Context: an optimization exercise on an open-source flow, tuned for small area and a short achievable clock period. The choices shown serve that exercise and are no tape-out recipe.
RTL that was checked went through simulation tests only; none was proved equivalent to the original.
Some runs may be left out. An edit can pass the tests and still lose a function that they never use.
Function not checked in runs 10 and 11: the RTL went through the layout flow alone.
Power and IR drop assume default switching activity.

**Run 1: the metal 2 layer**

(2 px per um)
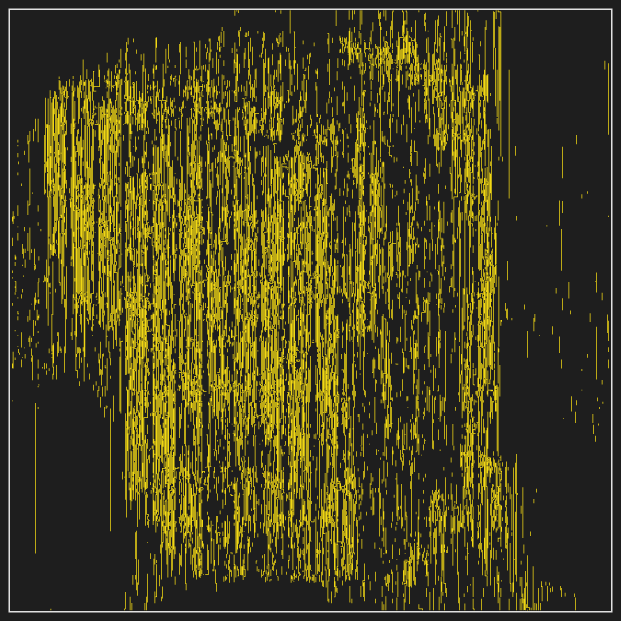
**Run 1: the clock network**

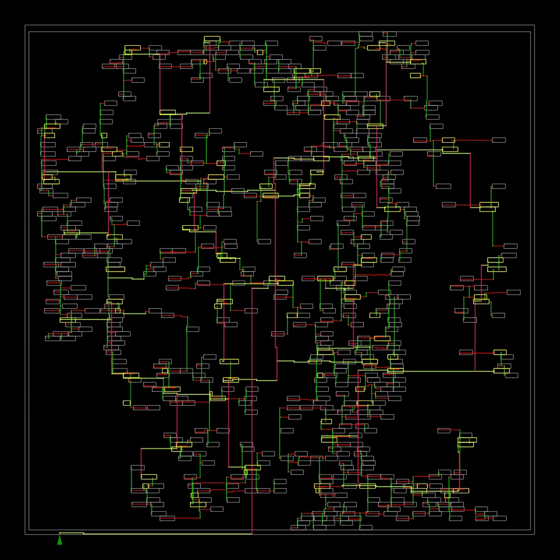
**Run 1: track usage over the die**

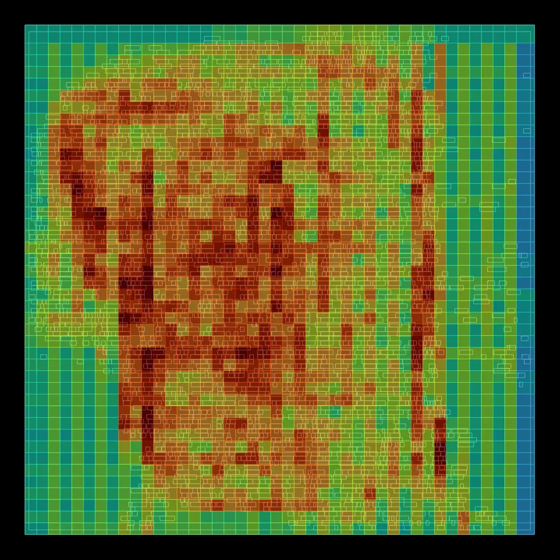
**Run 1: routed metal, one colour a layer**

(2 px per um) Two of the layers only.
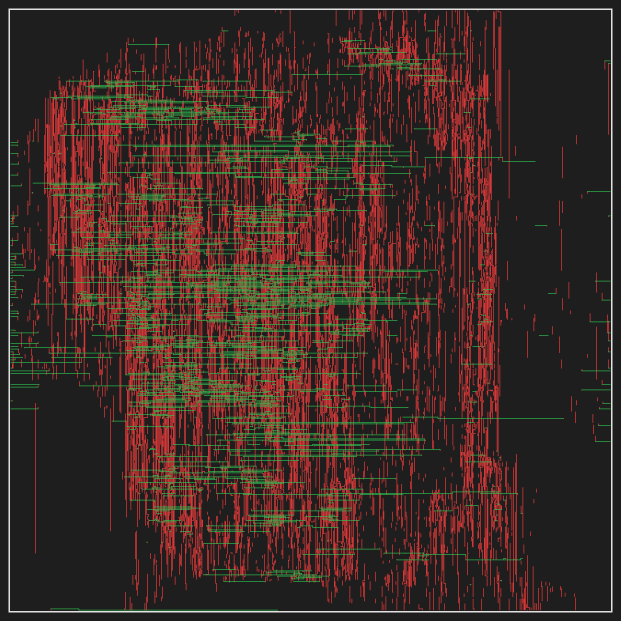
==> flow/design.v, too long to show whole: its modules and the start of the top module <==
// module chip_top: 4875 lines
module chip_top
  ( input          clk_i
  , input          reset_i
  , input          v_i
  , input  [31:0]  a_i
  , input  [31:0]  b_i
  , output         v_o
  , output [63:0]  c_o
  );
  // ...
==> flow/flow/run.sh <==
#!/bin/bash
# Layout flow: the standard ORFS flow, with a cleaner synthesis netlist.
#  2. the same synthesis again with one change: Yosys's pre-mapping 'abc -fast'
#     (in synth's fine step) is skipped (-noabc) except on the final adder,
#     so extract_fa maps the RTL's full adders without the inverters abc's
#     restructuring leaves between them.  Everything else (ORFS synth.tcl,
#     synth_recipe.tcl, -nofsm -noshare, flatten, renames, final abc
#     mapping) is unchanged.
#  3. flow/polfix.py removes inverters left between self-dual cells.
#  4. the netlist is used only if its registers (names and cell types) are
#     exactly the standard synthesis's; otherwise the standard one is used.
#  5. bash standard.sh finish for the rest of the layout.
# Each tool's output goes to a log file of its own in this folder.
set -u
R=orfs/results/${FLOW_PLATFORM}/chip_top/base
bash standard.sh synth > 1_synth_standard.log 2>&1 || exit 1
cp $R/1_2_yosys.v $R/1_2_yosys_standard.v

# step 2: same make command as standard.sh, own WORK_HOME and synthesis script
# own synthesis script: synth_recipe.tcl with its first line (the synth
# wrapper) replaced; flow/synth_wrap.tcl adds -noabc to synth's fine step
# and runs 'abc -fast' only on the final adder (the logic between the
# carry-save registers fx_r/fy_r and prod_n), which maps better that way.
{ cat flow/synth_wrap.tcl; tail -n +2 synth_recipe.tcl; } > synth_recipe_noabc.tcl
MK=$(grep -m1 '^make ' standard.sh | sed -e "s#SYNTH_SCRIPT=[^ ]*#SYNTH_SCRIPT=$PWD/synth_recipe_noabc.tcl#" -e "s#WORK_HOME=[^ ]*#WORK_HOME=$PWD/orfs_noabc#" -e 's#"${@:-finish}"#synth#')
echo "$MK" > 1_synth_noabc.cmd
ok=0
if bash -c "$MK" > 1_synth_noabc.log 2>&1; then
  N=orfs_noabc/results/${FLOW_PLATFORM}/chip_top/base/1_2_yosys.v
  if python3 flow/polfix.py $N $R/1_2_yosys_fixed.v > polfix.log 2>&1; then
    python3 - $R/1_2_yosys_standard.v $R/1_2_yosys_fixed.v > regcheck.log 2>&1 <<'PY' && ok=1
import re, sys
def regs(f):
    t = open(f).read()
    return sorted(re.findall(r'\n  (sky130_fd_sc_hd__(?:dfxtp|dfrtp|dfstp|dfbbp|dfrbp|dfxbp|edfxtp|sdf\w*|dl\w*)_\d+)\s+(\S+)', t))
a, b = regs(sys.argv[1]), regs(sys.argv[2])
print('registers: standard %d, new %d' % (len(a), len(b)))
sys.exit(0 if a == b and a else 1)
PY
  fi
fi
if [ $ok = 1 ]; then
  echo "using the -noabc netlist" >> regcheck.log
  cp $R/1_2_yosys_fixed.v $R/1_2_yosys.v
  rm -f $R/1_synth.odb $R/1_synth.sdc
else
  echo "using the standard netlist" >> regcheck.log
fi
bash standard.sh finish > 2_finish.log 2>&1
==> flow/flow/polfix.py <==
#!/usr/bin/env python3
"""Inverter clean-up on a sky130hd gate netlist (yosys write_verilog output).

Full adders, majority and xor3 gates and buffers are self-dual
(f(~x) = ~f(x)), so a cell's polarity can be flipped for free: invert all its
inputs and outputs.  Simple gates can be swapped for their complement
(and2 <-> nand2, ...).  A local search picks polarities that minimise
inverter area (plus the area change of swapped gates); then every inverter
is rebuilt: one per source net that some load needs inverted.
usage: polfix.py in.v out.v
"""
import re, sys, random

LIB = '/OpenROAD-flow-scripts/flow/platforms/sky130hd/lib/sky130_fd_sc_hd__tt_025C_1v80.lib'
INV_AREA = 3.7536

def lib_info():
    txt = open(LIB).read()
    area = {}; outs = {}
    for m in re.finditer(r'\n    cell \("?(sky130_fd_sc_hd__\w+)"?\) \{', txt):
        name = m.group(1)
        end = txt.find('\n    cell (', m.end())
        body = txt[m.end(): end if end > 0 else len(txt)]
        a = re.search(r'area : ([\d.]+)', body)
        area[name] = float(a.group(1)) if a else 0.0
        o = set()
        for pm in re.finditer(r'\n        pin \("?(\w+)"?\) \{(.*?)\n        \}', body, re.S):
            if re.search(r'direction : "?output', pm.group(2)):
                o.add(pm.group(1))
        outs[name] = o
    return area, outs

AREA, OUTS = lib_info()
P = 'sky130_fd_sc_hd__'
SELFDUAL = re.compile(P + r'(fa|maj3|buf|clkbuf)_\d+$')
XORC = re.compile(P + r'(xor2|xnor2|xor3|xnor3)_\d+$')
INV = re.compile(P + r'(inv|clkinv)_\d+$')
COMP = [('and2', 'nand2'), ('or2', 'nor2'), ('and3', 'nand3'), ('or3', 'nor3'), ('and4', 'nand4'),
        ('or4', 'nor4'), ('xor2', 'xnor2'), ('a21o', 'a21oi'), ('o21a', 'o21ai'), ('a22o', 'a22oi'),
        ('o22a', 'o22ai'), ('a211o', 'a211oi'), ('o211a', 'o211ai'), ('a31o', 'a31oi'), ('o31a', 'o31ai'),
        ('a32o', 'a32oi'), ('o32a', 'o32ai'), ('a221o', 'a221oi'), ('o221a', 'o221ai'), ('a2111o', 'a2111oi'),
        ('o2111a', 'o2111ai'), ('xor3', 'xnor3'), ('a311o', 'a311oi'), ('o311a', 'o311ai'), ('a41o', 'a41oi'), ('o41a', 'o41ai'),
        ('a21bo', 'a21boi'), ('o21ba', 'o21bai'), ('mux2', 'mux2i'), ('nor2b', 'or2b'), ('and2b', 'nand2b')]
def comp_of(typ):
    m = re.match(P + r'(\w+?)_(\d+)$', typ)
    if not m:
        return None
    base = m.group(1)
    for x, y in COMP:
        for u, v in ((x, y), (y, x)):
            if base == u:
                for d in (m.group(2), '1', '2', '0', '4'):
                    cand = P + v + '_' + d
                    if cand in AREA:
                        return cand
    return None

src_txt = open(sys.argv[1]).read()
mod_m = re.search(r'module chip_top\((.*?)\);', src_txt, re.S)
ports = set()
for m in re.finditer(r'\n  (input|output)\s+(\[(\d+):(\d+)\]\s+)?(\S+);', src_txt):
    if m.group(2):
        hi, lo = int(m.group(3)), int(m.group(4))
        for i in range(min(hi, lo), max(hi, lo) + 1):
            ports.add('%s[%d]' % (m.group(5), i))
    ports.add(m.group(5))

inst_re = re.compile(r'\n  (sky130_fd_sc_hd__\w+)\s+(\\\S+ |\S+)\s*\((.*?)\n  \);', re.S)
insts = []
for m in inst_re.finditer(src_txt):
    pins = [(p, n.strip()) for p, n in re.findall(r'\.(\w+)\(([^()]*)\)', m.group(3))]
    insts.append([m.group(1), m.group(2), pins])
first = inst_re.search(src_txt).start()
last = max(m.end() for m in inst_re.finditer(src_txt))
head, tail = src_txt[:first], src_txt[last:]
assert 'assign' not in src_txt[first:last]

def key(n):
    return n.replace(' ', '')
driver = {}
for idx, (typ, name, pins) in enumerate(insts):
    for p, n in pins:
        if p in OUTS[typ] and n:
            driver[key(n)] = (idx, p)

# inverters that may be removed: not touching ports
removable = set()
for idx, (typ, name, pins) in enumerate(insts):
    if INV.match(typ):
        d = dict(pins)
        if key(d['Y']) not in ports and key(d['A']) not in ports:
            removable.add(idx)

def resolve(n):
    par = 0
    seen = 0
    while True:
        d = driver.get(key(n))
        if d is None or d[0] not in removable:
            return n, par
        n = dict(insts[d[0]][2])['A']
        par ^= 1
        seen += 1
        assert seen < 100

kind = {}
for idx, (typ, name, pins) in enumerate(insts):
    if idx in removable:
        continue
    if any(key(n) in ports for p, n in pins if p in OUTS[typ]):
        continue   # drives a port: frozen
    if XORC.match(typ):
        kind[idx] = 'xor'
    elif SELFDUAL.match(typ):
        kind[idx] = 'sd'
    elif comp_of(typ):
        kind[idx] = 'comp'

# loads per source net
loads = {}       # src key -> list of [idx, pin_index, parity]
srcname = {}
cell_in = {}     # idx -> list of (srckey, load index)
for idx, (typ, name, pins) in enumerate(insts):
    if idx in removable:
        continue
    for pi, (p, n) in enumerate(pins):
        if p in OUTS[typ] or not n or "'" in n:
            continue
        s, par = resolve(n)
        k = key(s)
        srcname[k] = s
        loads.setdefault(k, []).append([idx, pi, par])
        cell_in.setdefault(idx, []).append((k, len(loads[k]) - 1))
cell_out = {}
for k in loads:
    d = driver.get(k)
    if d is not None:
        cell_out.setdefault(d[0], []).append(k)

x = {idx: 0 for idx in kind}
def xd(k):
    d = driver.get(k)
    return x.get(d[0], 0) if d else 0
def mism(k, ld):
    idx, pi, par = ld
    if kind.get(idx) == 'xor':
        return 0
    r = x.get(idx, 0) if kind.get(idx) == 'sd' else 0
    return par ^ r ^ xd(k)
mm = {k: sum(mism(k, ld) for ld in lds) for k, lds in loads.items()}
def comp_delta(idx):
    typ = insts[idx][0]
    if kind.get(idx) == 'xor':
        return 0.0
    return AREA[comp_of(typ)] - AREA[typ]

def flip_delta(idx):
    changes = {}
    for k in cell_out.get(idx, []):
        changes[k] = sum(1 for ld in loads[k] if kind.get(ld[0]) != 'xor') - mm[k]
    if kind[idx] == 'sd':
        for k, li in cell_in.get(idx, []):
            cur = changes.get(k, mm[k])
            # this load's status flips
            was = mism(k, loads[k][li])
            if k in cell_out.get(idx, []):
                was ^= 1
            changes[k] = cur + (-1 if was else 1)
    d = 0.0
    for k, new in changes.items():
        d += INV_AREA * ((new > 0) - (mm[k] > 0))
    if kind[idx] == 'comp':
        d += comp_delta(idx) * (1 if x[idx] == 0 else -1)
    return d, changes

def cost():
    c = sum(INV_AREA for k in mm if mm[k] > 0)
    c += sum(comp_delta(i) for i in x if x[i] and kind[i] == 'comp')
    return c

random.seed(1)
c0 = cost()
def topo_init():
    # topological initialisation: each self-dual cell follows the polarity its inputs arrive in
    indeg = {}
    succ = {}
    for idx in range(len(insts)):
        if idx in removable:
            continue
        for k, li in cell_in.get(idx, []):
            d = driver.get(k)
            if d is not None and d[0] not in removable:
                succ.setdefault(d[0], []).append(idx)
                indeg[idx] = indeg.get(idx, 0) + 1
    ready = [i for i in range(len(insts)) if i not in removable and indeg.get(i, 0) == 0]
    topo = []
    while ready:
        i = ready.pop()
        topo.append(i)
        for j in succ.get(i, []):
            indeg[j] -= 1
            if indeg[j] == 0:
                ready.append(j)
    for idx in topo:
        if kind.get(idx) == 'sd':
            votes = 0
            for k, li in cell_in.get(idx, []):
                par = loads[k][li][2]
                votes += 1 if (par ^ xd(k)) else -1
            if votes > 0:
                x[idx] = 1

def local_search():
    global mm
    order = list(kind)
    for it in range(50):
        random.shuffle(order)
        improved = 0
        for idx in order:
            d, ch = flip_delta(idx)
            if d < -1e-9 or (d < 1e-9 and random.random() < 0.3 and it < 30):
                x[idx] ^= 1
                for k, v in ch.items():
                    mm[k] = v
                if d < -1e-9:
                    improved += 1
        if not improved and it >= 30:
            break

def search(init_all):
    global mm
    for i in x:
        x[i] = 0
    if init_all:
        for i in x:
            x[i] = 1
    else:
        topo_init()
    mm = {k: sum(mism(k, ld) for ld in lds) for k, lds in loads.items()}
    local_search()
    return cost(), dict(x)

best = None
for init_all in (0, 1):
    random.seed(1)
    c, xs = search(init_all)
    sys.stderr.write('polfix: init %d -> cost %.0f\n' % (init_all, c))
    if best is None or c < best[0]:
        best = (c, xs)
x.update(best[1])
mm = {k: sum(mism(k, ld) for ld in lds) for k, lds in loads.items()}
c1 = cost()
ninv0 = len(removable)

# rebuild
out_insts = []
newwires = []
invnet = {}
cnt = 0
for k, lds in loads.items():
    if mm[k] > 0:
        cnt += 1
        nn = 'polinv_net_%d' % cnt
        invnet[k] = nn
        newwires.append(nn)
        out_insts.append((P + 'inv_1', 'polinv_%d' % cnt, [('A', srcname[k]), ('Y', nn)]))
newpins = {}
for k, lds in loads.items():
    for ld in lds:
        idx, pi, par = ld
        n = invnet[k] if mism(k, ld) else srcname[k]
        newpins[(idx, pi)] = n
ncomp = 0
for idx, (typ, name, pins) in enumerate(insts):
    if idx in removable:
        continue
    pl = []
    for pi, (p, n) in enumerate(pins):
        pl.append((p, newpins.get((idx, pi), n)))
    if kind.get(idx) == 'xor':
        flip = x[idx]
        for k, li in cell_in.get(idx, []):
            flip ^= loads[k][li][2] ^ xd(k)
        pl = []
        for pi, (p, n) in enumerate(pins):
            if (idx, pi) in newpins:
                ks = key(resolve(n)[0])
                n = srcname[ks]
            pl.append((p, n))
        if flip:
            nt = comp_of(typ)
            o_old = list(OUTS[typ])[0]; o_new = list(OUTS[nt])[0]
            pl = [((o_new if p == o_old else p), n) for p, n in pl]
            typ = nt
            ncomp += 1
        out_insts.append((typ, name, pl))
        continue
    if kind.get(idx) == 'comp' and x[idx]:
        nt = comp_of(typ)
        o_old = list(OUTS[typ])[0]; o_new = list(OUTS[nt])[0]
        pl = [((o_new if p == o_old else p), n) for p, n in pl]
        typ = nt
        ncomp += 1
    out_insts.append((typ, name, pl))

def esc(n):
    return n + ' ' if n.startswith('\\') else n
body = []
for typ, name, pl in out_insts:
    body.append('  %s %s (\n%s\n  );' % (typ, name, ',\n'.join('    .%s(%s)' % (p, esc(n)) for p, n in pl)))
head2 = head + ''.join('  wire %s;\n' % w for w in newwires)
open(sys.argv[2], 'w').write(head2 + '\n'.join(body) + tail)
sys.stderr.write('polfix: inverters %d -> %d, complemented gates %d, cost %.0f -> %.0f um2\n' % (ninv0, cnt, ncomp, c0, c1))
==> flow/flow/synth_wrap.tcl <==
proc synth {args} {
  if {[lsearch -exact $args "fine:"] >= 0} {
    yosys synth -nofsm -noshare -noabc {*}$args
    yosys select -set adder w:fx_r w:fy_r %co* w:prod_n %ci* %i
    yosys abc -fast @adder
    yosys opt -fast
  } else {
    yosys synth -nofsm -noshare {*}$args
  }
}
==> flow/standard.sh <==
#!/bin/bash
# synth_recipe.tcl (not shown) runs the flow's synth.tcl, then flattens the netlist and writes it again
# the make line also repeats each setting of config.mk as NAME=value (left out here)
make -C /OpenROAD-flow-scripts/flow DESIGN_CONFIG=/design/flow/config.mk WORK_HOME=/design/flow/orfs CLKGATE_MAP_FILE= SYNTH_SCRIPT=/design/flow/synth_recipe.tcl "${@:-finish}"
==> flow/config.mk <==
export PLATFORM = sky130hd
export DESIGN_NAME = chip_top
export DESIGN_NICKNAME = chip_top
export VERILOG_FILES = /design/flow/design.v
export SDC_FILE = /design/flow/constraint.sdc
export NUM_CORES = 4
export LEC_CHECK = 0
export CAP_MARGIN = 20
export CORE_MARGIN = 2
export CORE_UTILIZATION = 40
export CTS_CLUSTER_DIAMETER = 60
export CTS_CLUSTER_SIZE = 24
export SETUP_SLACK_MARGIN = 5.0
export SLEW_MARGIN = 20
==> flow/constraint.sdc <==
create_clock -name core_clock -period 7.5 [get_ports {clk_i}]
set_input_delay 1.5000 -clock core_clock [delete_from_list [all_inputs] [get_ports {clk_i}]]
set_output_delay 1.5000 -clock core_clock [all_outputs]
set_load 0.01 [all_outputs]
==> flow_summary_export.csv, run 1 <==
group,metric,value,unit
setup_path,slowest_stage,"a211o_1",
detailed_routing,ant_nets,0,
sta,rsz0062_at_grt,"yes",
finish,drive_gt1_frac,0.155,
setup_path,worstPathArrival,3.20,ns
power_and_ir_drop,seq_power_share,0.262,
sta,whs,0.333,ns
yosys,synth_area,35200,um2
clock_tree,numCtsBuffers,56,
clock_tree,clk_latency,0.67,ns
setup_path,reg2reg_depth,10,
worst_hold_path,hold_class,"reg2reg",
global_route,overflow,0,
power_and_ir_drop,combPwrFrac,0.591,
die,coreArea,86900,um2
sta,layout_setup_ws,4.82,ns
setup_path,critical_path_depth,10,
run_status,status,"complete, no violations",
setup_path,crit_path_max_incr_delay,0.35,ns
sta,relSlewSlack,0.425,
detailed_routing,via_count,25400,
yosys,yosys_warnings,1,
placed_design,gp_congestion,0.870,
setup_path,worstSetupStartpointType,"flip-flop",
flow_run,cap_violations,0,
setup_path,critPathCaptureType,"flip-flop",
setup_path,worst-setup-path-type,"reg2reg",
placed_design,hpwl,70.2,mm
sta,min_period_over_period,0.357,
die,initial_utilization,0.405,
placed_design,place_ws,4.38,ns
yosys,syn-num-nets,3800,
finish,final_cell_mix,"522 x xor2_1, 496 x o22ai_1, 475 x fa_1, 451 x dfxtp_1, 94 x inv_1",
detailed_routing,dr.pass1.iters,7,
finish,instances_no_fill,4292,
finish,final_common_cell,"xor2_1",
power_and_ir_drop,p_switching,9820,uW
worst_hold_path,hold_path_depth,0,
power_and_ir_drop,clkPwrFrac,0.148,
finish,final_area,40300,um2
power_and_ir_drop,switching_share,0.452,
yosys,postSynthAreaPerCell,11.1,um2
setup_path,critPathRequiredTime,8.02,ns
sta,tightestPinTransition,0.862,ns
Notes on 'the metal 2 layer' above:
longest straight run = 92.8 um
main direction = vertical

Notes on 'the clock network' above:
clk sink count: 579
post-route clock skew: 0.0271 ns

Notes on 'track usage over the die' above:
Most Crowded Layer GR: met2
Finished Core Util: 0.464
Total GRT Usage: 0.253

Notes on 'routed metal, one colour a layer' above:
red -> M2  # wire length 48.4 mm
green -> M3  # wire length 14100 um

run 1: power groups by stage:
stage               clock [uW]  combinational [uW]  sequential (uW)
floorplan                    0                7070             5230
global placement             0               11600             5620
detailed placement           0               11700             5650
CTS                       3290               12100             5630
global route              3400               14100             5790
finish                    3210               12800             5680
run 1: final cells by class:
cell class / count / area, um2 / area share
multi-input cells: 2170 / 22700 / 0.563
flip-flops and latches: 579 / 11900 / 0.296
repair buffers: 187 / 1710 / 0.0425
clock buffers: 61 / 1450 / 0.0360
well taps: 1155 / 1450 / 0.0359
clock inverters: 44 / 718 / 0.0178
inverters: 95 / 359 / 0.00892
diodes: 1 / 2.50 / 0.0000621
run 1: layer usage:
metal  global-route usage  up-vias  wire [um]
li1                     -    10600          -
met1                0.342    12600      47600
met2                0.368     1741      48400
met3               0.0883      393      14100
met4                0.106        0       5130
met5                    0        -          0
run 1: metrics by stage:
step,util,power [uW]
final,0.464,21700
after global routing,0.463,23300
after global placement,0.426,17200
after detailed placement,0.426,17400
after floorplan,-,12300
after CTS,0.457,21000
run 1: what timing repair did:
item	4_1_cts	5_1_grt
gates cloned	0	0
pin swaps	38	33
setup buffers	16	17
gates resized for setup	476	105
endpoints found under the setup margin	287	118
==> run 2, diff against run 1 <==
--- a/flow/config.mk
+++ b/flow/config.mk
@@ -10,4 +10,2 @@
 export CORE_UTILIZATION = 40
-export CTS_CLUSTER_DIAMETER = 60
-export CTS_CLUSTER_SIZE = 24
 export SETUP_SLACK_MARGIN = 5.0
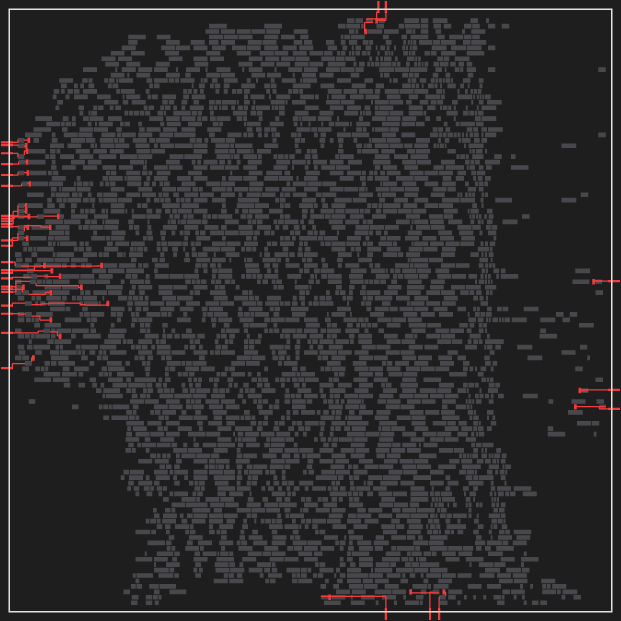
**Above:** run 2 (port wiring).
(2 px per um)
red -> a_i  # bits 32, direction input, edge 24 left, 3 right, 3 bottom, 2 top, end cells 32, buffers 32, wire 550 um

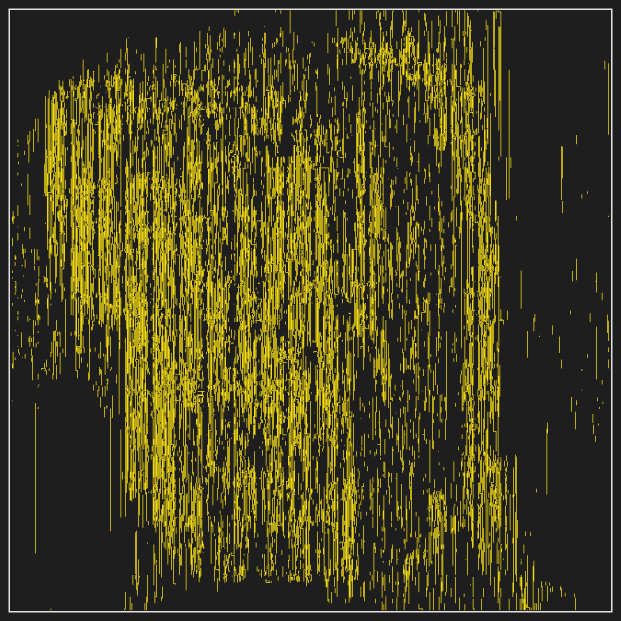
**Above:** run 2 (the metal 2 layer).
(2 px per um)
met2 Track Usage GR: 0.368
routed via count: 25500
final WL: 116 mm

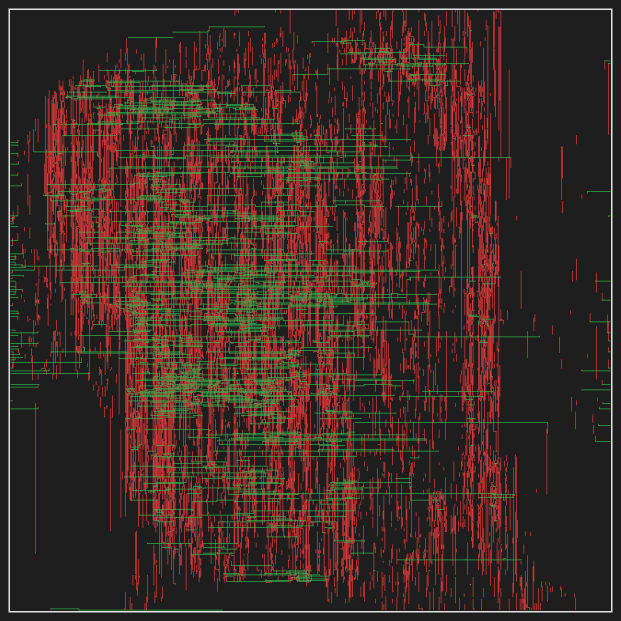
**Above:** run 2 (routed metal, one colour a layer).
(2 px per um) Two of the layers only.
routed len/inst: 26.9 um
Total GRT Usage: 0.255

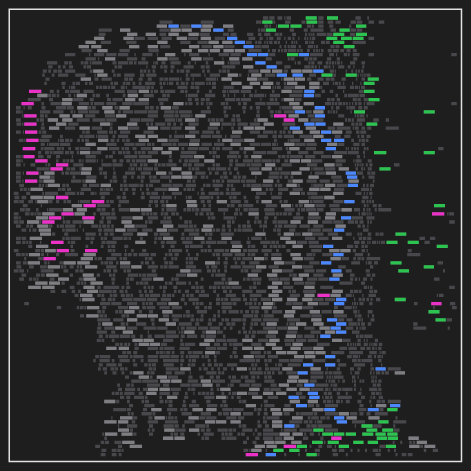
**Above:** run 2 (register map, names as in the netlist).
(1.5 px per um) Other sequential cells in the stronger grey, the rest of the logic in the fainter grey.
magenta -> an_r  # flops 32
blue -> fy_r  # flops 61
green -> c_r  # flops 64

==> run 2 against run 1 <==
Flip-flop and latch count unchanged; wire length increased by 0.74%; non-clock buffer count increased by 1; sequential power about the same; critical path depth unchanged; register-to-register slack improved by 0.03 ns; fmax increased by 0.98%; sequential share of layout area decreased by 0.21 points; core utilization increased by 0.32 points; clock power increased by 12%.
==> flow_summary_export.csv, run 2 <==
group,metric,value,unit
run_status,status,"complete, no violations",
placed_design,gp_congestion,0.870,
setup_path,slowest_stage,"a211o_1",
sta,tightestPinTransition,0.923,ns
flow_run,cap_violations,0,
finish,final_common_cell,"xor2_1",
yosys,postSynthAreaPerCell,11.1,um2
die,initial_utilization,0.405,
sta,relSlewSlack,0.385,
setup_path,critPathCaptureType,"flip-flop",
setup_path,critPathRequiredTime,7.98,ns
die,coreArea,86900,um2
setup_path,reg2reg_depth,10,
global_route,overflow,0,
setup_path,crit_chain,"ha_4 -> and4_4 -> a32o_2 -> o2bb2ai_4 -> o21ai_4 -> a211o_1 -> a211oi_2 -> nor4_2 -> o31a_2 -> xor2_1",
power_and_ir_drop,clkPwrFrac,0.163,
finish,drive_gt1_frac,0.160,
detailed_routing,dr.pass1.iters,8,
finish,diodes,0,
clock_tree,clk_latency,0.62,ns
clock_tree,numCtsBuffers,70,
worst_hold_path,hold_path_depth,0,
yosys,yosys_warnings,1,
power_and_ir_drop,seq_power_share,0.258,
sta,min_period_over_period,0.353,
setup_path,worstPathArrival,3.14,ns
yosys,synth_area,35200,um2
sta,fin_worst_skew,0.0354,ns
power_and_ir_drop,switching_share,0.436,
clock_tree,cts_sinks,579,
finish,instances_no_fill,4312,
yosys,syn-num-nets,3800,
setup_path,critical_path_depth,10,
setup_path,worstSetupStartpointType,"flip-flop",
sta,rsz0062_at_grt,"yes",
setup_path,crit_path_max_incr_delay,0.39,ns
## run 2: stage by stage
step / setup slack (ns) / power [uW] / area [um2] / util
after floorplan: 5.01 / 12300 / 35200 / -
after global placement: 4.35 / 17200 / 37000 / 0.426
after detailed placement: 4.38 / 17400 / 37000 / 0.426
after CTS: 4.85 / 21400 / 40000 / 0.460
after global routing: 4.81 / 23600 / 40600 / 0.467
final: 4.85 / 22100 / 40600 / 0.467
## run 2: worst reg2reg max path: stages, from the launching register on
cell and delay (ns):
dfxtp_2 0.33, ha_4 0.24, and4_4 0.20, a32o_2 0.28, o2bb2ai_4 0.18, o21ai_4 0.09, a211o_1 0.39, a211oi_2 0.27
nor4_2 0.08, o31a_2 0.34, xor2_1 0.14
## run 2: what timing repair did
item / 4_1_cts / 5_1_grt
pin swaps: 39 / 28
cloned: 0 / 0
hold buffers: 0 / 0
resized for setup: 471 / 108
setup endpoints to repair: 276 / 143
buffers inserted: 16 / 18
## run 2: layout make-up
| type | count | area (um2) | share of cell area |
|---|---|---|---|
| Clock buffer | 94 | 2020 | 0.0499 |
| Multi-Input combinational cell | 2170 | 22700 | 0.560 |
| Timing Repair Buffer | 188 | 1700 | 0.0419 |
| Inverter | 95 | 359 | 0.00885 |
| Tap cell | 1155 | 1450 | 0.0356 |
| Sequential cell | 579 | 11900 | 0.293 |
| Clock inverter | 31 | 425 | 0.0105 |
## run 2: metal layers
layer | vias to the layer above | routed length (um) | GRT usage
met5 | - | 0 | 0
met4 | 0 | 4750 | 0.106
met3 | 389 | 14800 | 0.0887
met2 | 1827 | 48600 | 0.368
met1 | 12600 | 48100 | 0.348
li1 | 10600 | - | -
## run 2: power groups by stage
stage,logic [uW],clock network [uW],registers (uW)
after floorplan,7070,0,5230
after global placement,11600,0,5620
after detailed placement,11700,0,5650
after CTS,12100,3650,5640
after global routing,14000,3780,5790
final,12800,3590,5690
==> run 3, diff against run 2 <==
--- a/flow/config.mk
+++ b/flow/config.mk
@@ -9,3 +9,4 @@
 export CORE_MARGIN = 2
-export CORE_UTILIZATION = 40
+export CORE_UTILIZATION = 70
+export PLACE_DENSITY = 0.78
 export SETUP_SLACK_MARGIN = 5.0
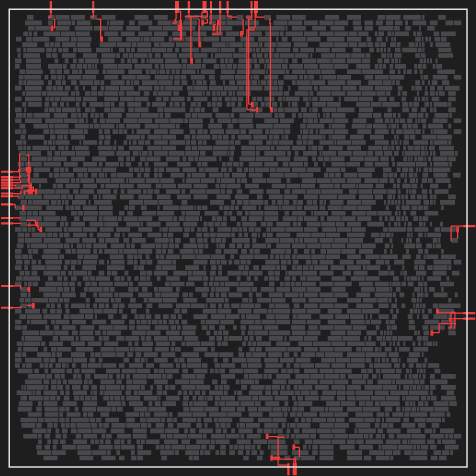
**Above:** run 3 (port wiring).
(2 px per um)
Top-Level Pins: 132
Port Buffer Count: 131

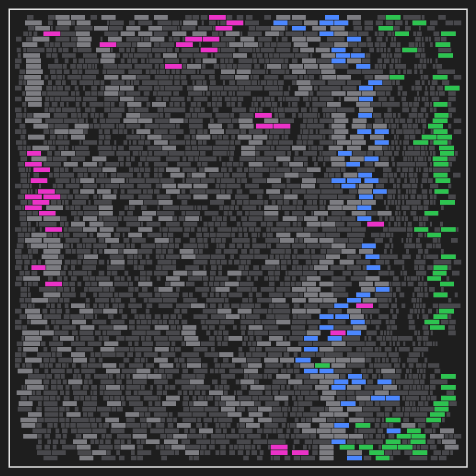
**Above:** run 3 (register map, names as in the netlist).
(2 px per um) Other sequential cells in the stronger grey, the rest of the logic in the fainter grey.
Finished Core Util: 0.789
sequential share of cell area: 0.303

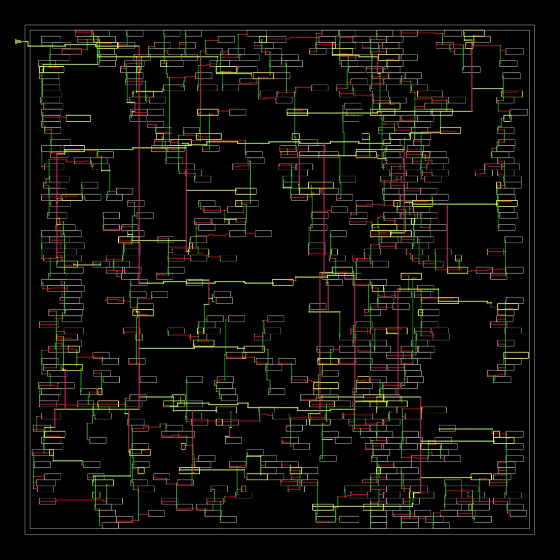
**Above:** run 3 (the clock network).
Clock Latency Late Sink: 0.65 ns
clock buffer count: 71

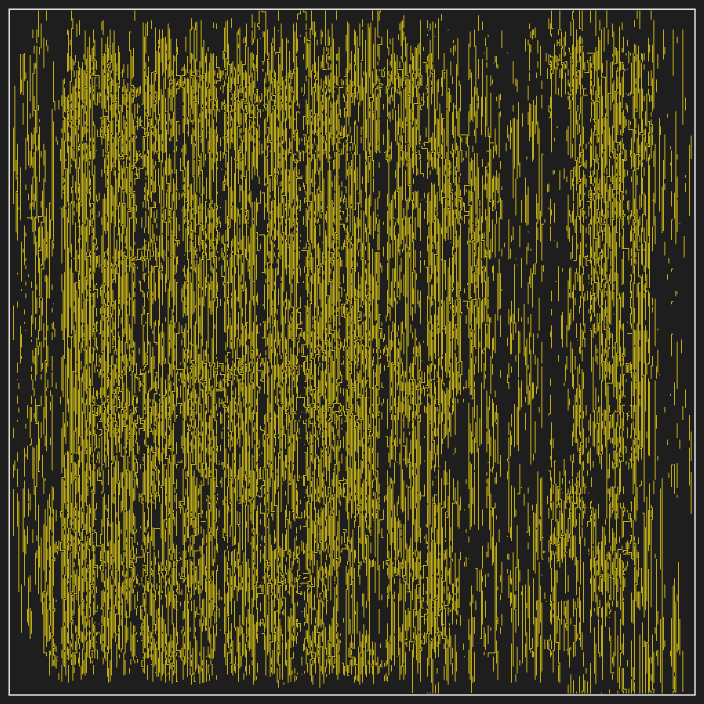
**Above:** run 3 (the metal 2 layer).
(3 px per um)
main direction = vertical
nets with wire on the layer = 3290
longest straight run = 76.2 um
wire length on this layer = 49.2 mm

==> run 3 against run 2 <==
Setup slack gained 0.049 ns; non-clock buffer count shrank 17; critical path type unchanged; wire length is 0.46% lower; synthesized area did not move; still clean on timing, DRC and antenna; synthesized cell count is the same; fmax increased by 1.9%; flip-flop and latch count is the same; critical endpoint is now c_r[62]; register-to-register slack improved by 0.05 ns; combinational power increased by 6%; highest routed layer is now met5; clock skew is 0.018 ns lower; via count up 7.2%; first-iteration DRC count increased by 67%.
==> flow_summary_export.csv, run 3 <==
group,metric,value,unit
setup_path,critical_path_depth,10,
global_route,grtUsageMet2,0.658,
placed_design,gp_congestion,0.904,
power_and_ir_drop,power,22500,uW
clock_tree,cts_sinks,579,
setup_path,worstPathArrival,3.16,ns
detailed_routing,wire_per_inst,30.4,um
clock_tree,numCtsBuffers,60,
finish,final_cell_mix,"522 x xor2_1, 496 x o22ai_1, 470 x fa_1, 454 x dfxtp_1, 94 x inv_1",
yosys,postSynthAreaPerCell,11.1,um2
sta,rsz0062_at_grt,"yes",
detailed_routing,dr.pass1.iters,11,
setup_path,crit_chain,"ha_4 -> and4_4 -> a32oi_4 -> a211oi_4 -> o41a_4 -> a31o_4 -> a31oi_4 -> o21ai_4 -> a31oi_2 -> xnor2_1",
placed_design,hpwl,66.6,mm
global_route,use_met3,0.195,
run_status,status,"complete, no violations",
global_route,overflow,0,
die,coreArea,49900,um2
power_and_ir_drop,seq_power_share,0.255,
global_route,grt-busiest-layer,"met2",
power_and_ir_drop,switching_share,0.448,
finish,drive_gt1_frac,0.146,
yosys,yosys_warnings,1,
detailed_routing,wl,116,mm
power_and_ir_drop,p_switching,10100,uW
global_route,met1_usage,0.546,
setup_path,worst-setup-path-type,"reg2reg",
## run 3: routing by layer
metal | vias up | wire [um]
met5 | - | 97
met4 | 8 | 8000
met3 | 906 | 18800
met1 | 13100 | 39500
met2 | 2742 | 49200
li1 | 10500 | -
## run 3: area by class of cell
class	count	area [um2]
flip-flops and latches	579	11900
diodes	1	2.50
fillers	3117	10500
clock inverters	39	512
clock buffers	71	1580
repair buffers	171	1540
multi-input cells	2170	22600
inverters	95	357
well taps	672	841
## run 3: power groups by stage
stage / Sequential (uW) / Clock, uW / Combinational [uW]
detailed placement: 5630 / 0 / 12000
finish: 5720 / 3180 / 13600
CTS: 5620 / 3180 / 12400
global route: 5800 / 3320 / 14400
floorplan: 5230 / 0 / 7070
global placement: 5580 / 0 / 11700
## run 3: repair_timing
action	CTS	global route
gates resized for setup	436	97
hold endpoints to repair	0	0
endpoints found under the setup margin	259	187
hold buffers	0	0
pin swaps	32	19
setup buffers	13	8
## run 3: metrics by stage
| stage | instance area [um2] | setup WS [ns] | hold slack [ns] | instances |
|---|---|---|---|---|
| 2_1_floorplan | 35200 | 5.01 | 0.310 | 3163 |
| 3_3_place_gp | 36400 | 4.64 | 0.312 | 3666 |
| 3_5_place_dp | 36400 | 4.59 | 0.312 | 3666 |
| 4_1_cts | 38900 | 4.87 | 0.327 | 3789 |
| 5_1_grt | 39300 | 4.87 | 0.334 | 3797 |
| 6_report | 39300 | 4.90 | 0.327 | 3798 |
==> run 4, diff against run 3 <==
--- a/flow/config.mk
+++ b/flow/config.mk
@@ -9,4 +9,4 @@
 export CORE_MARGIN = 2
-export CORE_UTILIZATION = 70
-export PLACE_DENSITY = 0.78
+export CORE_UTILIZATION = 65
+export PLACE_DENSITY = 0.7
 export SETUP_SLACK_MARGIN = 5.0
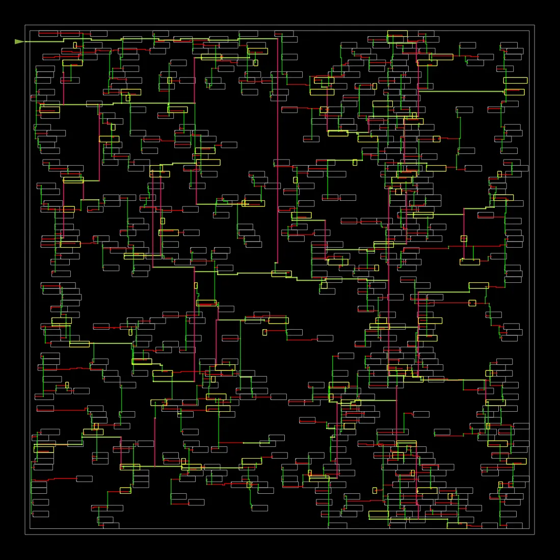
**Above:** run 4 (the clock network).
clock buffer count: 73
clk pwr: 3020 uW
CTS Buf Count: 60

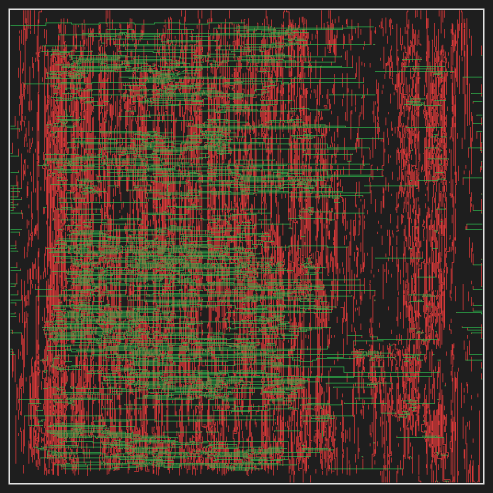
**Above:** run 4 (routed metal, one colour a layer).
(2 px per um) Two of the layers only.
red -> M2  # wire length 48.2 mm
green -> M3  # wire length 18700 um

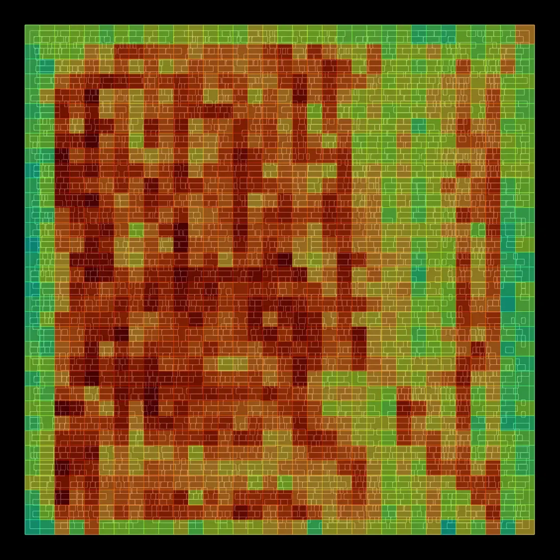
**Above:** run 4 (track usage over the die).
routed len/inst: 30.2 um
Finished Core Util: 0.732
Total GRT Usage: 0.409
Global Route met3 Usage: 0.184
met2 Track Usage GR: 0.592

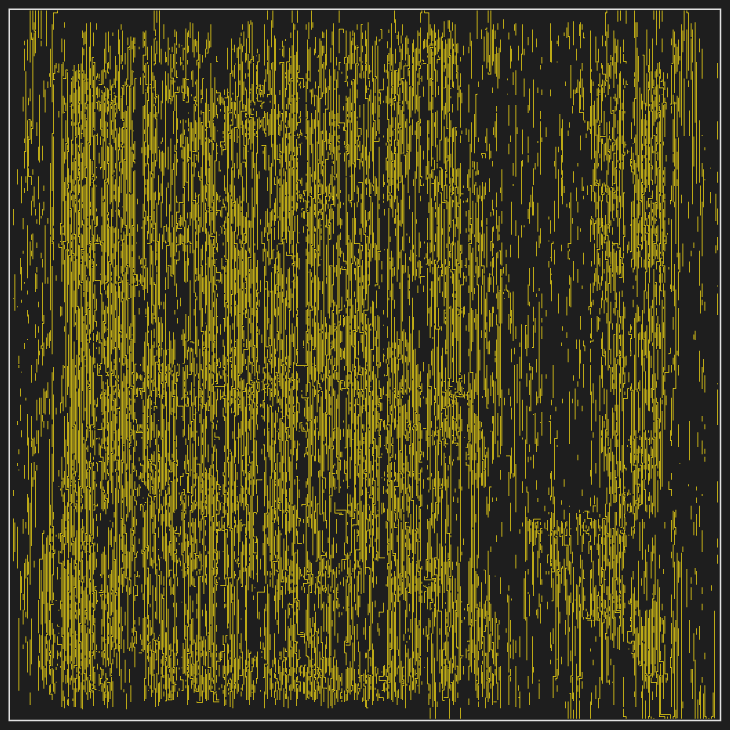
**Above:** run 4 (the metal 2 layer).
(3 px per um)
main direction = vertical
wire length on this layer = 48.2 mm
longest straight run = 91.0 um

==> run 4 against run 3 <==
Still clean; clock skew rose by 0.0091 ns; clock-buffer cell count rose by 2; synthesized cell count is the same; total power is 0.84% lower; flip-flop and latch count did not move; worst hold slack about the same; largest cell class unchanged; highest routed layer unchanged.
==> flow_summary_export.csv, run 4 <==
group,metric,value,unit
run_status,status,"complete, no violations",
placed_design,gp_congestion,0.940,
detailed_routing,wl,116,mm
finish,final_common_cell,"xor2_1",
finish,instances_no_fill,3828,
power_and_ir_drop,seq_power_share,0.255,
power_and_ir_drop,switching_share,0.450,
detailed_routing,via_count,26800,
placed_design,post-place-cells,3690,
sta,min_period_over_period,0.347,
yosys,syn-num-nets,3800,
sta,fmax,0.384,GHz
setup_path,reg2reg_slack,4.90,ns
placed_design,hpwl,66.2,mm
sta,tightestPinTransition,0.930,ns
flow_run,cap_violations,0,
detailed_routing,dr.pass1.iters,8,
power_and_ir_drop,p_switching,10000,uW
clock_tree,cts_sinks,579,
clock_tree,ctsHoldBuffers,0,
sta,fin_worst_skew,0.0264,ns
setup_path,critPathRequiredTime,8.02,ns
worst_hold_path,hold_path_depth,0,
finish,final_cell_mix,"522 x xor2_1, 496 x o22ai_1, 468 x fa_1, 462 x dfxtp_1, 94 x inv_1",
clock_tree,clk_latency,0.65,ns
die,coreArea,53600,um2
sta,relSlewSlack,0.380,
setup_path,worst-setup-path-type,"reg2reg",
die,num_io_pins,132,
yosys,synth_area,35200,um2
finish,fillerInstances,3710,
setup_path,critPathCaptureType,"flip-flop",
detailed_routing,ant_nets,0,
setup_path,worstSetupStartpointType,"flip-flop",
placed_design,io_buffers,131,
setup_path,reg2reg_depth,12,
yosys,yosys_warnings,1,
power_and_ir_drop,clkPwrFrac,0.135,
yosys,postSynthAreaPerCell,11.1,um2
finish,drive_gt1_frac,0.145,
power_and_ir_drop,combPwrFrac,0.609,
die,initial_utilization,0.656,
worst_hold_path,hold_class,"reg2reg",
-- run 4: per-stage QoR --
stage	total power (uW)	instance area, um2	utilization	setup slack [ns]	hold slack, ns
2_1_floorplan	12300	35200	-	5.01	0.310
3_3_place_gp	17400	36400	0.679	4.60	0.311
3_5_place_dp	17700	36400	0.679	4.52	0.318
4_1_cts	21100	38800	0.724	4.88	0.329
5_1_grt	23400	39200	0.732	4.82	0.335
6_report	22300	39200	0.732	4.90	0.327
-- run 4: power groups by stage --
stage               logic (uW)  clock network (uW)  registers, uW
floorplan                 7070                   0           5230
global placement         11900                   0           5590
detailed placement       12100                   0           5640
CTS                      12500                3040           5610
global route             14500                3160           5770
finish                   13600                3020           5690
-- run 4: metal layers --
layer | vias to the layer above | part of all wire | GRT usage
met5 | - | 0.0010 | 0.00260
met4 | 4 | 0.061 | 0.201
met3 | 710 | 0.16 | 0.184
met2 | 2536 | 0.42 | 0.592
met1 | 13000 | 0.36 | 0.524
li1 | 10600 | - | -
-- run 4: timing repair --
| item | 4_1_cts | 5_1_grt |
|---|---|---|
| endpoints found under the setup margin | 293 | 168 |
| pin swaps | 29 | 30 |
| setup buffers | 15 | 12 |
| resized for setup | 439 | 89 |
-- run 4: worst max-delay path: stages (launching register included) --
cell      delay, ns
dfxtp_2        0.33
ha_4           0.24
a21o_1         0.21
a221o_2        0.44
inv_4          0.09
o21bai_4       0.07
a31oi_4        0.27
o21a_1         0.25
o21ai_4        0.09
a21oi_4        0.20
buf_4          0.16
buf_6          0.09
xnor2_2        0.05
-- run 4: area by class of cell --
| class | instances | area (um2) | area share |
|---|---|---|---|
| clock buffers | 73 | 1600 | 0.0408 |
| well taps | 696 | 871 | 0.0222 |
| flip-flops and latches | 579 | 11900 | 0.303 |
| diodes | 2 | 5.00 | 0.000128 |
| repair buffers | 177 | 1540 | 0.0393 |
| multi-input cells | 2170 | 22600 | 0.576 |
| clock inverters | 36 | 383 | 0.00976 |
| inverters | 95 | 359 | 0.00915 |
==> run 5, diff against run 4 <==
--- a/flow/config.mk
+++ b/flow/config.mk
@@ -9,5 +9,5 @@
 export CORE_MARGIN = 2
-export CORE_UTILIZATION = 65
-export PLACE_DENSITY = 0.7
+export CORE_UTILIZATION = 60
 export SETUP_SLACK_MARGIN = 5.0
 export SLEW_MARGIN = 20
+export TNS_END_PERCENT = 10
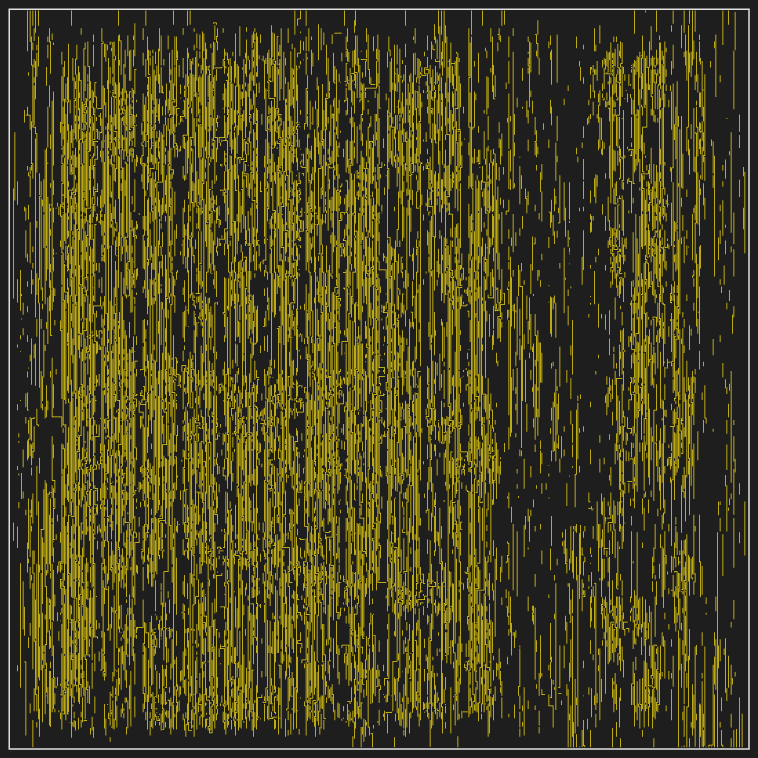
**Above:** run 5 (the metal 2 layer).
(3 px per um)
share of all routed wire = 43%
nets with wire on the layer = 3187
longest straight run = 75.8 um
main direction = vertical

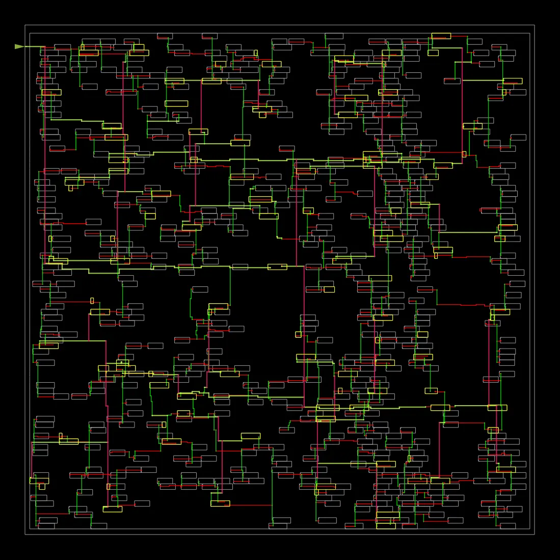
**Above:** run 5 (the clock network).
clock buffer count: 88
final sequential cell count: 579
post-route clock skew: 0.0326 ns
Clock Latency Late Sink: 0.63 ns
CTS Buf Count: 66

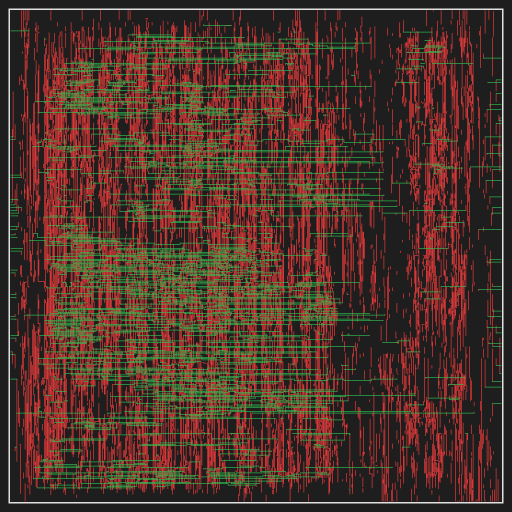
**Above:** run 5 (routed metal, one colour a layer).
(2 px per um) Two of the layers only.
routed len/inst: 30.1 um
final WL: 117 mm
routed via count: 26300
Total GRT Usage: 0.391

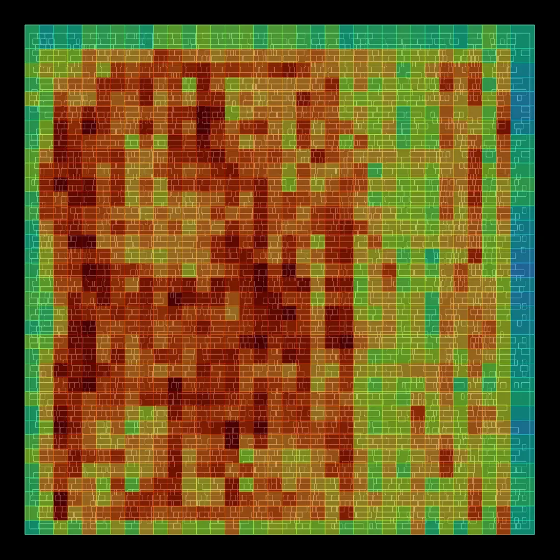
**Above:** run 5 (track usage over the die).
met1 usage: 0.500
met2 Track Usage GR: 0.579
Global Route met3 Usage: 0.161
Finished Core Util: 0.683

==> run 5 against run 4 <==
Flip-flop and latch count unchanged; register-to-register slack about the same; synthesized area did not move; critical path type unchanged.
==> flow_summary_export.csv, run 5 <==
group,metric,value,unit
sta,tightestPinTransition,0.887,ns
sta,whs,0.326,ns
setup_path,reg2reg_depth,8,
yosys,yosys_warnings,1,
die,num_io_pins,132,
die,initial_utilization,0.608,
worst_hold_path,hold_path_depth,0,
placed_design,post-place-cells,3761,
detailed_routing,wl_met2,50.4,mm
detailed_routing,dr.pass1.iters,7,
detailed_routing,drt-met1-wl,43.4,mm
yosys,postSynthAreaPerCell,11.1,um2
finish,drive_gt1_frac,0.137,
finish,final_common_cell,"xor2_1",
clock_tree,ctsHoldBuffers,0,
yosys,synth_area,35200,um2
worst_hold_path,hold_class,"reg2reg",
die,coreArea,57800,um2
run_status,status,"complete, no violations",
yosys,syn-num-nets,3800,
flow_run,cap_violations,0,
setup_path,reg2reg_slack,4.89,ns
finish,multi_input_area,22600,um2
detailed_routing,top_layer,"met5",
setup_path,critPathCaptureType,"flip-flop",
sta,fmax,0.382,GHz
clock_tree,cts_sinks,579,
placed_design,gp_congestion,0.887,
finish,final_cell_mix,"522 x xor2_1, 496 x o22ai_1, 481 x fa_1, 477 x dfxtp_1, 94 x inv_1",
setup_path,worstPathArrival,3.10,ns
placed_design,hpwl,68.2,mm
placed_design,io_buffers,131,
sta,relSlewSlack,0.409,
finish,seqCellArea,11900,um2
sta,rsz0062_at_grt,"yes",
## run 5: power breakdown
part | leakage [uW] | switching, uW | internal [uW]
clock | 0.00112 | 1340 | 2070
sequential | 0.00490 | 991 | 4660
combinational | 0.00998 | 7700 | 5640
total | 0.0160 | 10000 | 12400
## run 5: routing by layer
metal  global-route usage  vias up
li1                     -    10500
met1                0.500    13000
met2                0.579     2193
met3                0.161      599
met4                0.175       12
met5               0.0123        -
## run 5: through the flow
stage	power [uW]	setup slack (ns)	instance area [um2]
2_1_floorplan	12300	5.01	35200
3_3_place_gp	17600	4.67	36500
3_5_place_dp	17800	4.60	36500
4_1_cts	21500	4.91	39000
5_1_grt	23700	4.84	39500
6_report	22400	4.89	39500
## run 5: critical path, cell delays in order, from the launching register on
cell       delay (ns)
dfxtp_1          0.38
ha_1             0.52
nand4_1          0.27
nor2_1           0.34
nand2_1          0.15
a2bb2oi_4        0.20
o41ai_1          0.37
a21oi_1          0.13
xnor2_1          0.13
## run 5: layout make-up
class / count / share of cell area
inverters: 95 / 0.00910
repair buffers: 173 / 0.0361
multi-input cells: 2170 / 0.572
flip-flops and latches: 579 / 0.301
clock buffers: 88 / 0.0473
diodes: 1 / 0.0000634
clock inverters: 28 / 0.0107
well taps: 765 / 0.0243
## run 5: what timing repair did
item | 4_1_cts | 5_1_grt
resized for setup | 387 | 90
endpoints found under the setup margin | 288 | 325
pin swaps | 25 | 20
buffers inserted | 13 | 8
==> run 6, diff against run 5 <==
--- a/flow/config.mk
+++ b/flow/config.mk
@@ -12,2 +12 @@
 export SLEW_MARGIN = 20
-export TNS_END_PERCENT = 10
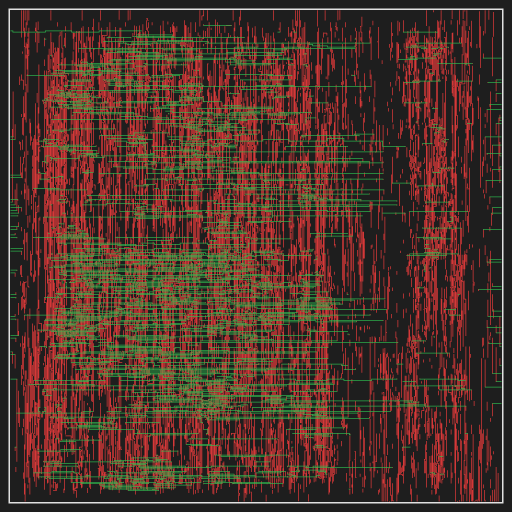
**Above:** run 6 (routed metal, one colour a layer).
(2 px per um) Two of the layers only.
green -> M3  # wire length 17000 um
red -> M2  # wire length 50.6 mm

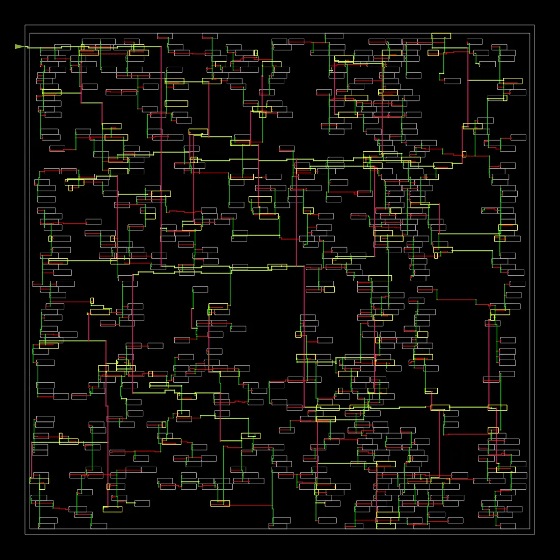
**Above:** run 6 (the clock network).
post-route clock skew: 0.0264 ns
Clock Latency Late Sink: 0.64 ns

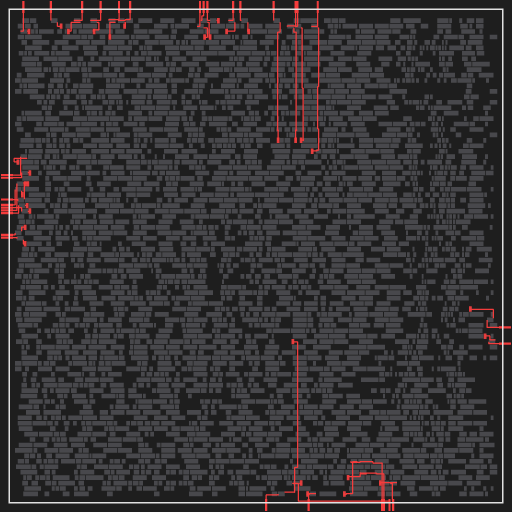
**Above:** run 6 (port wiring).
(2 px per um)
red -> a_i  # bits 32, direction input, edge 15 top, 9 left, 6 bottom, 2 right, end cells 32, buffers 32, wire 859 um

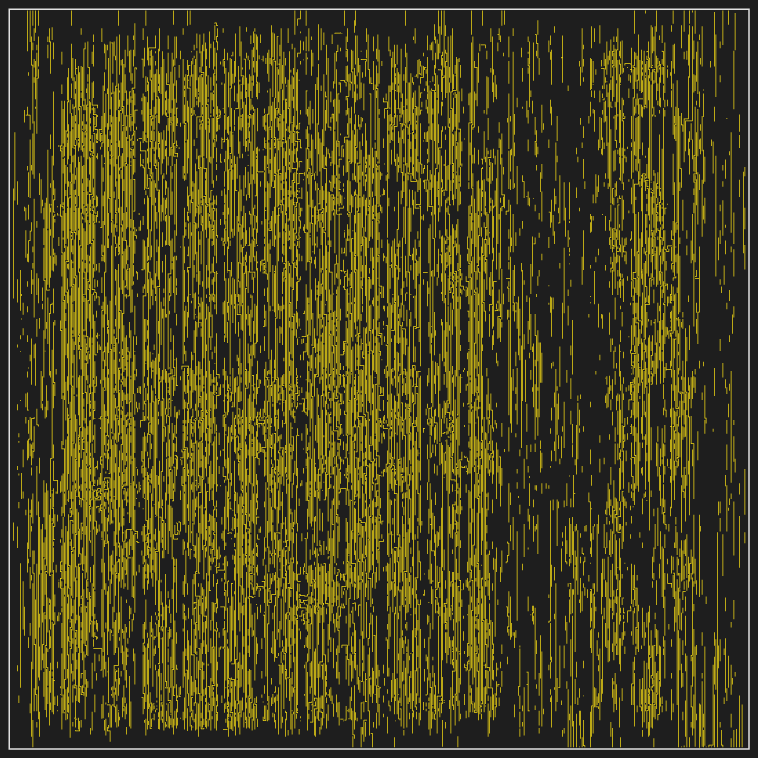
**Above:** run 6 (the metal 2 layer).
(3 px per um)
met2 Track Usage GR: 0.580
final WL: 118 mm

==> run 6 against run 5 <==
Setup slack better by 0.062 ns; clock-buffer cell count stayed put; worst hold slack worse by 0.00057 ns; total power is 1.6% higher; final cell count is 0.21% higher; largest power group unchanged; synthesized cell count stayed put; via count is 0.18% higher; core utilization is 0.48 points higher; sequential share of layout area is 0.17 points lower.
==> flow_summary_export.csv, run 6 <==
group,metric,value,unit
run_status,status,"complete, no violations",
power_and_ir_drop,internal_power,12700,uW
setup_path,worst-setup-path-type,"reg2out",
global_route,overflow,0,
sta,rsz0062_at_grt,"yes",
setup_path,critical-path-top-delay-family,"flip-flops",
yosys,synth_area,35200,um2
setup_path,critPathRequiredTime,6.00,ns
flow_run,cap_violations,0,
placed_design,hpwl,68.2,mm
finish,drive_gt1_frac,0.149,
yosys,postSynthAreaPerCell,11.1,um2
clock_tree,numCtsBuffers,66,
detailed_routing,dr.pass1.iters,8,
power_and_ir_drop,combPwrFrac,0.601,
setup_path,reg2reg_slack,4.95,ns
worst_hold_path,hold_class,"reg2reg",
sta,tightestPinTransition,0.889,ns
clock_tree,ctsHoldBuffers,0,
detailed_routing,wire_per_inst,30.1,um
setup_path,worstSetupStartpointType,"flip-flop",
worst_hold_path,hold_path_depth,0,
placed_design,gp_congestion,0.887,
setup_path,worstPathArrival,1.05,ns
detailed_routing,via_count,26400,
sta,min_period_over_period,0.340,
setup_path,critical_path_depth,1,
die,coreArea,57800,um2
finish,final_area,39700,um2
sta,relSlewSlack,0.407,
yosys,yosys_warnings,1,
global_route,grt_usage,0.392,
finish,final_common_cell,"xor2_1",
power_and_ir_drop,seq_power_share,0.250,
clock_tree,cts_sinks,579,
finish,final_cell_mix,"522 x xor2_1, 496 x o22ai_1, 467 x fa_1, 464 x dfxtp_1, 94 x inv_1",
yosys,syn-num-nets,3800,
setup_path,path_buf_inv,1,
power_and_ir_drop,switching_share,0.444,
setup_path,critPathCaptureType,"output pin",
[run 6: cell type report]
type	instances	area [um2]
diodes	1	2.50
repair buffers	181	1570
inverters	95	359
multi-input cells	2170	22700
fillers	4348	18100
clock inverters	28	423
well taps	765	957
flip-flops and latches	579	11900
clock buffers	88	1870
[run 6: metrics by stage]
| stage | hold slack (ns) | std cells | total power (uW) | setup slack (ns) |
|---|---|---|---|---|
| global placement | 0.313 | 3761 | 17600 | 4.67 |
| finish | 0.325 | 3907 | 22800 | 4.95 |
| global route | 0.336 | 3906 | 24100 | 4.89 |
| floorplan | 0.310 | 3163 | 12300 | 5.01 |
| CTS | 0.329 | 3895 | 21700 | 4.91 |
| detailed placement | 0.312 | 3761 | 17800 | 4.60 |
[run 6: what timing repair did]
item | 4_1_cts | 5_1_grt
setup buffers | 18 | 11
hold endpoints to repair | 0 | 0
setup endpoints to repair | 288 | 163
pin swaps | 37 | 24
gates resized for setup | 430 | 104
[run 6: layer usage]
layer  vias up  wire, um  track usage
li1      10600         -            -
met1     13000     44000        0.503
met2      2238     50600        0.580
met3       584     17000        0.160
met4         4      6110        0.183
met5         -        23            0
[run 6: worst register-to-register path: stages, from the launching register on]
cell     delay (ns)
dfxtp_1        0.32
fa_2           0.57
fa_2           0.47
fa_2           0.61
fa_1           0.44
[run 6: power groups by stage]
| stage | combinational [uW] | clock (uW) | sequential [uW] |
|---|---|---|---|
| finish | 13700 | 3410 | 5680 |
| global route | 14800 | 3570 | 5770 |
| CTS | 12700 | 3440 | 5610 |
| detailed placement | 12200 | 0 | 5630 |
| global placement | 12000 | 0 | 5590 |
| floorplan | 7070 | 0 | 5230 |
==> run 7, diff against run 6 <==
--- a/flow/config.mk
+++ b/flow/config.mk
@@ -7,3 +7,3 @@
 export LEC_CHECK = 0
-export CAP_MARGIN = 20
+export CAP_MARGIN = 0
 export CORE_MARGIN = 2
@@ -11,2 +11,2 @@
 export SETUP_SLACK_MARGIN = 5.0
-export SLEW_MARGIN = 20
+export SLEW_MARGIN = 0
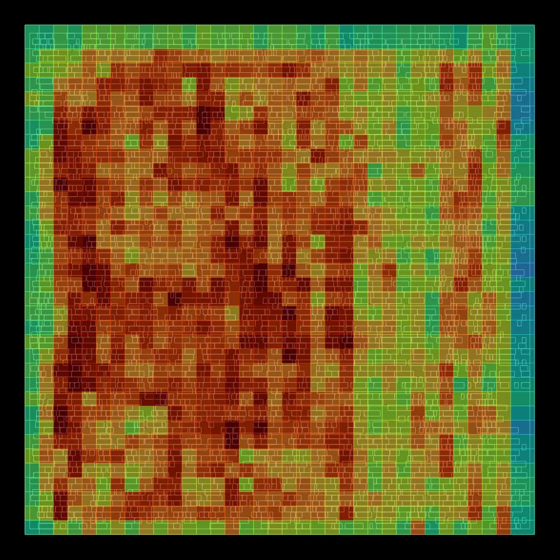
**Above:** run 7 (track usage over the die).
Global Route met3 Usage: 0.160
Total GRT Usage: 0.392
met1 usage: 0.503
Finished Core Util: 0.687
routed len/inst: 30.1 um

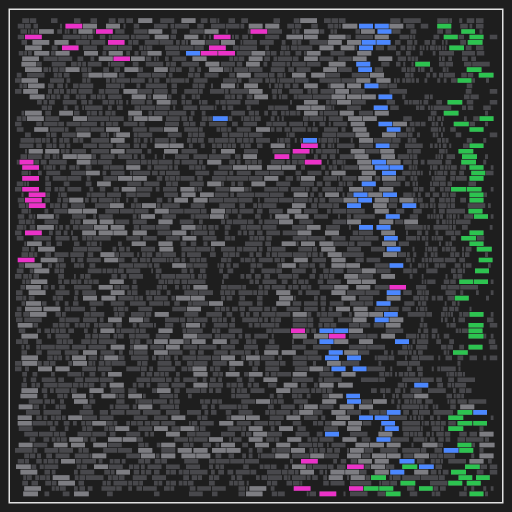
**Above:** run 7 (register map, names as in the netlist).
(2 px per um) Other sequential cells in the stronger grey, the rest of the logic in the fainter grey.
green -> c_r  # flops 64, where a vertical strip on the right
blue -> fy_r  # flops 61, where a vertical strip on the right
magenta -> an_r  # flops 32, where all over the die
not coloured = 422

==> run 7 against run 6 <==
Still clean on timing, DRC and antenna; non-clock buffer count did not move; setup slack unchanged; synthesized cell count is the same; synthesized area stayed put; register-to-register slack is essentially flat; via count unchanged; combinational power is essentially flat; cell area stayed put; die area unchanged; clock-buffer cell count is the same.
==> flow_summary_export.csv, run 7 <==
group,metric,value,unit
sta,fmax,0.392,GHz
global_route,overflow,0,
die,initial_utilization,0.608,
clock_tree,cts_sinks,579,
setup_path,worst-setup-path-type,"reg2out",
setup_path,reg2reg_depth,4,
sta,fin_worst_skew,0.0264,ns
die,coreArea,57800,um2
sta,layout_setup_ws,4.95,ns
sta,tightestPinTransition,0.889,ns
finish,drive_gt1_frac,0.149,
placed_design,io_buffers,131,
finish,fillerInstances,4348,
finish,final_common_cell,"xor2_1",
power_and_ir_drop,power_density,573,nW/um2
power_and_ir_drop,peakVddDrop,568,uV
setup_path,critical-path-top-delay-family,"flip-flops",
clock_tree,numCtsBuffers,66,
setup_path,crit_path_max_incr_delay,0.33,ns
setup_path,path_buf_inv,1,
sta,whs,0.325,ns
sta,relSlewSlack,0.407,
run_status,status,"complete, no violations",
yosys,synth_area,35200,um2
setup_path,worstPathArrival,1.05,ns
yosys,yosys_warnings,1,
die,num_io_pins,132,
yosys,postSynthAreaPerCell,11.1,um2
yosys,syn-num-nets,3800,
setup_path,slowest_stage,"dfxtp_2",
setup_path,critical_path_depth,1,
finish,final_cell_mix,"522 x xor2_1, 496 x o22ai_1, 467 x fa_1, 464 x dfxtp_1, 94 x inv_1",
detailed_routing,dr.pass1.iters,8,
placed_design,place_ws,4.60,ns
placed_design,gp_congestion,0.887,
sta,min_period_over_period,0.340,
setup_path,critPathRequiredTime,6.00,ns
clock_tree,clk_latency,0.64,ns
worst_hold_path,hold_class,"reg2reg",
setup_path,reg2reg_slack,4.95,ns
detailed_routing,ant_nets,0,
finish,final_area,39700,um2
setup_path,crit_chain,"buf_6",
yosys,syn_inst,3163,
setup_path,critPathCaptureType,"output pin",
placed_design,hpwl,68.2,mm
worst_hold_path,hold_path_depth,0,
detailed_routing,wl,118,mm
placed_design,placed_area,36500,um2
sta,rsz0062_at_grt,"yes",
sta,setup_tns,0,ns
global_route,grtUsageMet2,0.580,
[run 7: cell counts in the layout (fill, tap and decap cells not counted)]
Identical to the previous run, type by type.
[run 7: report_power, final]
part           leakage, uW  switching [uW]  total (uW)  internal, uW
clock network      0.00112            1340        3410          2070
logic               0.0100            7740       13700          5930
registers          0.00490            1020        5680          4660
[run 7: final cells by class]
cell class,instances,area (um2),area share
tap,765,957,0.0241
sequential,579,11900,0.299
clock inverter,28,423,0.0106
timing repair buffer,181,1570,0.0395
antenna,1,2.50,0.0000630
clock buffer,88,1870,0.0470
multi-input combinational,2170,22700,0.571
inverter,95,359,0.00904
[run 7: metrics by stage]
step	cells	total power, uW
5_1_grt	3906	24100
3_5_place_dp	3761	17800
2_1_floorplan	3163	12300
3_3_place_gp	3761	17600
4_1_cts	3895	21700
6_report	3907	22800
[run 7: repair_timing]
| action | in CTS | in global routing |
|---|---|---|
| hold buffers | 0 | 0 |
| resized for setup | 430 | 104 |
| setup endpoints to repair | 288 | 163 |
| pin swaps | 37 | 24 |
| setup buffers | 18 | 11 |
[run 7: per-layer routing]
| metal | part of all wire | routed length (um) | vias to the layer above |
|---|---|---|---|
| met3 | 0.14 | 17000 | 584 |
| met2 | 0.43 | 50600 | 2238 |
| li1 | - | - | 10600 |
| met5 | 0.00020 | 23 | - |
| met4 | 0.052 | 6110 | 4 |
| met1 | 0.37 | 44000 | 13000 |
==> run 8, diff against run 7 <==
--- a/flow/config.mk
+++ b/flow/config.mk
@@ -7,6 +7,8 @@
 export LEC_CHECK = 0
-export CAP_MARGIN = 0
+export CAP_MARGIN = 20
 export CORE_MARGIN = 2
 export CORE_UTILIZATION = 60
+export CTS_CLUSTER_DIAMETER = 50
+export CTS_CLUSTER_SIZE = 40
 export SETUP_SLACK_MARGIN = 5.0
-export SLEW_MARGIN = 0
+export SLEW_MARGIN = 20
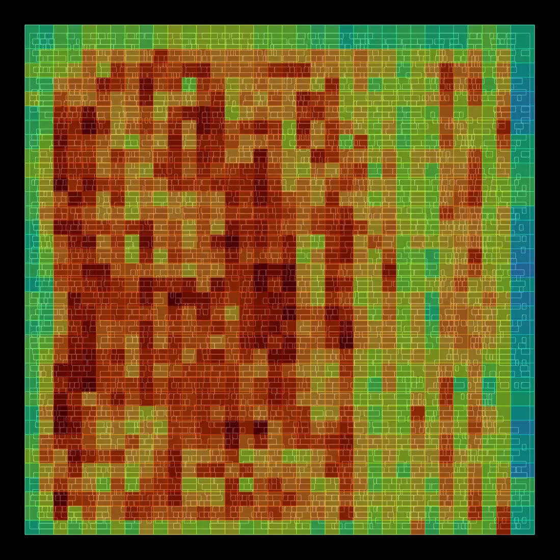
**Above:** run 8 (track usage over the die).
routed len/inst: 30.0 um
Finished Core Util: 0.685
met2 Track Usage GR: 0.579
met1 usage: 0.498
Global Route met3 Usage: 0.164

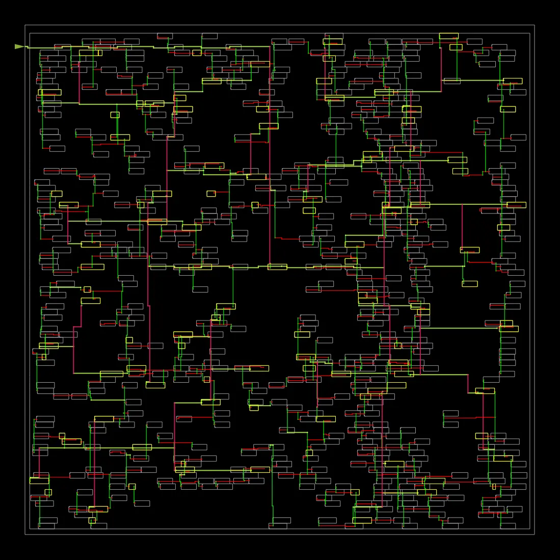
**Above:** run 8 (the clock network).
CTS Buf Count: 60
post-route clock skew: 0.0304 ns
clk pwr: 3300 uW
clock buffer count: 64
Clock Latency Late Sink: 0.65 ns

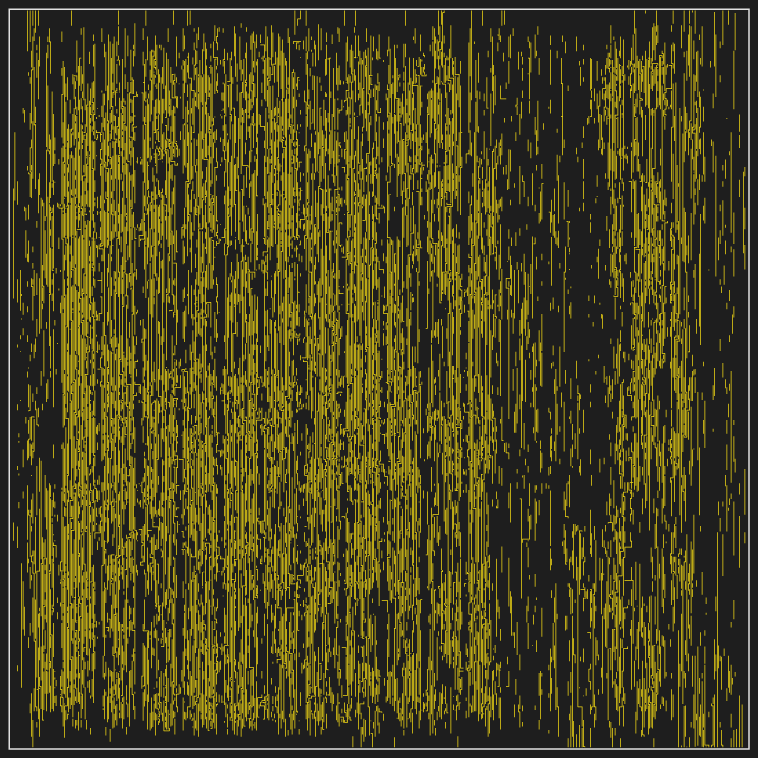
**Above:** run 8 (the metal 2 layer).
(3 px per um)
main direction = vertical
longest straight run = 100 um
nets with wire on the layer = 3182

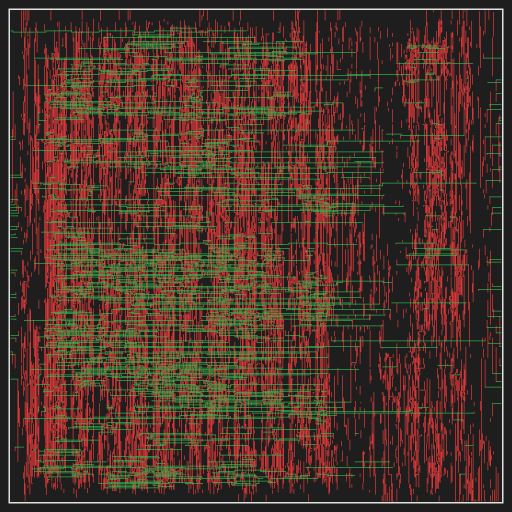
**Above:** run 8 (routed metal, one colour a layer).
(2 px per um) Two of the layers only.
red -> M2  # wire length 50.4 mm
green -> M3  # wire length 17600 um

==> run 8 against run 7 <==
Cell area fell by 0.29%; largest cell class unchanged; die area did not move; highest routed layer unchanged; largest power group unchanged; setup slack got worse by 0.042 ns; fmax fell by 1.6%.
==> flow_summary_export.csv, run 8 <==
group,metric,value,unit
sta,tightestPinTransition,0.927,ns
placed_design,place_ws,4.60,ns
setup_path,critPathCaptureType,"output pin",
detailed_routing,ant_nets,0,
finish,final_cell_mix,"522 x xor2_1, 496 x o22ai_1, 467 x fa_1, 464 x dfxtp_1, 94 x inv_1",
placed_design,hpwl,68.2,mm
placed_design,gp_congestion,0.887,
yosys,synth_area,35200,um2
sta,whs,0.332,ns
setup_path,crit_path_max_incr_delay,0.34,ns
global_route,overflow,0,
setup_path,worstPathArrival,1.10,ns
global_route,grt_usage,0.389,
sta,min_period_over_period,0.346,
clock_tree,ctsHoldBuffers,0,
worst_hold_path,hold_class,"reg2reg",
setup_path,critPathRequiredTime,6.00,ns
die,initial_utilization,0.608,
setup_path,worstSetupStartpointType,"flip-flop",
placed_design,io_buffers,131,
sta,relSlewSlack,0.382,
flow_run,cap_violations,0,
finish,final_common_cell,"xor2_1",
die,num_io_pins,132,
run_status,status,"complete, no violations",
die,coreArea,57800,um2
detailed_routing,dr.pass1.iters,6,
yosys,postSynthAreaPerCell,11.1,um2
worst_hold_path,hold_path_depth,0,
setup_path,crit_chain,"buf_6",
setup_path,worst-setup-path-type,"reg2out",
yosys,syn_inst,3163,
detailed_routing,via_count,26400,
sta,layout_setup_ws,4.90,ns
sta,setup_tns,0,ns
-- run 8: final cells by class --
class	instances	area [um2]
diodes	3	7.51
repair buffers	177	1530
clock buffers	64	1560
fillers	4369	18200
clock inverters	48	654
inverters	95	359
flip-flops and latches	579	11900
well taps	765	957
multi-input cells	2170	22700
-- run 8: layer usage --
metal	up-vias	global-route usage	part of all wire
li1	10500	-	-
met1	13000	0.498	0.37
met2	2261	0.579	0.43
met3	614	0.164	0.15
met4	10	0.167	0.049
met5	-	0	0.00084
-- run 8: metrics by stage --
step,area [um2],total power (uW),utilization
3_3_place_gp,36500,17600,0.631
4_1_cts,39200,21500,0.678
5_1_grt,39600,24000,0.685
6_report,39600,22600,0.685
2_1_floorplan,35200,12300,-
3_5_place_dp,36500,17800,0.631
-- run 8: power by group --
group          internal (uW)  leakage (uW)  switching [uW]  total [uW]
clock                   1770       0.00108            1530        3300
sequential              4660       0.00490            1010        5670
combinational           5880        0.0100            7730       13600
total                  12300        0.0160           10300       22600
-- run 8: repair_timing --
item | CTS | global route
endpoints found under the setup margin | 284 | 181
gates resized for setup | 438 | 97
setup buffers | 18 | 7
pin swaps | 38 | 29
gates cloned | 0 | 0
==> run 9, diff against run 8 <==
--- a/flow/config.mk
+++ b/flow/config.mk
@@ -10,4 +10,3 @@
 export CORE_UTILIZATION = 60
-export CTS_CLUSTER_DIAMETER = 50
-export CTS_CLUSTER_SIZE = 40
+export CTS_BUF_LIST = sky130_fd_sc_hd__clkbuf_8
 export SETUP_SLACK_MARGIN = 5.0
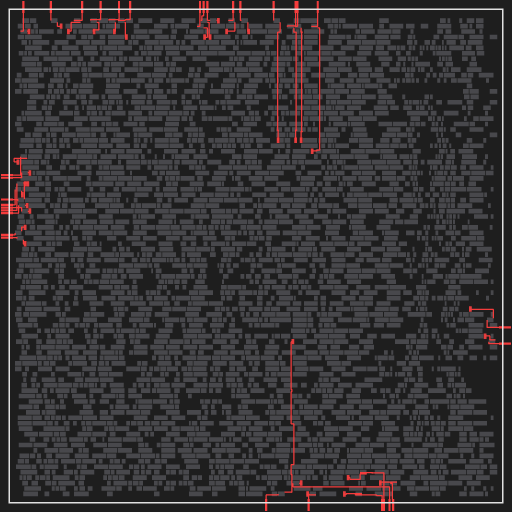
**Above:** run 9 (port wiring).
(2 px per um)
red -> a_i  # bits 32, direction input, edge 15 top, 9 left, 6 bottom, 2 right, end cells 32, buffers 32, wire 826 um

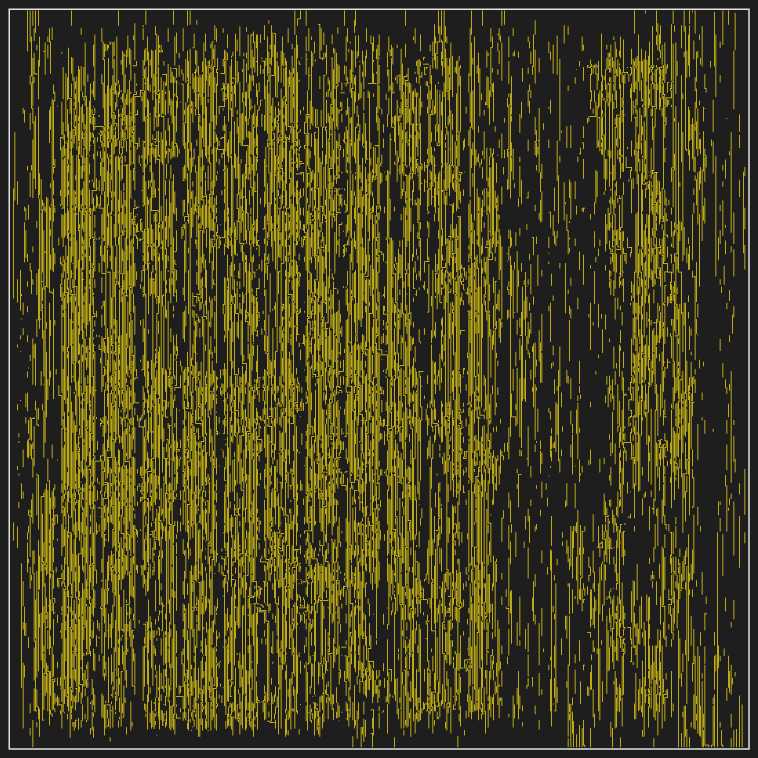
**Above:** run 9 (the metal 2 layer).
(3 px per um)
share of all routed wire = 43%
main direction = vertical
wire length on this layer = 50.4 mm
nets with wire on the layer = 3204

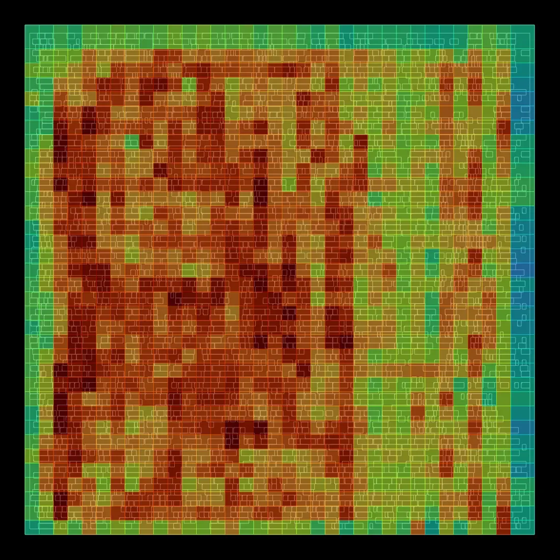
**Above:** run 9 (track usage over the die).
met2 Track Usage GR: 0.576
Finished Core Util: 0.683
met1 usage: 0.498
Total GRT Usage: 0.389
Global Route met3 Usage: 0.161

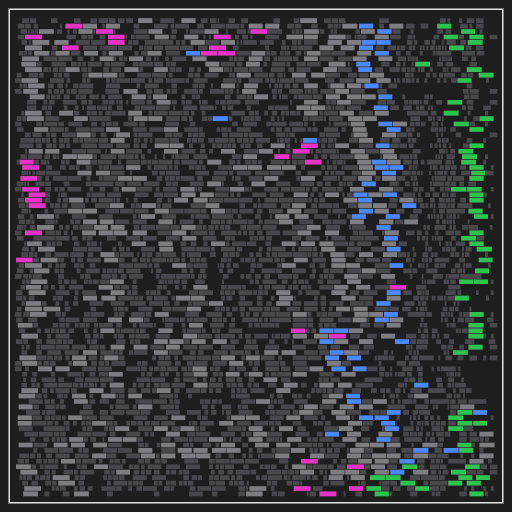
**Above:** run 9 (register map, names as in the netlist).
(2 px per um) Other sequential cells in the stronger grey, the rest of the logic in the fainter grey.
sequential share of cell area: 0.301
P_seq: 5660 uW
sequential standard cell area: 11900 um2

==> run 9 against run 8 <==
Still clean; first-iteration DRC count increased by 4.6%; critical path depth did not move; worst hold slack lost 0.025 ns; global-route usage is essentially flat; sequential share of layout area is 0.082 points higher; non-clock buffer count is 4 lower; combinational power about the same; sequential power about the same; critical path type unchanged; largest cell class unchanged; highest routed layer unchanged.
==> flow_summary_export.csv, run 9 <==
group,metric,value,unit
sta,min_period_over_period,0.356,
setup_path,critical_path_depth,1,
placed_design,place_ws,4.60,ns
sta,setup_tns,0,ns
finish,final_cell_mix,"522 x xor2_1, 496 x o22ai_1, 467 x fa_1, 464 x dfxtp_1, 126 x clkbuf_8",
global_route,overflow,0,
yosys,synth_area,35200,um2
sta,relSlewSlack,0.393,
yosys,syn-num-nets,3800,
placed_design,gp_congestion,0.887,
placed_design,hpwl,68.2,mm
run_status,status,"complete, no violations",
setup_path,critPathCaptureType,"output pin",
setup_path,critical-path-top-delay-family,"flip-flops",
power_and_ir_drop,peakVddDrop,586,uV
die,coreArea,57800,um2
flow_run,cap_violations,0,
detailed_routing,dr.pass1.iters,6,
detailed_routing,via_count,26500,
worst_hold_path,hold_class,"reg2reg",
yosys,syn_inst,3163,
detailed_routing,wire_per_inst,29.5,um
die,num_io_pins,132,
setup_path,slowest_stage,"dfxtp_2",
yosys,postSynthAreaPerCell,11.1,um2
yosys,yosys_warnings,1,
setup_path,reg2reg_depth,10,
finish,drive_gt1_frac,0.159,
sta,tightestPinTransition,0.911,ns
setup_path,reg2reg_slack,4.91,ns
sta,fin_worst_skew,0.0328,ns
finish,final_common_cell,"xor2_1",
finish,multi_input_area,22600,um2
setup_path,worstSetupStartpointType,"flip-flop",
setup_path,worst-setup-path-type,"reg2out",
detailed_routing,ant_nets,0,
detailed_routing,wl,117,mm
[run 9: layout make-up]
class / count / area share
inverter: 95 / 0.00909
tap: 765 / 0.0242
clock buffer: 126 / 0.0439
antenna: 3 / 0.000190
multi-input combinational: 2170 / 0.572
clock inverter: 54 / 0.0121
sequential: 579 / 0.301
timing repair buffer: 173 / 0.0378
[run 9: what timing repair did]
action | CTS | global route
resized for setup | 428 | 96
hold buffers | 0 | 0
setup buffers | 14 | 7
pin swaps | 33 | 28
endpoints found under the hold margin | 0 | 0
endpoints found under the setup margin | 285 | 156
[run 9: routing by layer]
metal	global-route usage	share of wire
met4	0.181	0.050
met2	0.576	0.43
met3	0.161	0.15
met1	0.498	0.37
met5	0	0.00043
[run 9: stage by stage]
step           hold WS, ns  utilization  cells  instance area [um2]  power, uW
5_1_grt              0.328        0.683   3963                39500      23700
3_3_place_gp         0.313        0.631   3761                36500      17600
2_1_floorplan        0.310            -   3163                35200      12300
6_report             0.307        0.683   3965                39500      22300
4_1_cts              0.319        0.676   3955                39100      21300
3_5_place_dp         0.312        0.631   3761                36500      17800
[run 9: power by group]
group	switching, uW	internal, uW
Clock	1350	1790
Combinational	7710	5820
Sequential	993	4660
## Run 10: large edit since run 9, in outline
flow/design.v: 4875 -> 4638 lines; modules unchanged: 0
  chip_top: edited, 4875 -> 4638 lines
==> flow/flow/synth_wrap.tcl (replaced) <==
proc synth {args} {
  if {[lsearch -exact $args "fine:"] >= 0} {
    yosys synth -nofsm -noshare -noabc {*}$args
    yosys select -set adder w:fx_r w:fy_r w:hx_r w:hy_r %co* w:prod_n %ci* %i
    yosys abc -fast @adder
    yosys opt -fast
  } else {
    yosys synth -nofsm -noshare {*}$args
  }
}
--- a/flow/config.mk
+++ b/flow/config.mk
@@ -9,5 +9,4 @@
 export CORE_MARGIN = 2
 export CORE_UTILIZATION = 60
-export CTS_BUF_LIST = sky130_fd_sc_hd__clkbuf_8
 export SETUP_SLACK_MARGIN = 5.0
 export SLEW_MARGIN = 20
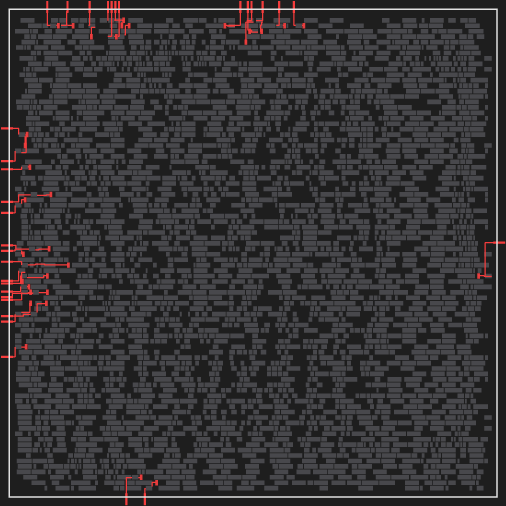
**Above:** run 10 (port wiring).
(2 px per um)
red -> a_i  # bits 32, direction input, edge 16 left, 13 top, 2 bottom, 1 right, end cells 32, buffers 32, wire 459 um

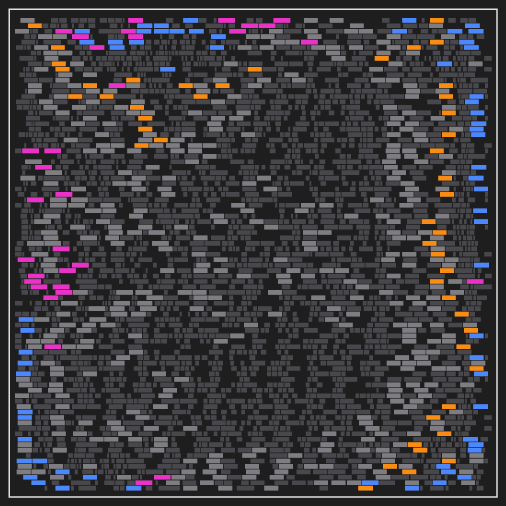
**Above:** run 10 (register map, names as in the netlist).
(2 px per um) Other sequential cells in the stronger grey, the rest of the logic in the fainter grey.
blue -> c_r  # flops 64, where all over the die
magenta -> an_r  # flops 32
orange -> hx_r  # flops 48, where all over the die
not coloured = 423

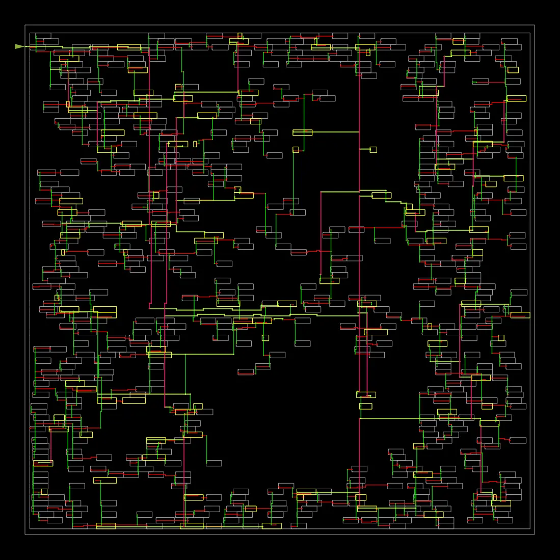
**Above:** run 10 (the clock network).
Clock Latency Late Sink: 0.64 ns
clock buffer count: 77

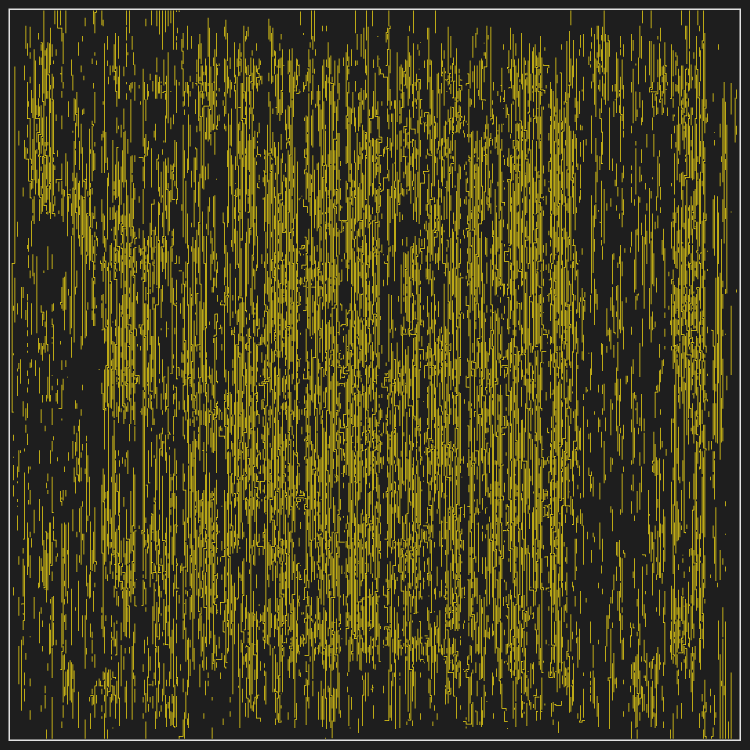
**Above:** run 10 (the metal 2 layer).
(3 px per um)
share of all routed wire = 44%
nets with wire on the layer = 3144
wire length on this layer = 46.8 mm
main direction = vertical
longest straight run = 70.4 um

==> run 10 against run 9 <==
Combinational power shrank 9%; clock skew shrank 0.019 ns; total power shrank 5.4%; synthesized cell count shrank 3.1%.
==> flow_summary_export.csv, run 10 <==
group,metric,value,unit
sta,tightestPinTransition,1.06,ns
sta,fin_worst_skew,0.0139,ns
placed_design,io_buffers,131,
detailed_routing,wl,106,mm
setup_path,path_buf_inv,3,
yosys,syn-num-nets,3703,
power_and_ir_drop,power_density,541,nW/um2
sta,layout_setup_ws,4.45,ns
die,coreArea,56500,um2
yosys,yosys_warnings,1,
detailed_routing,ant_nets,0,
detailed_routing,via_count,24900,
setup_path,cpMostUsedCell,"buf_4",
sta,fmax,0.328,GHz
placed_design,gp_congestion,0.859,
global_route,grt_usage,0.360,
setup_path,crit_path_max_incr_delay,0.41,ns
flow_run,cap_violations,0,
yosys,postSynthAreaPerCell,11.2,um2
global_route,grt-busiest-layer,"met2",
run_status,status,"complete, no violations",
clock_tree,numCtsBuffers,60,
worst_hold_path,hold_path_depth,0,
detailed_routing,dr.pass1.iters,5,
global_route,overflow,0,
finish,final_cell_mix,"521 x xor2_1, 496 x o22ai_1, 474 x fa_1, 450 x dfxtp_1, 100 x nor2_1",
sta,min_period_over_period,0.407,
setup_path,critPathRequiredTime,8.02,ns
setup_path,critPathCaptureType,"flip-flop",
run 10: cell count changes in the layout (fill, tap and decap cells not counted), sizes merged, moves of 5 or more:
cell,delta
nor3b,-11
o21ai,-9
inv,-33
clkinv,-5
clkbuf,-49
dfxtp,-12
nand4,-13
a21oi,-23
nor2,+10
bufinv,+5
buf,+17
nor4,-5
run 10: power by group:
| part | switching, uW | internal, uW | total, uW | leakage [uW] |
|---|---|---|---|---|
| Clock | 1280 | 2030 | 3300 | 0.00107 |
| Combinational | 6500 | 5770 | 12300 | 0.0100 |
| Sequential | 964 | 4580 | 5550 | 0.00480 |
| Total | 8750 | 12400 | 21100 | 0.0159 |
run 10: layout make-up:
class                   instances  area, um2
inverters                      89        337
diodes                          1       2.50
fillers                      4138      17500
flip-flops and latches        567      11600
repair buffers                190       1700
multi-input cells            2104      22200
clock buffers                  77       1680
well taps                     756        946
clock inverters                31        539
run 10: routing by layer:
metal / wire length, um / vias to the layer above
met1: 41400 / 12500
met5: 0 / -
met2: 46800 / 1732
met4: 5010 / 0
met3: 12800 / 431
li1: - / 10200
run 10: what timing repair did:
item / in CTS / in global routing
pin swaps: 40 / 37
buffers inserted: 23 / 14
hold buffers: 0 / 0
endpoints found under the setup margin: 272 / 263
gates resized for setup: 457 / 64
run 10: stage by stage:
step	std cells	area (um2)	hold WS [ns]	total power (uW)
after global routing	3814	39000	0.330	22700
after floorplan	3065	34400	0.310	12300
after global placement	3669	35800	0.312	16000
after detailed placement	3669	35800	0.315	16300
final	3815	39000	0.326	21100
after CTS	3800	38600	0.327	20500
==> run 11: too many edits to list; what changed since run 10 <==
flow/design.v: 4638 -> 4617 lines; modules unchanged: 0
  chip_top: edited, 4638 -> 4617 lines
==> flow/flow/synth_wrap.tcl (replaced) <==
proc synth {args} {
  if {[lsearch -exact $args "fine:"] >= 0} {
    yosys synth -nofsm -noshare -noabc {*}$args
    yosys select -set adder w:fx_r w:fy_r %co* w:prod_n %ci* %i
    yosys abc -fast @adder
    yosys opt -fast
  } else {
    yosys synth -nofsm -noshare {*}$args
  }
}
--- a/flow/config.mk
+++ b/flow/config.mk
@@ -8,5 +8,5 @@
 export CAP_MARGIN = 20
 export CORE_MARGIN = 2
-export CORE_UTILIZATION = 60
+export CORE_UTILIZATION = 40
 export SETUP_SLACK_MARGIN = 5.0
 export SLEW_MARGIN = 20
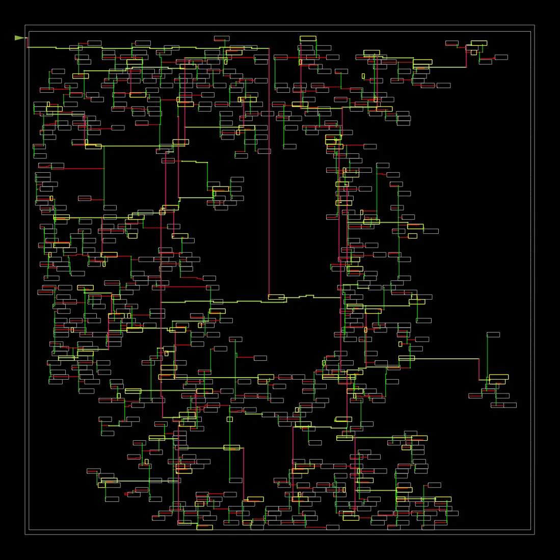
**Above:** run 11 (the clock network).
Clock Latency Late Sink: 0.63 ns
clock buffer count: 98
post-route clock skew: 0.0398 ns
clk pwr: 3270 uW
CTS Buf Count: 67

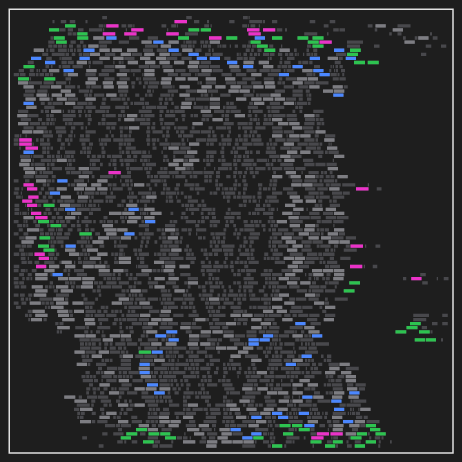
**Above:** run 11 (register map, names as in the netlist).
(1.5 px per um) Other sequential cells in the stronger grey, the rest of the logic in the fainter grey.
green -> c_r  # flops 64, where all over the die
magenta -> an_r  # flops 32
blue -> fy_r  # flops 61, where all over the die

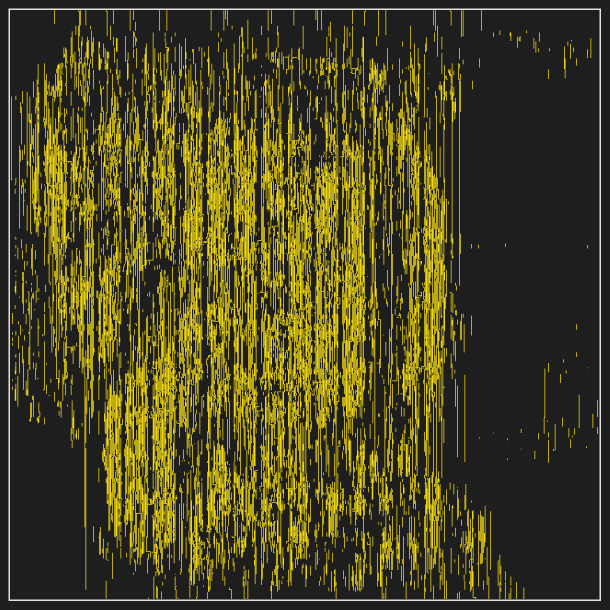
**Above:** run 11 (the metal 2 layer).
(2 px per um)
routed via count: 23700
met2 Track Usage GR: 0.397
final WL: 107 mm

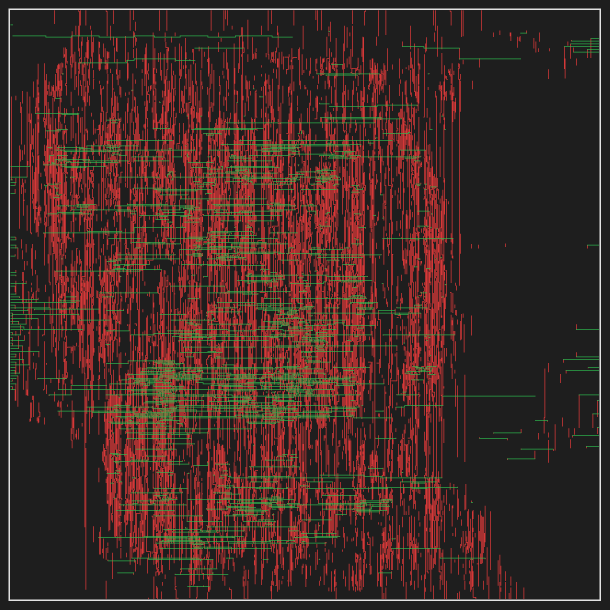
**Above:** run 11 (routed metal, one colour a layer).
(2 px per um) Two of the layers only.
Total GRT Usage: 0.248
routed len/inst: 26.4 um

==> run 11 against run 10 <==
Still clean on timing, DRC and antenna; critical path depth is 3 lower; setup slack better by 0.15 ns; register-to-register slack better by 0.15 ns; clock skew is 0.026 ns higher; non-clock buffer count is 6 lower; global-route usage is 11 points lower; total power is 8.6% lower; final cell count is 6.6% higher; flip-flop and latch count is 12 higher; die area is 47% higher; clock-buffer cell count is 21 higher; synthesized cell count is 4.8% lower; critical endpoint unchanged; highest routed layer is now met5.
==> flow_summary_export.csv, run 11 <==
group,metric,value,unit
run_status,status,"complete, no violations",
worst_hold_path,hold_path_depth,0,
setup_path,worstPathArrival,3.40,ns
setup_path,cpMostUsedCell,"a21o_1",
sta,rsz0062_at_grt,"yes",
setup_path,worstSetupStartpointType,"flip-flop",
yosys,yosys_warnings,1,
placed_design,gp_congestion,0.833,
finish,final_area,38900,um2
clock_tree,cts_sinks,579,
power_and_ir_drop,power_density,496,nW/um2
setup_path,path_buf_inv,0,
setup_path,reg2reg_slack,4.60,ns
global_route,use_met3,0.0592,
setup_path,critical_path_depth,10,
setup_path,slowest_stage,"a221o_1",
placed_design,io_buffers,131,
yosys,syn-num-nets,3561,
sta,min_period_over_period,0.387,
worst_hold_path,hold_class,"reg2reg",
detailed_routing,ant_nets,0,
global_route,met1_usage,0.312,
die,initial_utilization,0.404,
finish,fillerInstances,7453,
detailed_routing,dr.pass1.iters,8,
yosys,postSynthAreaPerCell,11.6,um2
setup_path,critPathRequiredTime,8.00,ns
setup_path,crit_path_max_incr_delay,0.45,ns
sta,tightestPinTransition,1.05,ns
sta,relSlewSlack,0.299,
setup_path,critPathCaptureType,"flip-flop",
power_and_ir_drop,peakVddDrop,348,uV
placed_design,placed_area,35800,um2
yosys,synth_area,33800,um2
die,num_io_pins,132,
yosys,syn_inst,2919,
setup_path,critical-path-top-delay-family,"compound AO/OA/AOI/OAI gates",
finish,drive_gt1_frac,0.150,
die,coreArea,83700,um2
finish,final_common_cell,"xor2_1",
==> run 11: repair_timing <==
action	4_1_cts	5_1_grt
pin swaps	30	19
endpoints found under the setup margin	319	242
resized for setup	429	89
cloned	0	0
buffers inserted	18	8
==> run 11: power by group <==
group	internal, uW	leakage [uW]	total, uW	switching (uW)
Sequential	4680	0.00490	5670	988
Combinational	4900	0.00970	10400	5470
Clock	1930	0.00109	3270	1340
Total	11500	0.0157	19300	7800
==> run 11: worst register-to-register path: cells and delay by family (launching register included) <==
family | cells | cell delay, ns
xor gates and xnor gates | 1 | 0.13
adders and majority gates | 1 | 0.23
DFF | 1 | 0.33
AOI/OAI and AO/OA | 8 | 2.10
==> run 11: metrics by stage <==
step                      cells  power (uW)  setup slack (ns)  hold WS [ns]
after floorplan            2919       11300              4.96         0.310
after global routing       4066       20900              4.52         0.333
after detailed placement   3920       15300              3.86         0.314
final                      4067       19300              4.60         0.324
after CTS                  4058       19100              4.70         0.327
after global placement     3920       15200              3.88         0.312
==> run 11: area by class of cell <==
| type | instances | area (um2) | area share |
|---|---|---|---|
| multi-input combinational | 1965 | 21400 | 0.550 |
| sequential | 579 | 11900 | 0.305 |
| clock buffer | 98 | 1960 | 0.0503 |
| timing repair buffer | 184 | 1700 | 0.0437 |
| tap | 1134 | 1420 | 0.0365 |
| inverter | 84 | 315 | 0.00810 |
| clock inverter | 22 | 236 | 0.00608 |
| antenna | 1 | 2.50 | 0.0000643 |
==> run 11: layer usage <==
metal,part of all wire,wire length [um],vias to the layer above
li1,-,-,9716
met1,0.38,41300,12000
met2,0.47,49900,1598
met3,0.10,10700,422
met4,0.050,5370,4
met5,0.00023,25,-

==> gallery <==
Register map, names as in the netlist.
Plate I
(2 px per um) Other sequential cells in the stronger grey, the rest of the logic in the fainter grey.
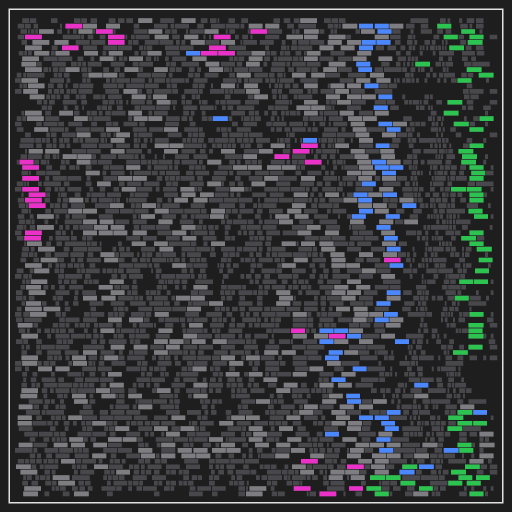
Plate II
(1.5 px per um) Other sequential cells in the stronger grey, the rest of the logic in the fainter grey.
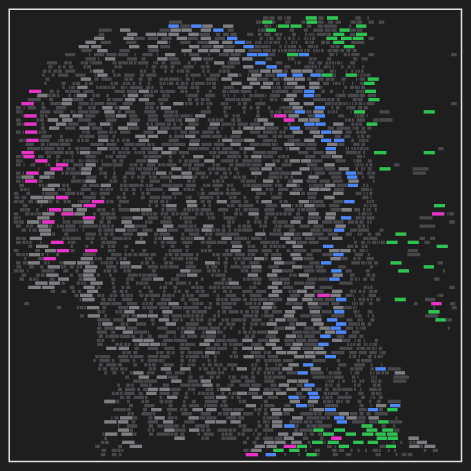
run 8 -> Plate I
run 1 -> Plate II
- largest die: Plate II


==> layout pictures side by side <==
Track usage over the die.
picture 1
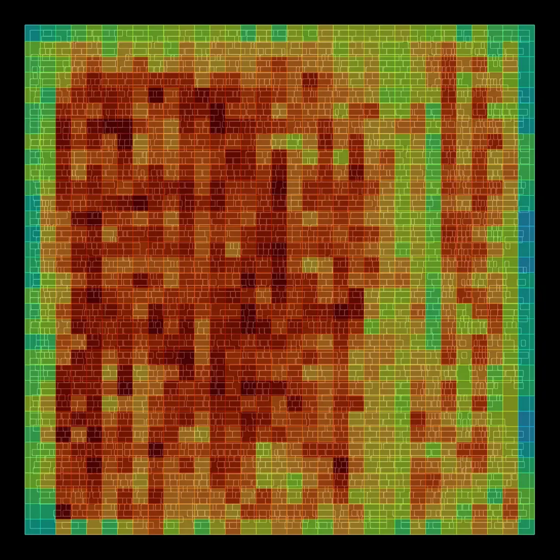
picture 2
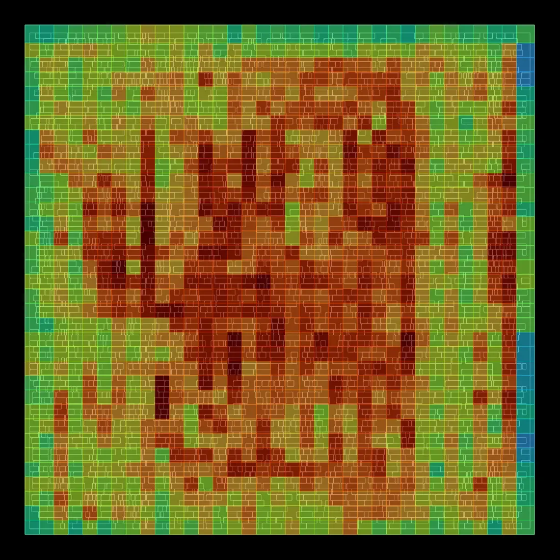
picture 3
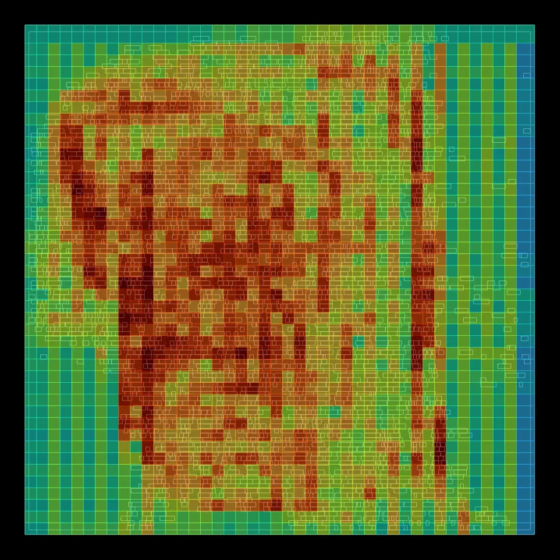
picture 4
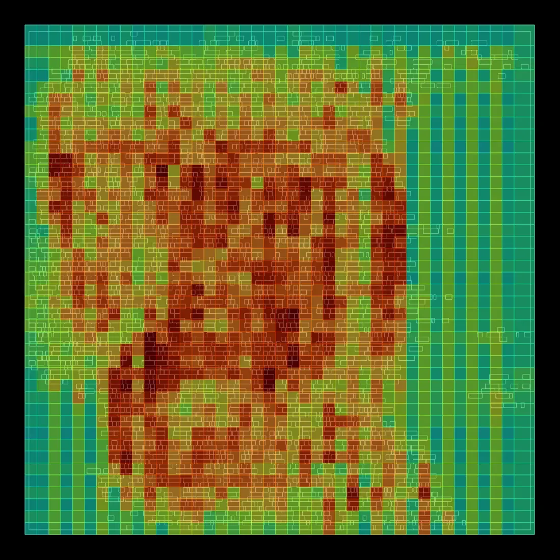
run 2 -> picture 3
run 3 -> picture 1
run 10 -> picture 2
run 11 -> picture 4

==> what the ideal ports hide <==
Ports are ideal in the flow. The routed layouts listed here were re-timed in OpenROAD. Step 1, drivers: a clkbuf_16 drives clk_i and a buf_2 each remaining input, both assumed. Step 2, shift: input delay + t, output delay - t, t = (earliest + latest rising clock arrival at the registers) / 2. This alone moves slack from input paths to output paths. a / b / c = no drivers / after step 1 / after step 2; a / b = the first two.
run | t, ns | setup slack, ns | hold slack, ns | latest minus earliest clock arrival (ns)
run 1 | 0.717 | 4.823 / 4.801 / 4.823 | 0.333 / 0.333 / 0.333 | 0.030 / 0.030
run 2 | 0.667 | 4.849 / 4.849 / 4.849 | 0.322 / 0.322 / 0.322 | 0.037 / 0.037
run 3 | 0.705 | 4.898 / 4.840 / 4.898 | 0.327 / 0.327 / 0.327 | 0.019 / 0.020
run 4 | 0.702 | 4.895 / 4.846 / 4.853 | 0.327 / 0.327 / 0.327 | 0.027 / 0.026
run 5 | 0.682 | 4.885 / 4.885 / 4.869 | 0.326 / 0.326 / 0.326 | 0.032 / 0.032
run 6 | 0.686 | 4.947 / 4.882 / 4.882 | 0.325 / 0.325 / 0.325 | 0.028 / 0.027
run 7 | 0.686 | 4.947 / 4.882 / 4.882 | 0.325 / 0.325 / 0.325 | 0.028 / 0.027
run 8 | 0.699 | 4.905 / 4.840 / 4.852 | 0.332 / 0.332 / 0.332 | 0.032 / 0.033
run 9 | 0.783 | 4.831 / 4.768 / 4.890 | 0.307 / 0.307 / 0.307 | 0.034 / 0.034
run 10 | 0.702 | 4.447 / 4.447 / 4.447 | 0.326 / 0.326 / 0.326 | 0.014 / 0.014
run 11 | 0.680 | 4.596 / 4.596 / 4.596 | 0.324 / 0.324 / 0.324 | 0.048 / 0.048
After both steps setup and hold are still met in every run listed.
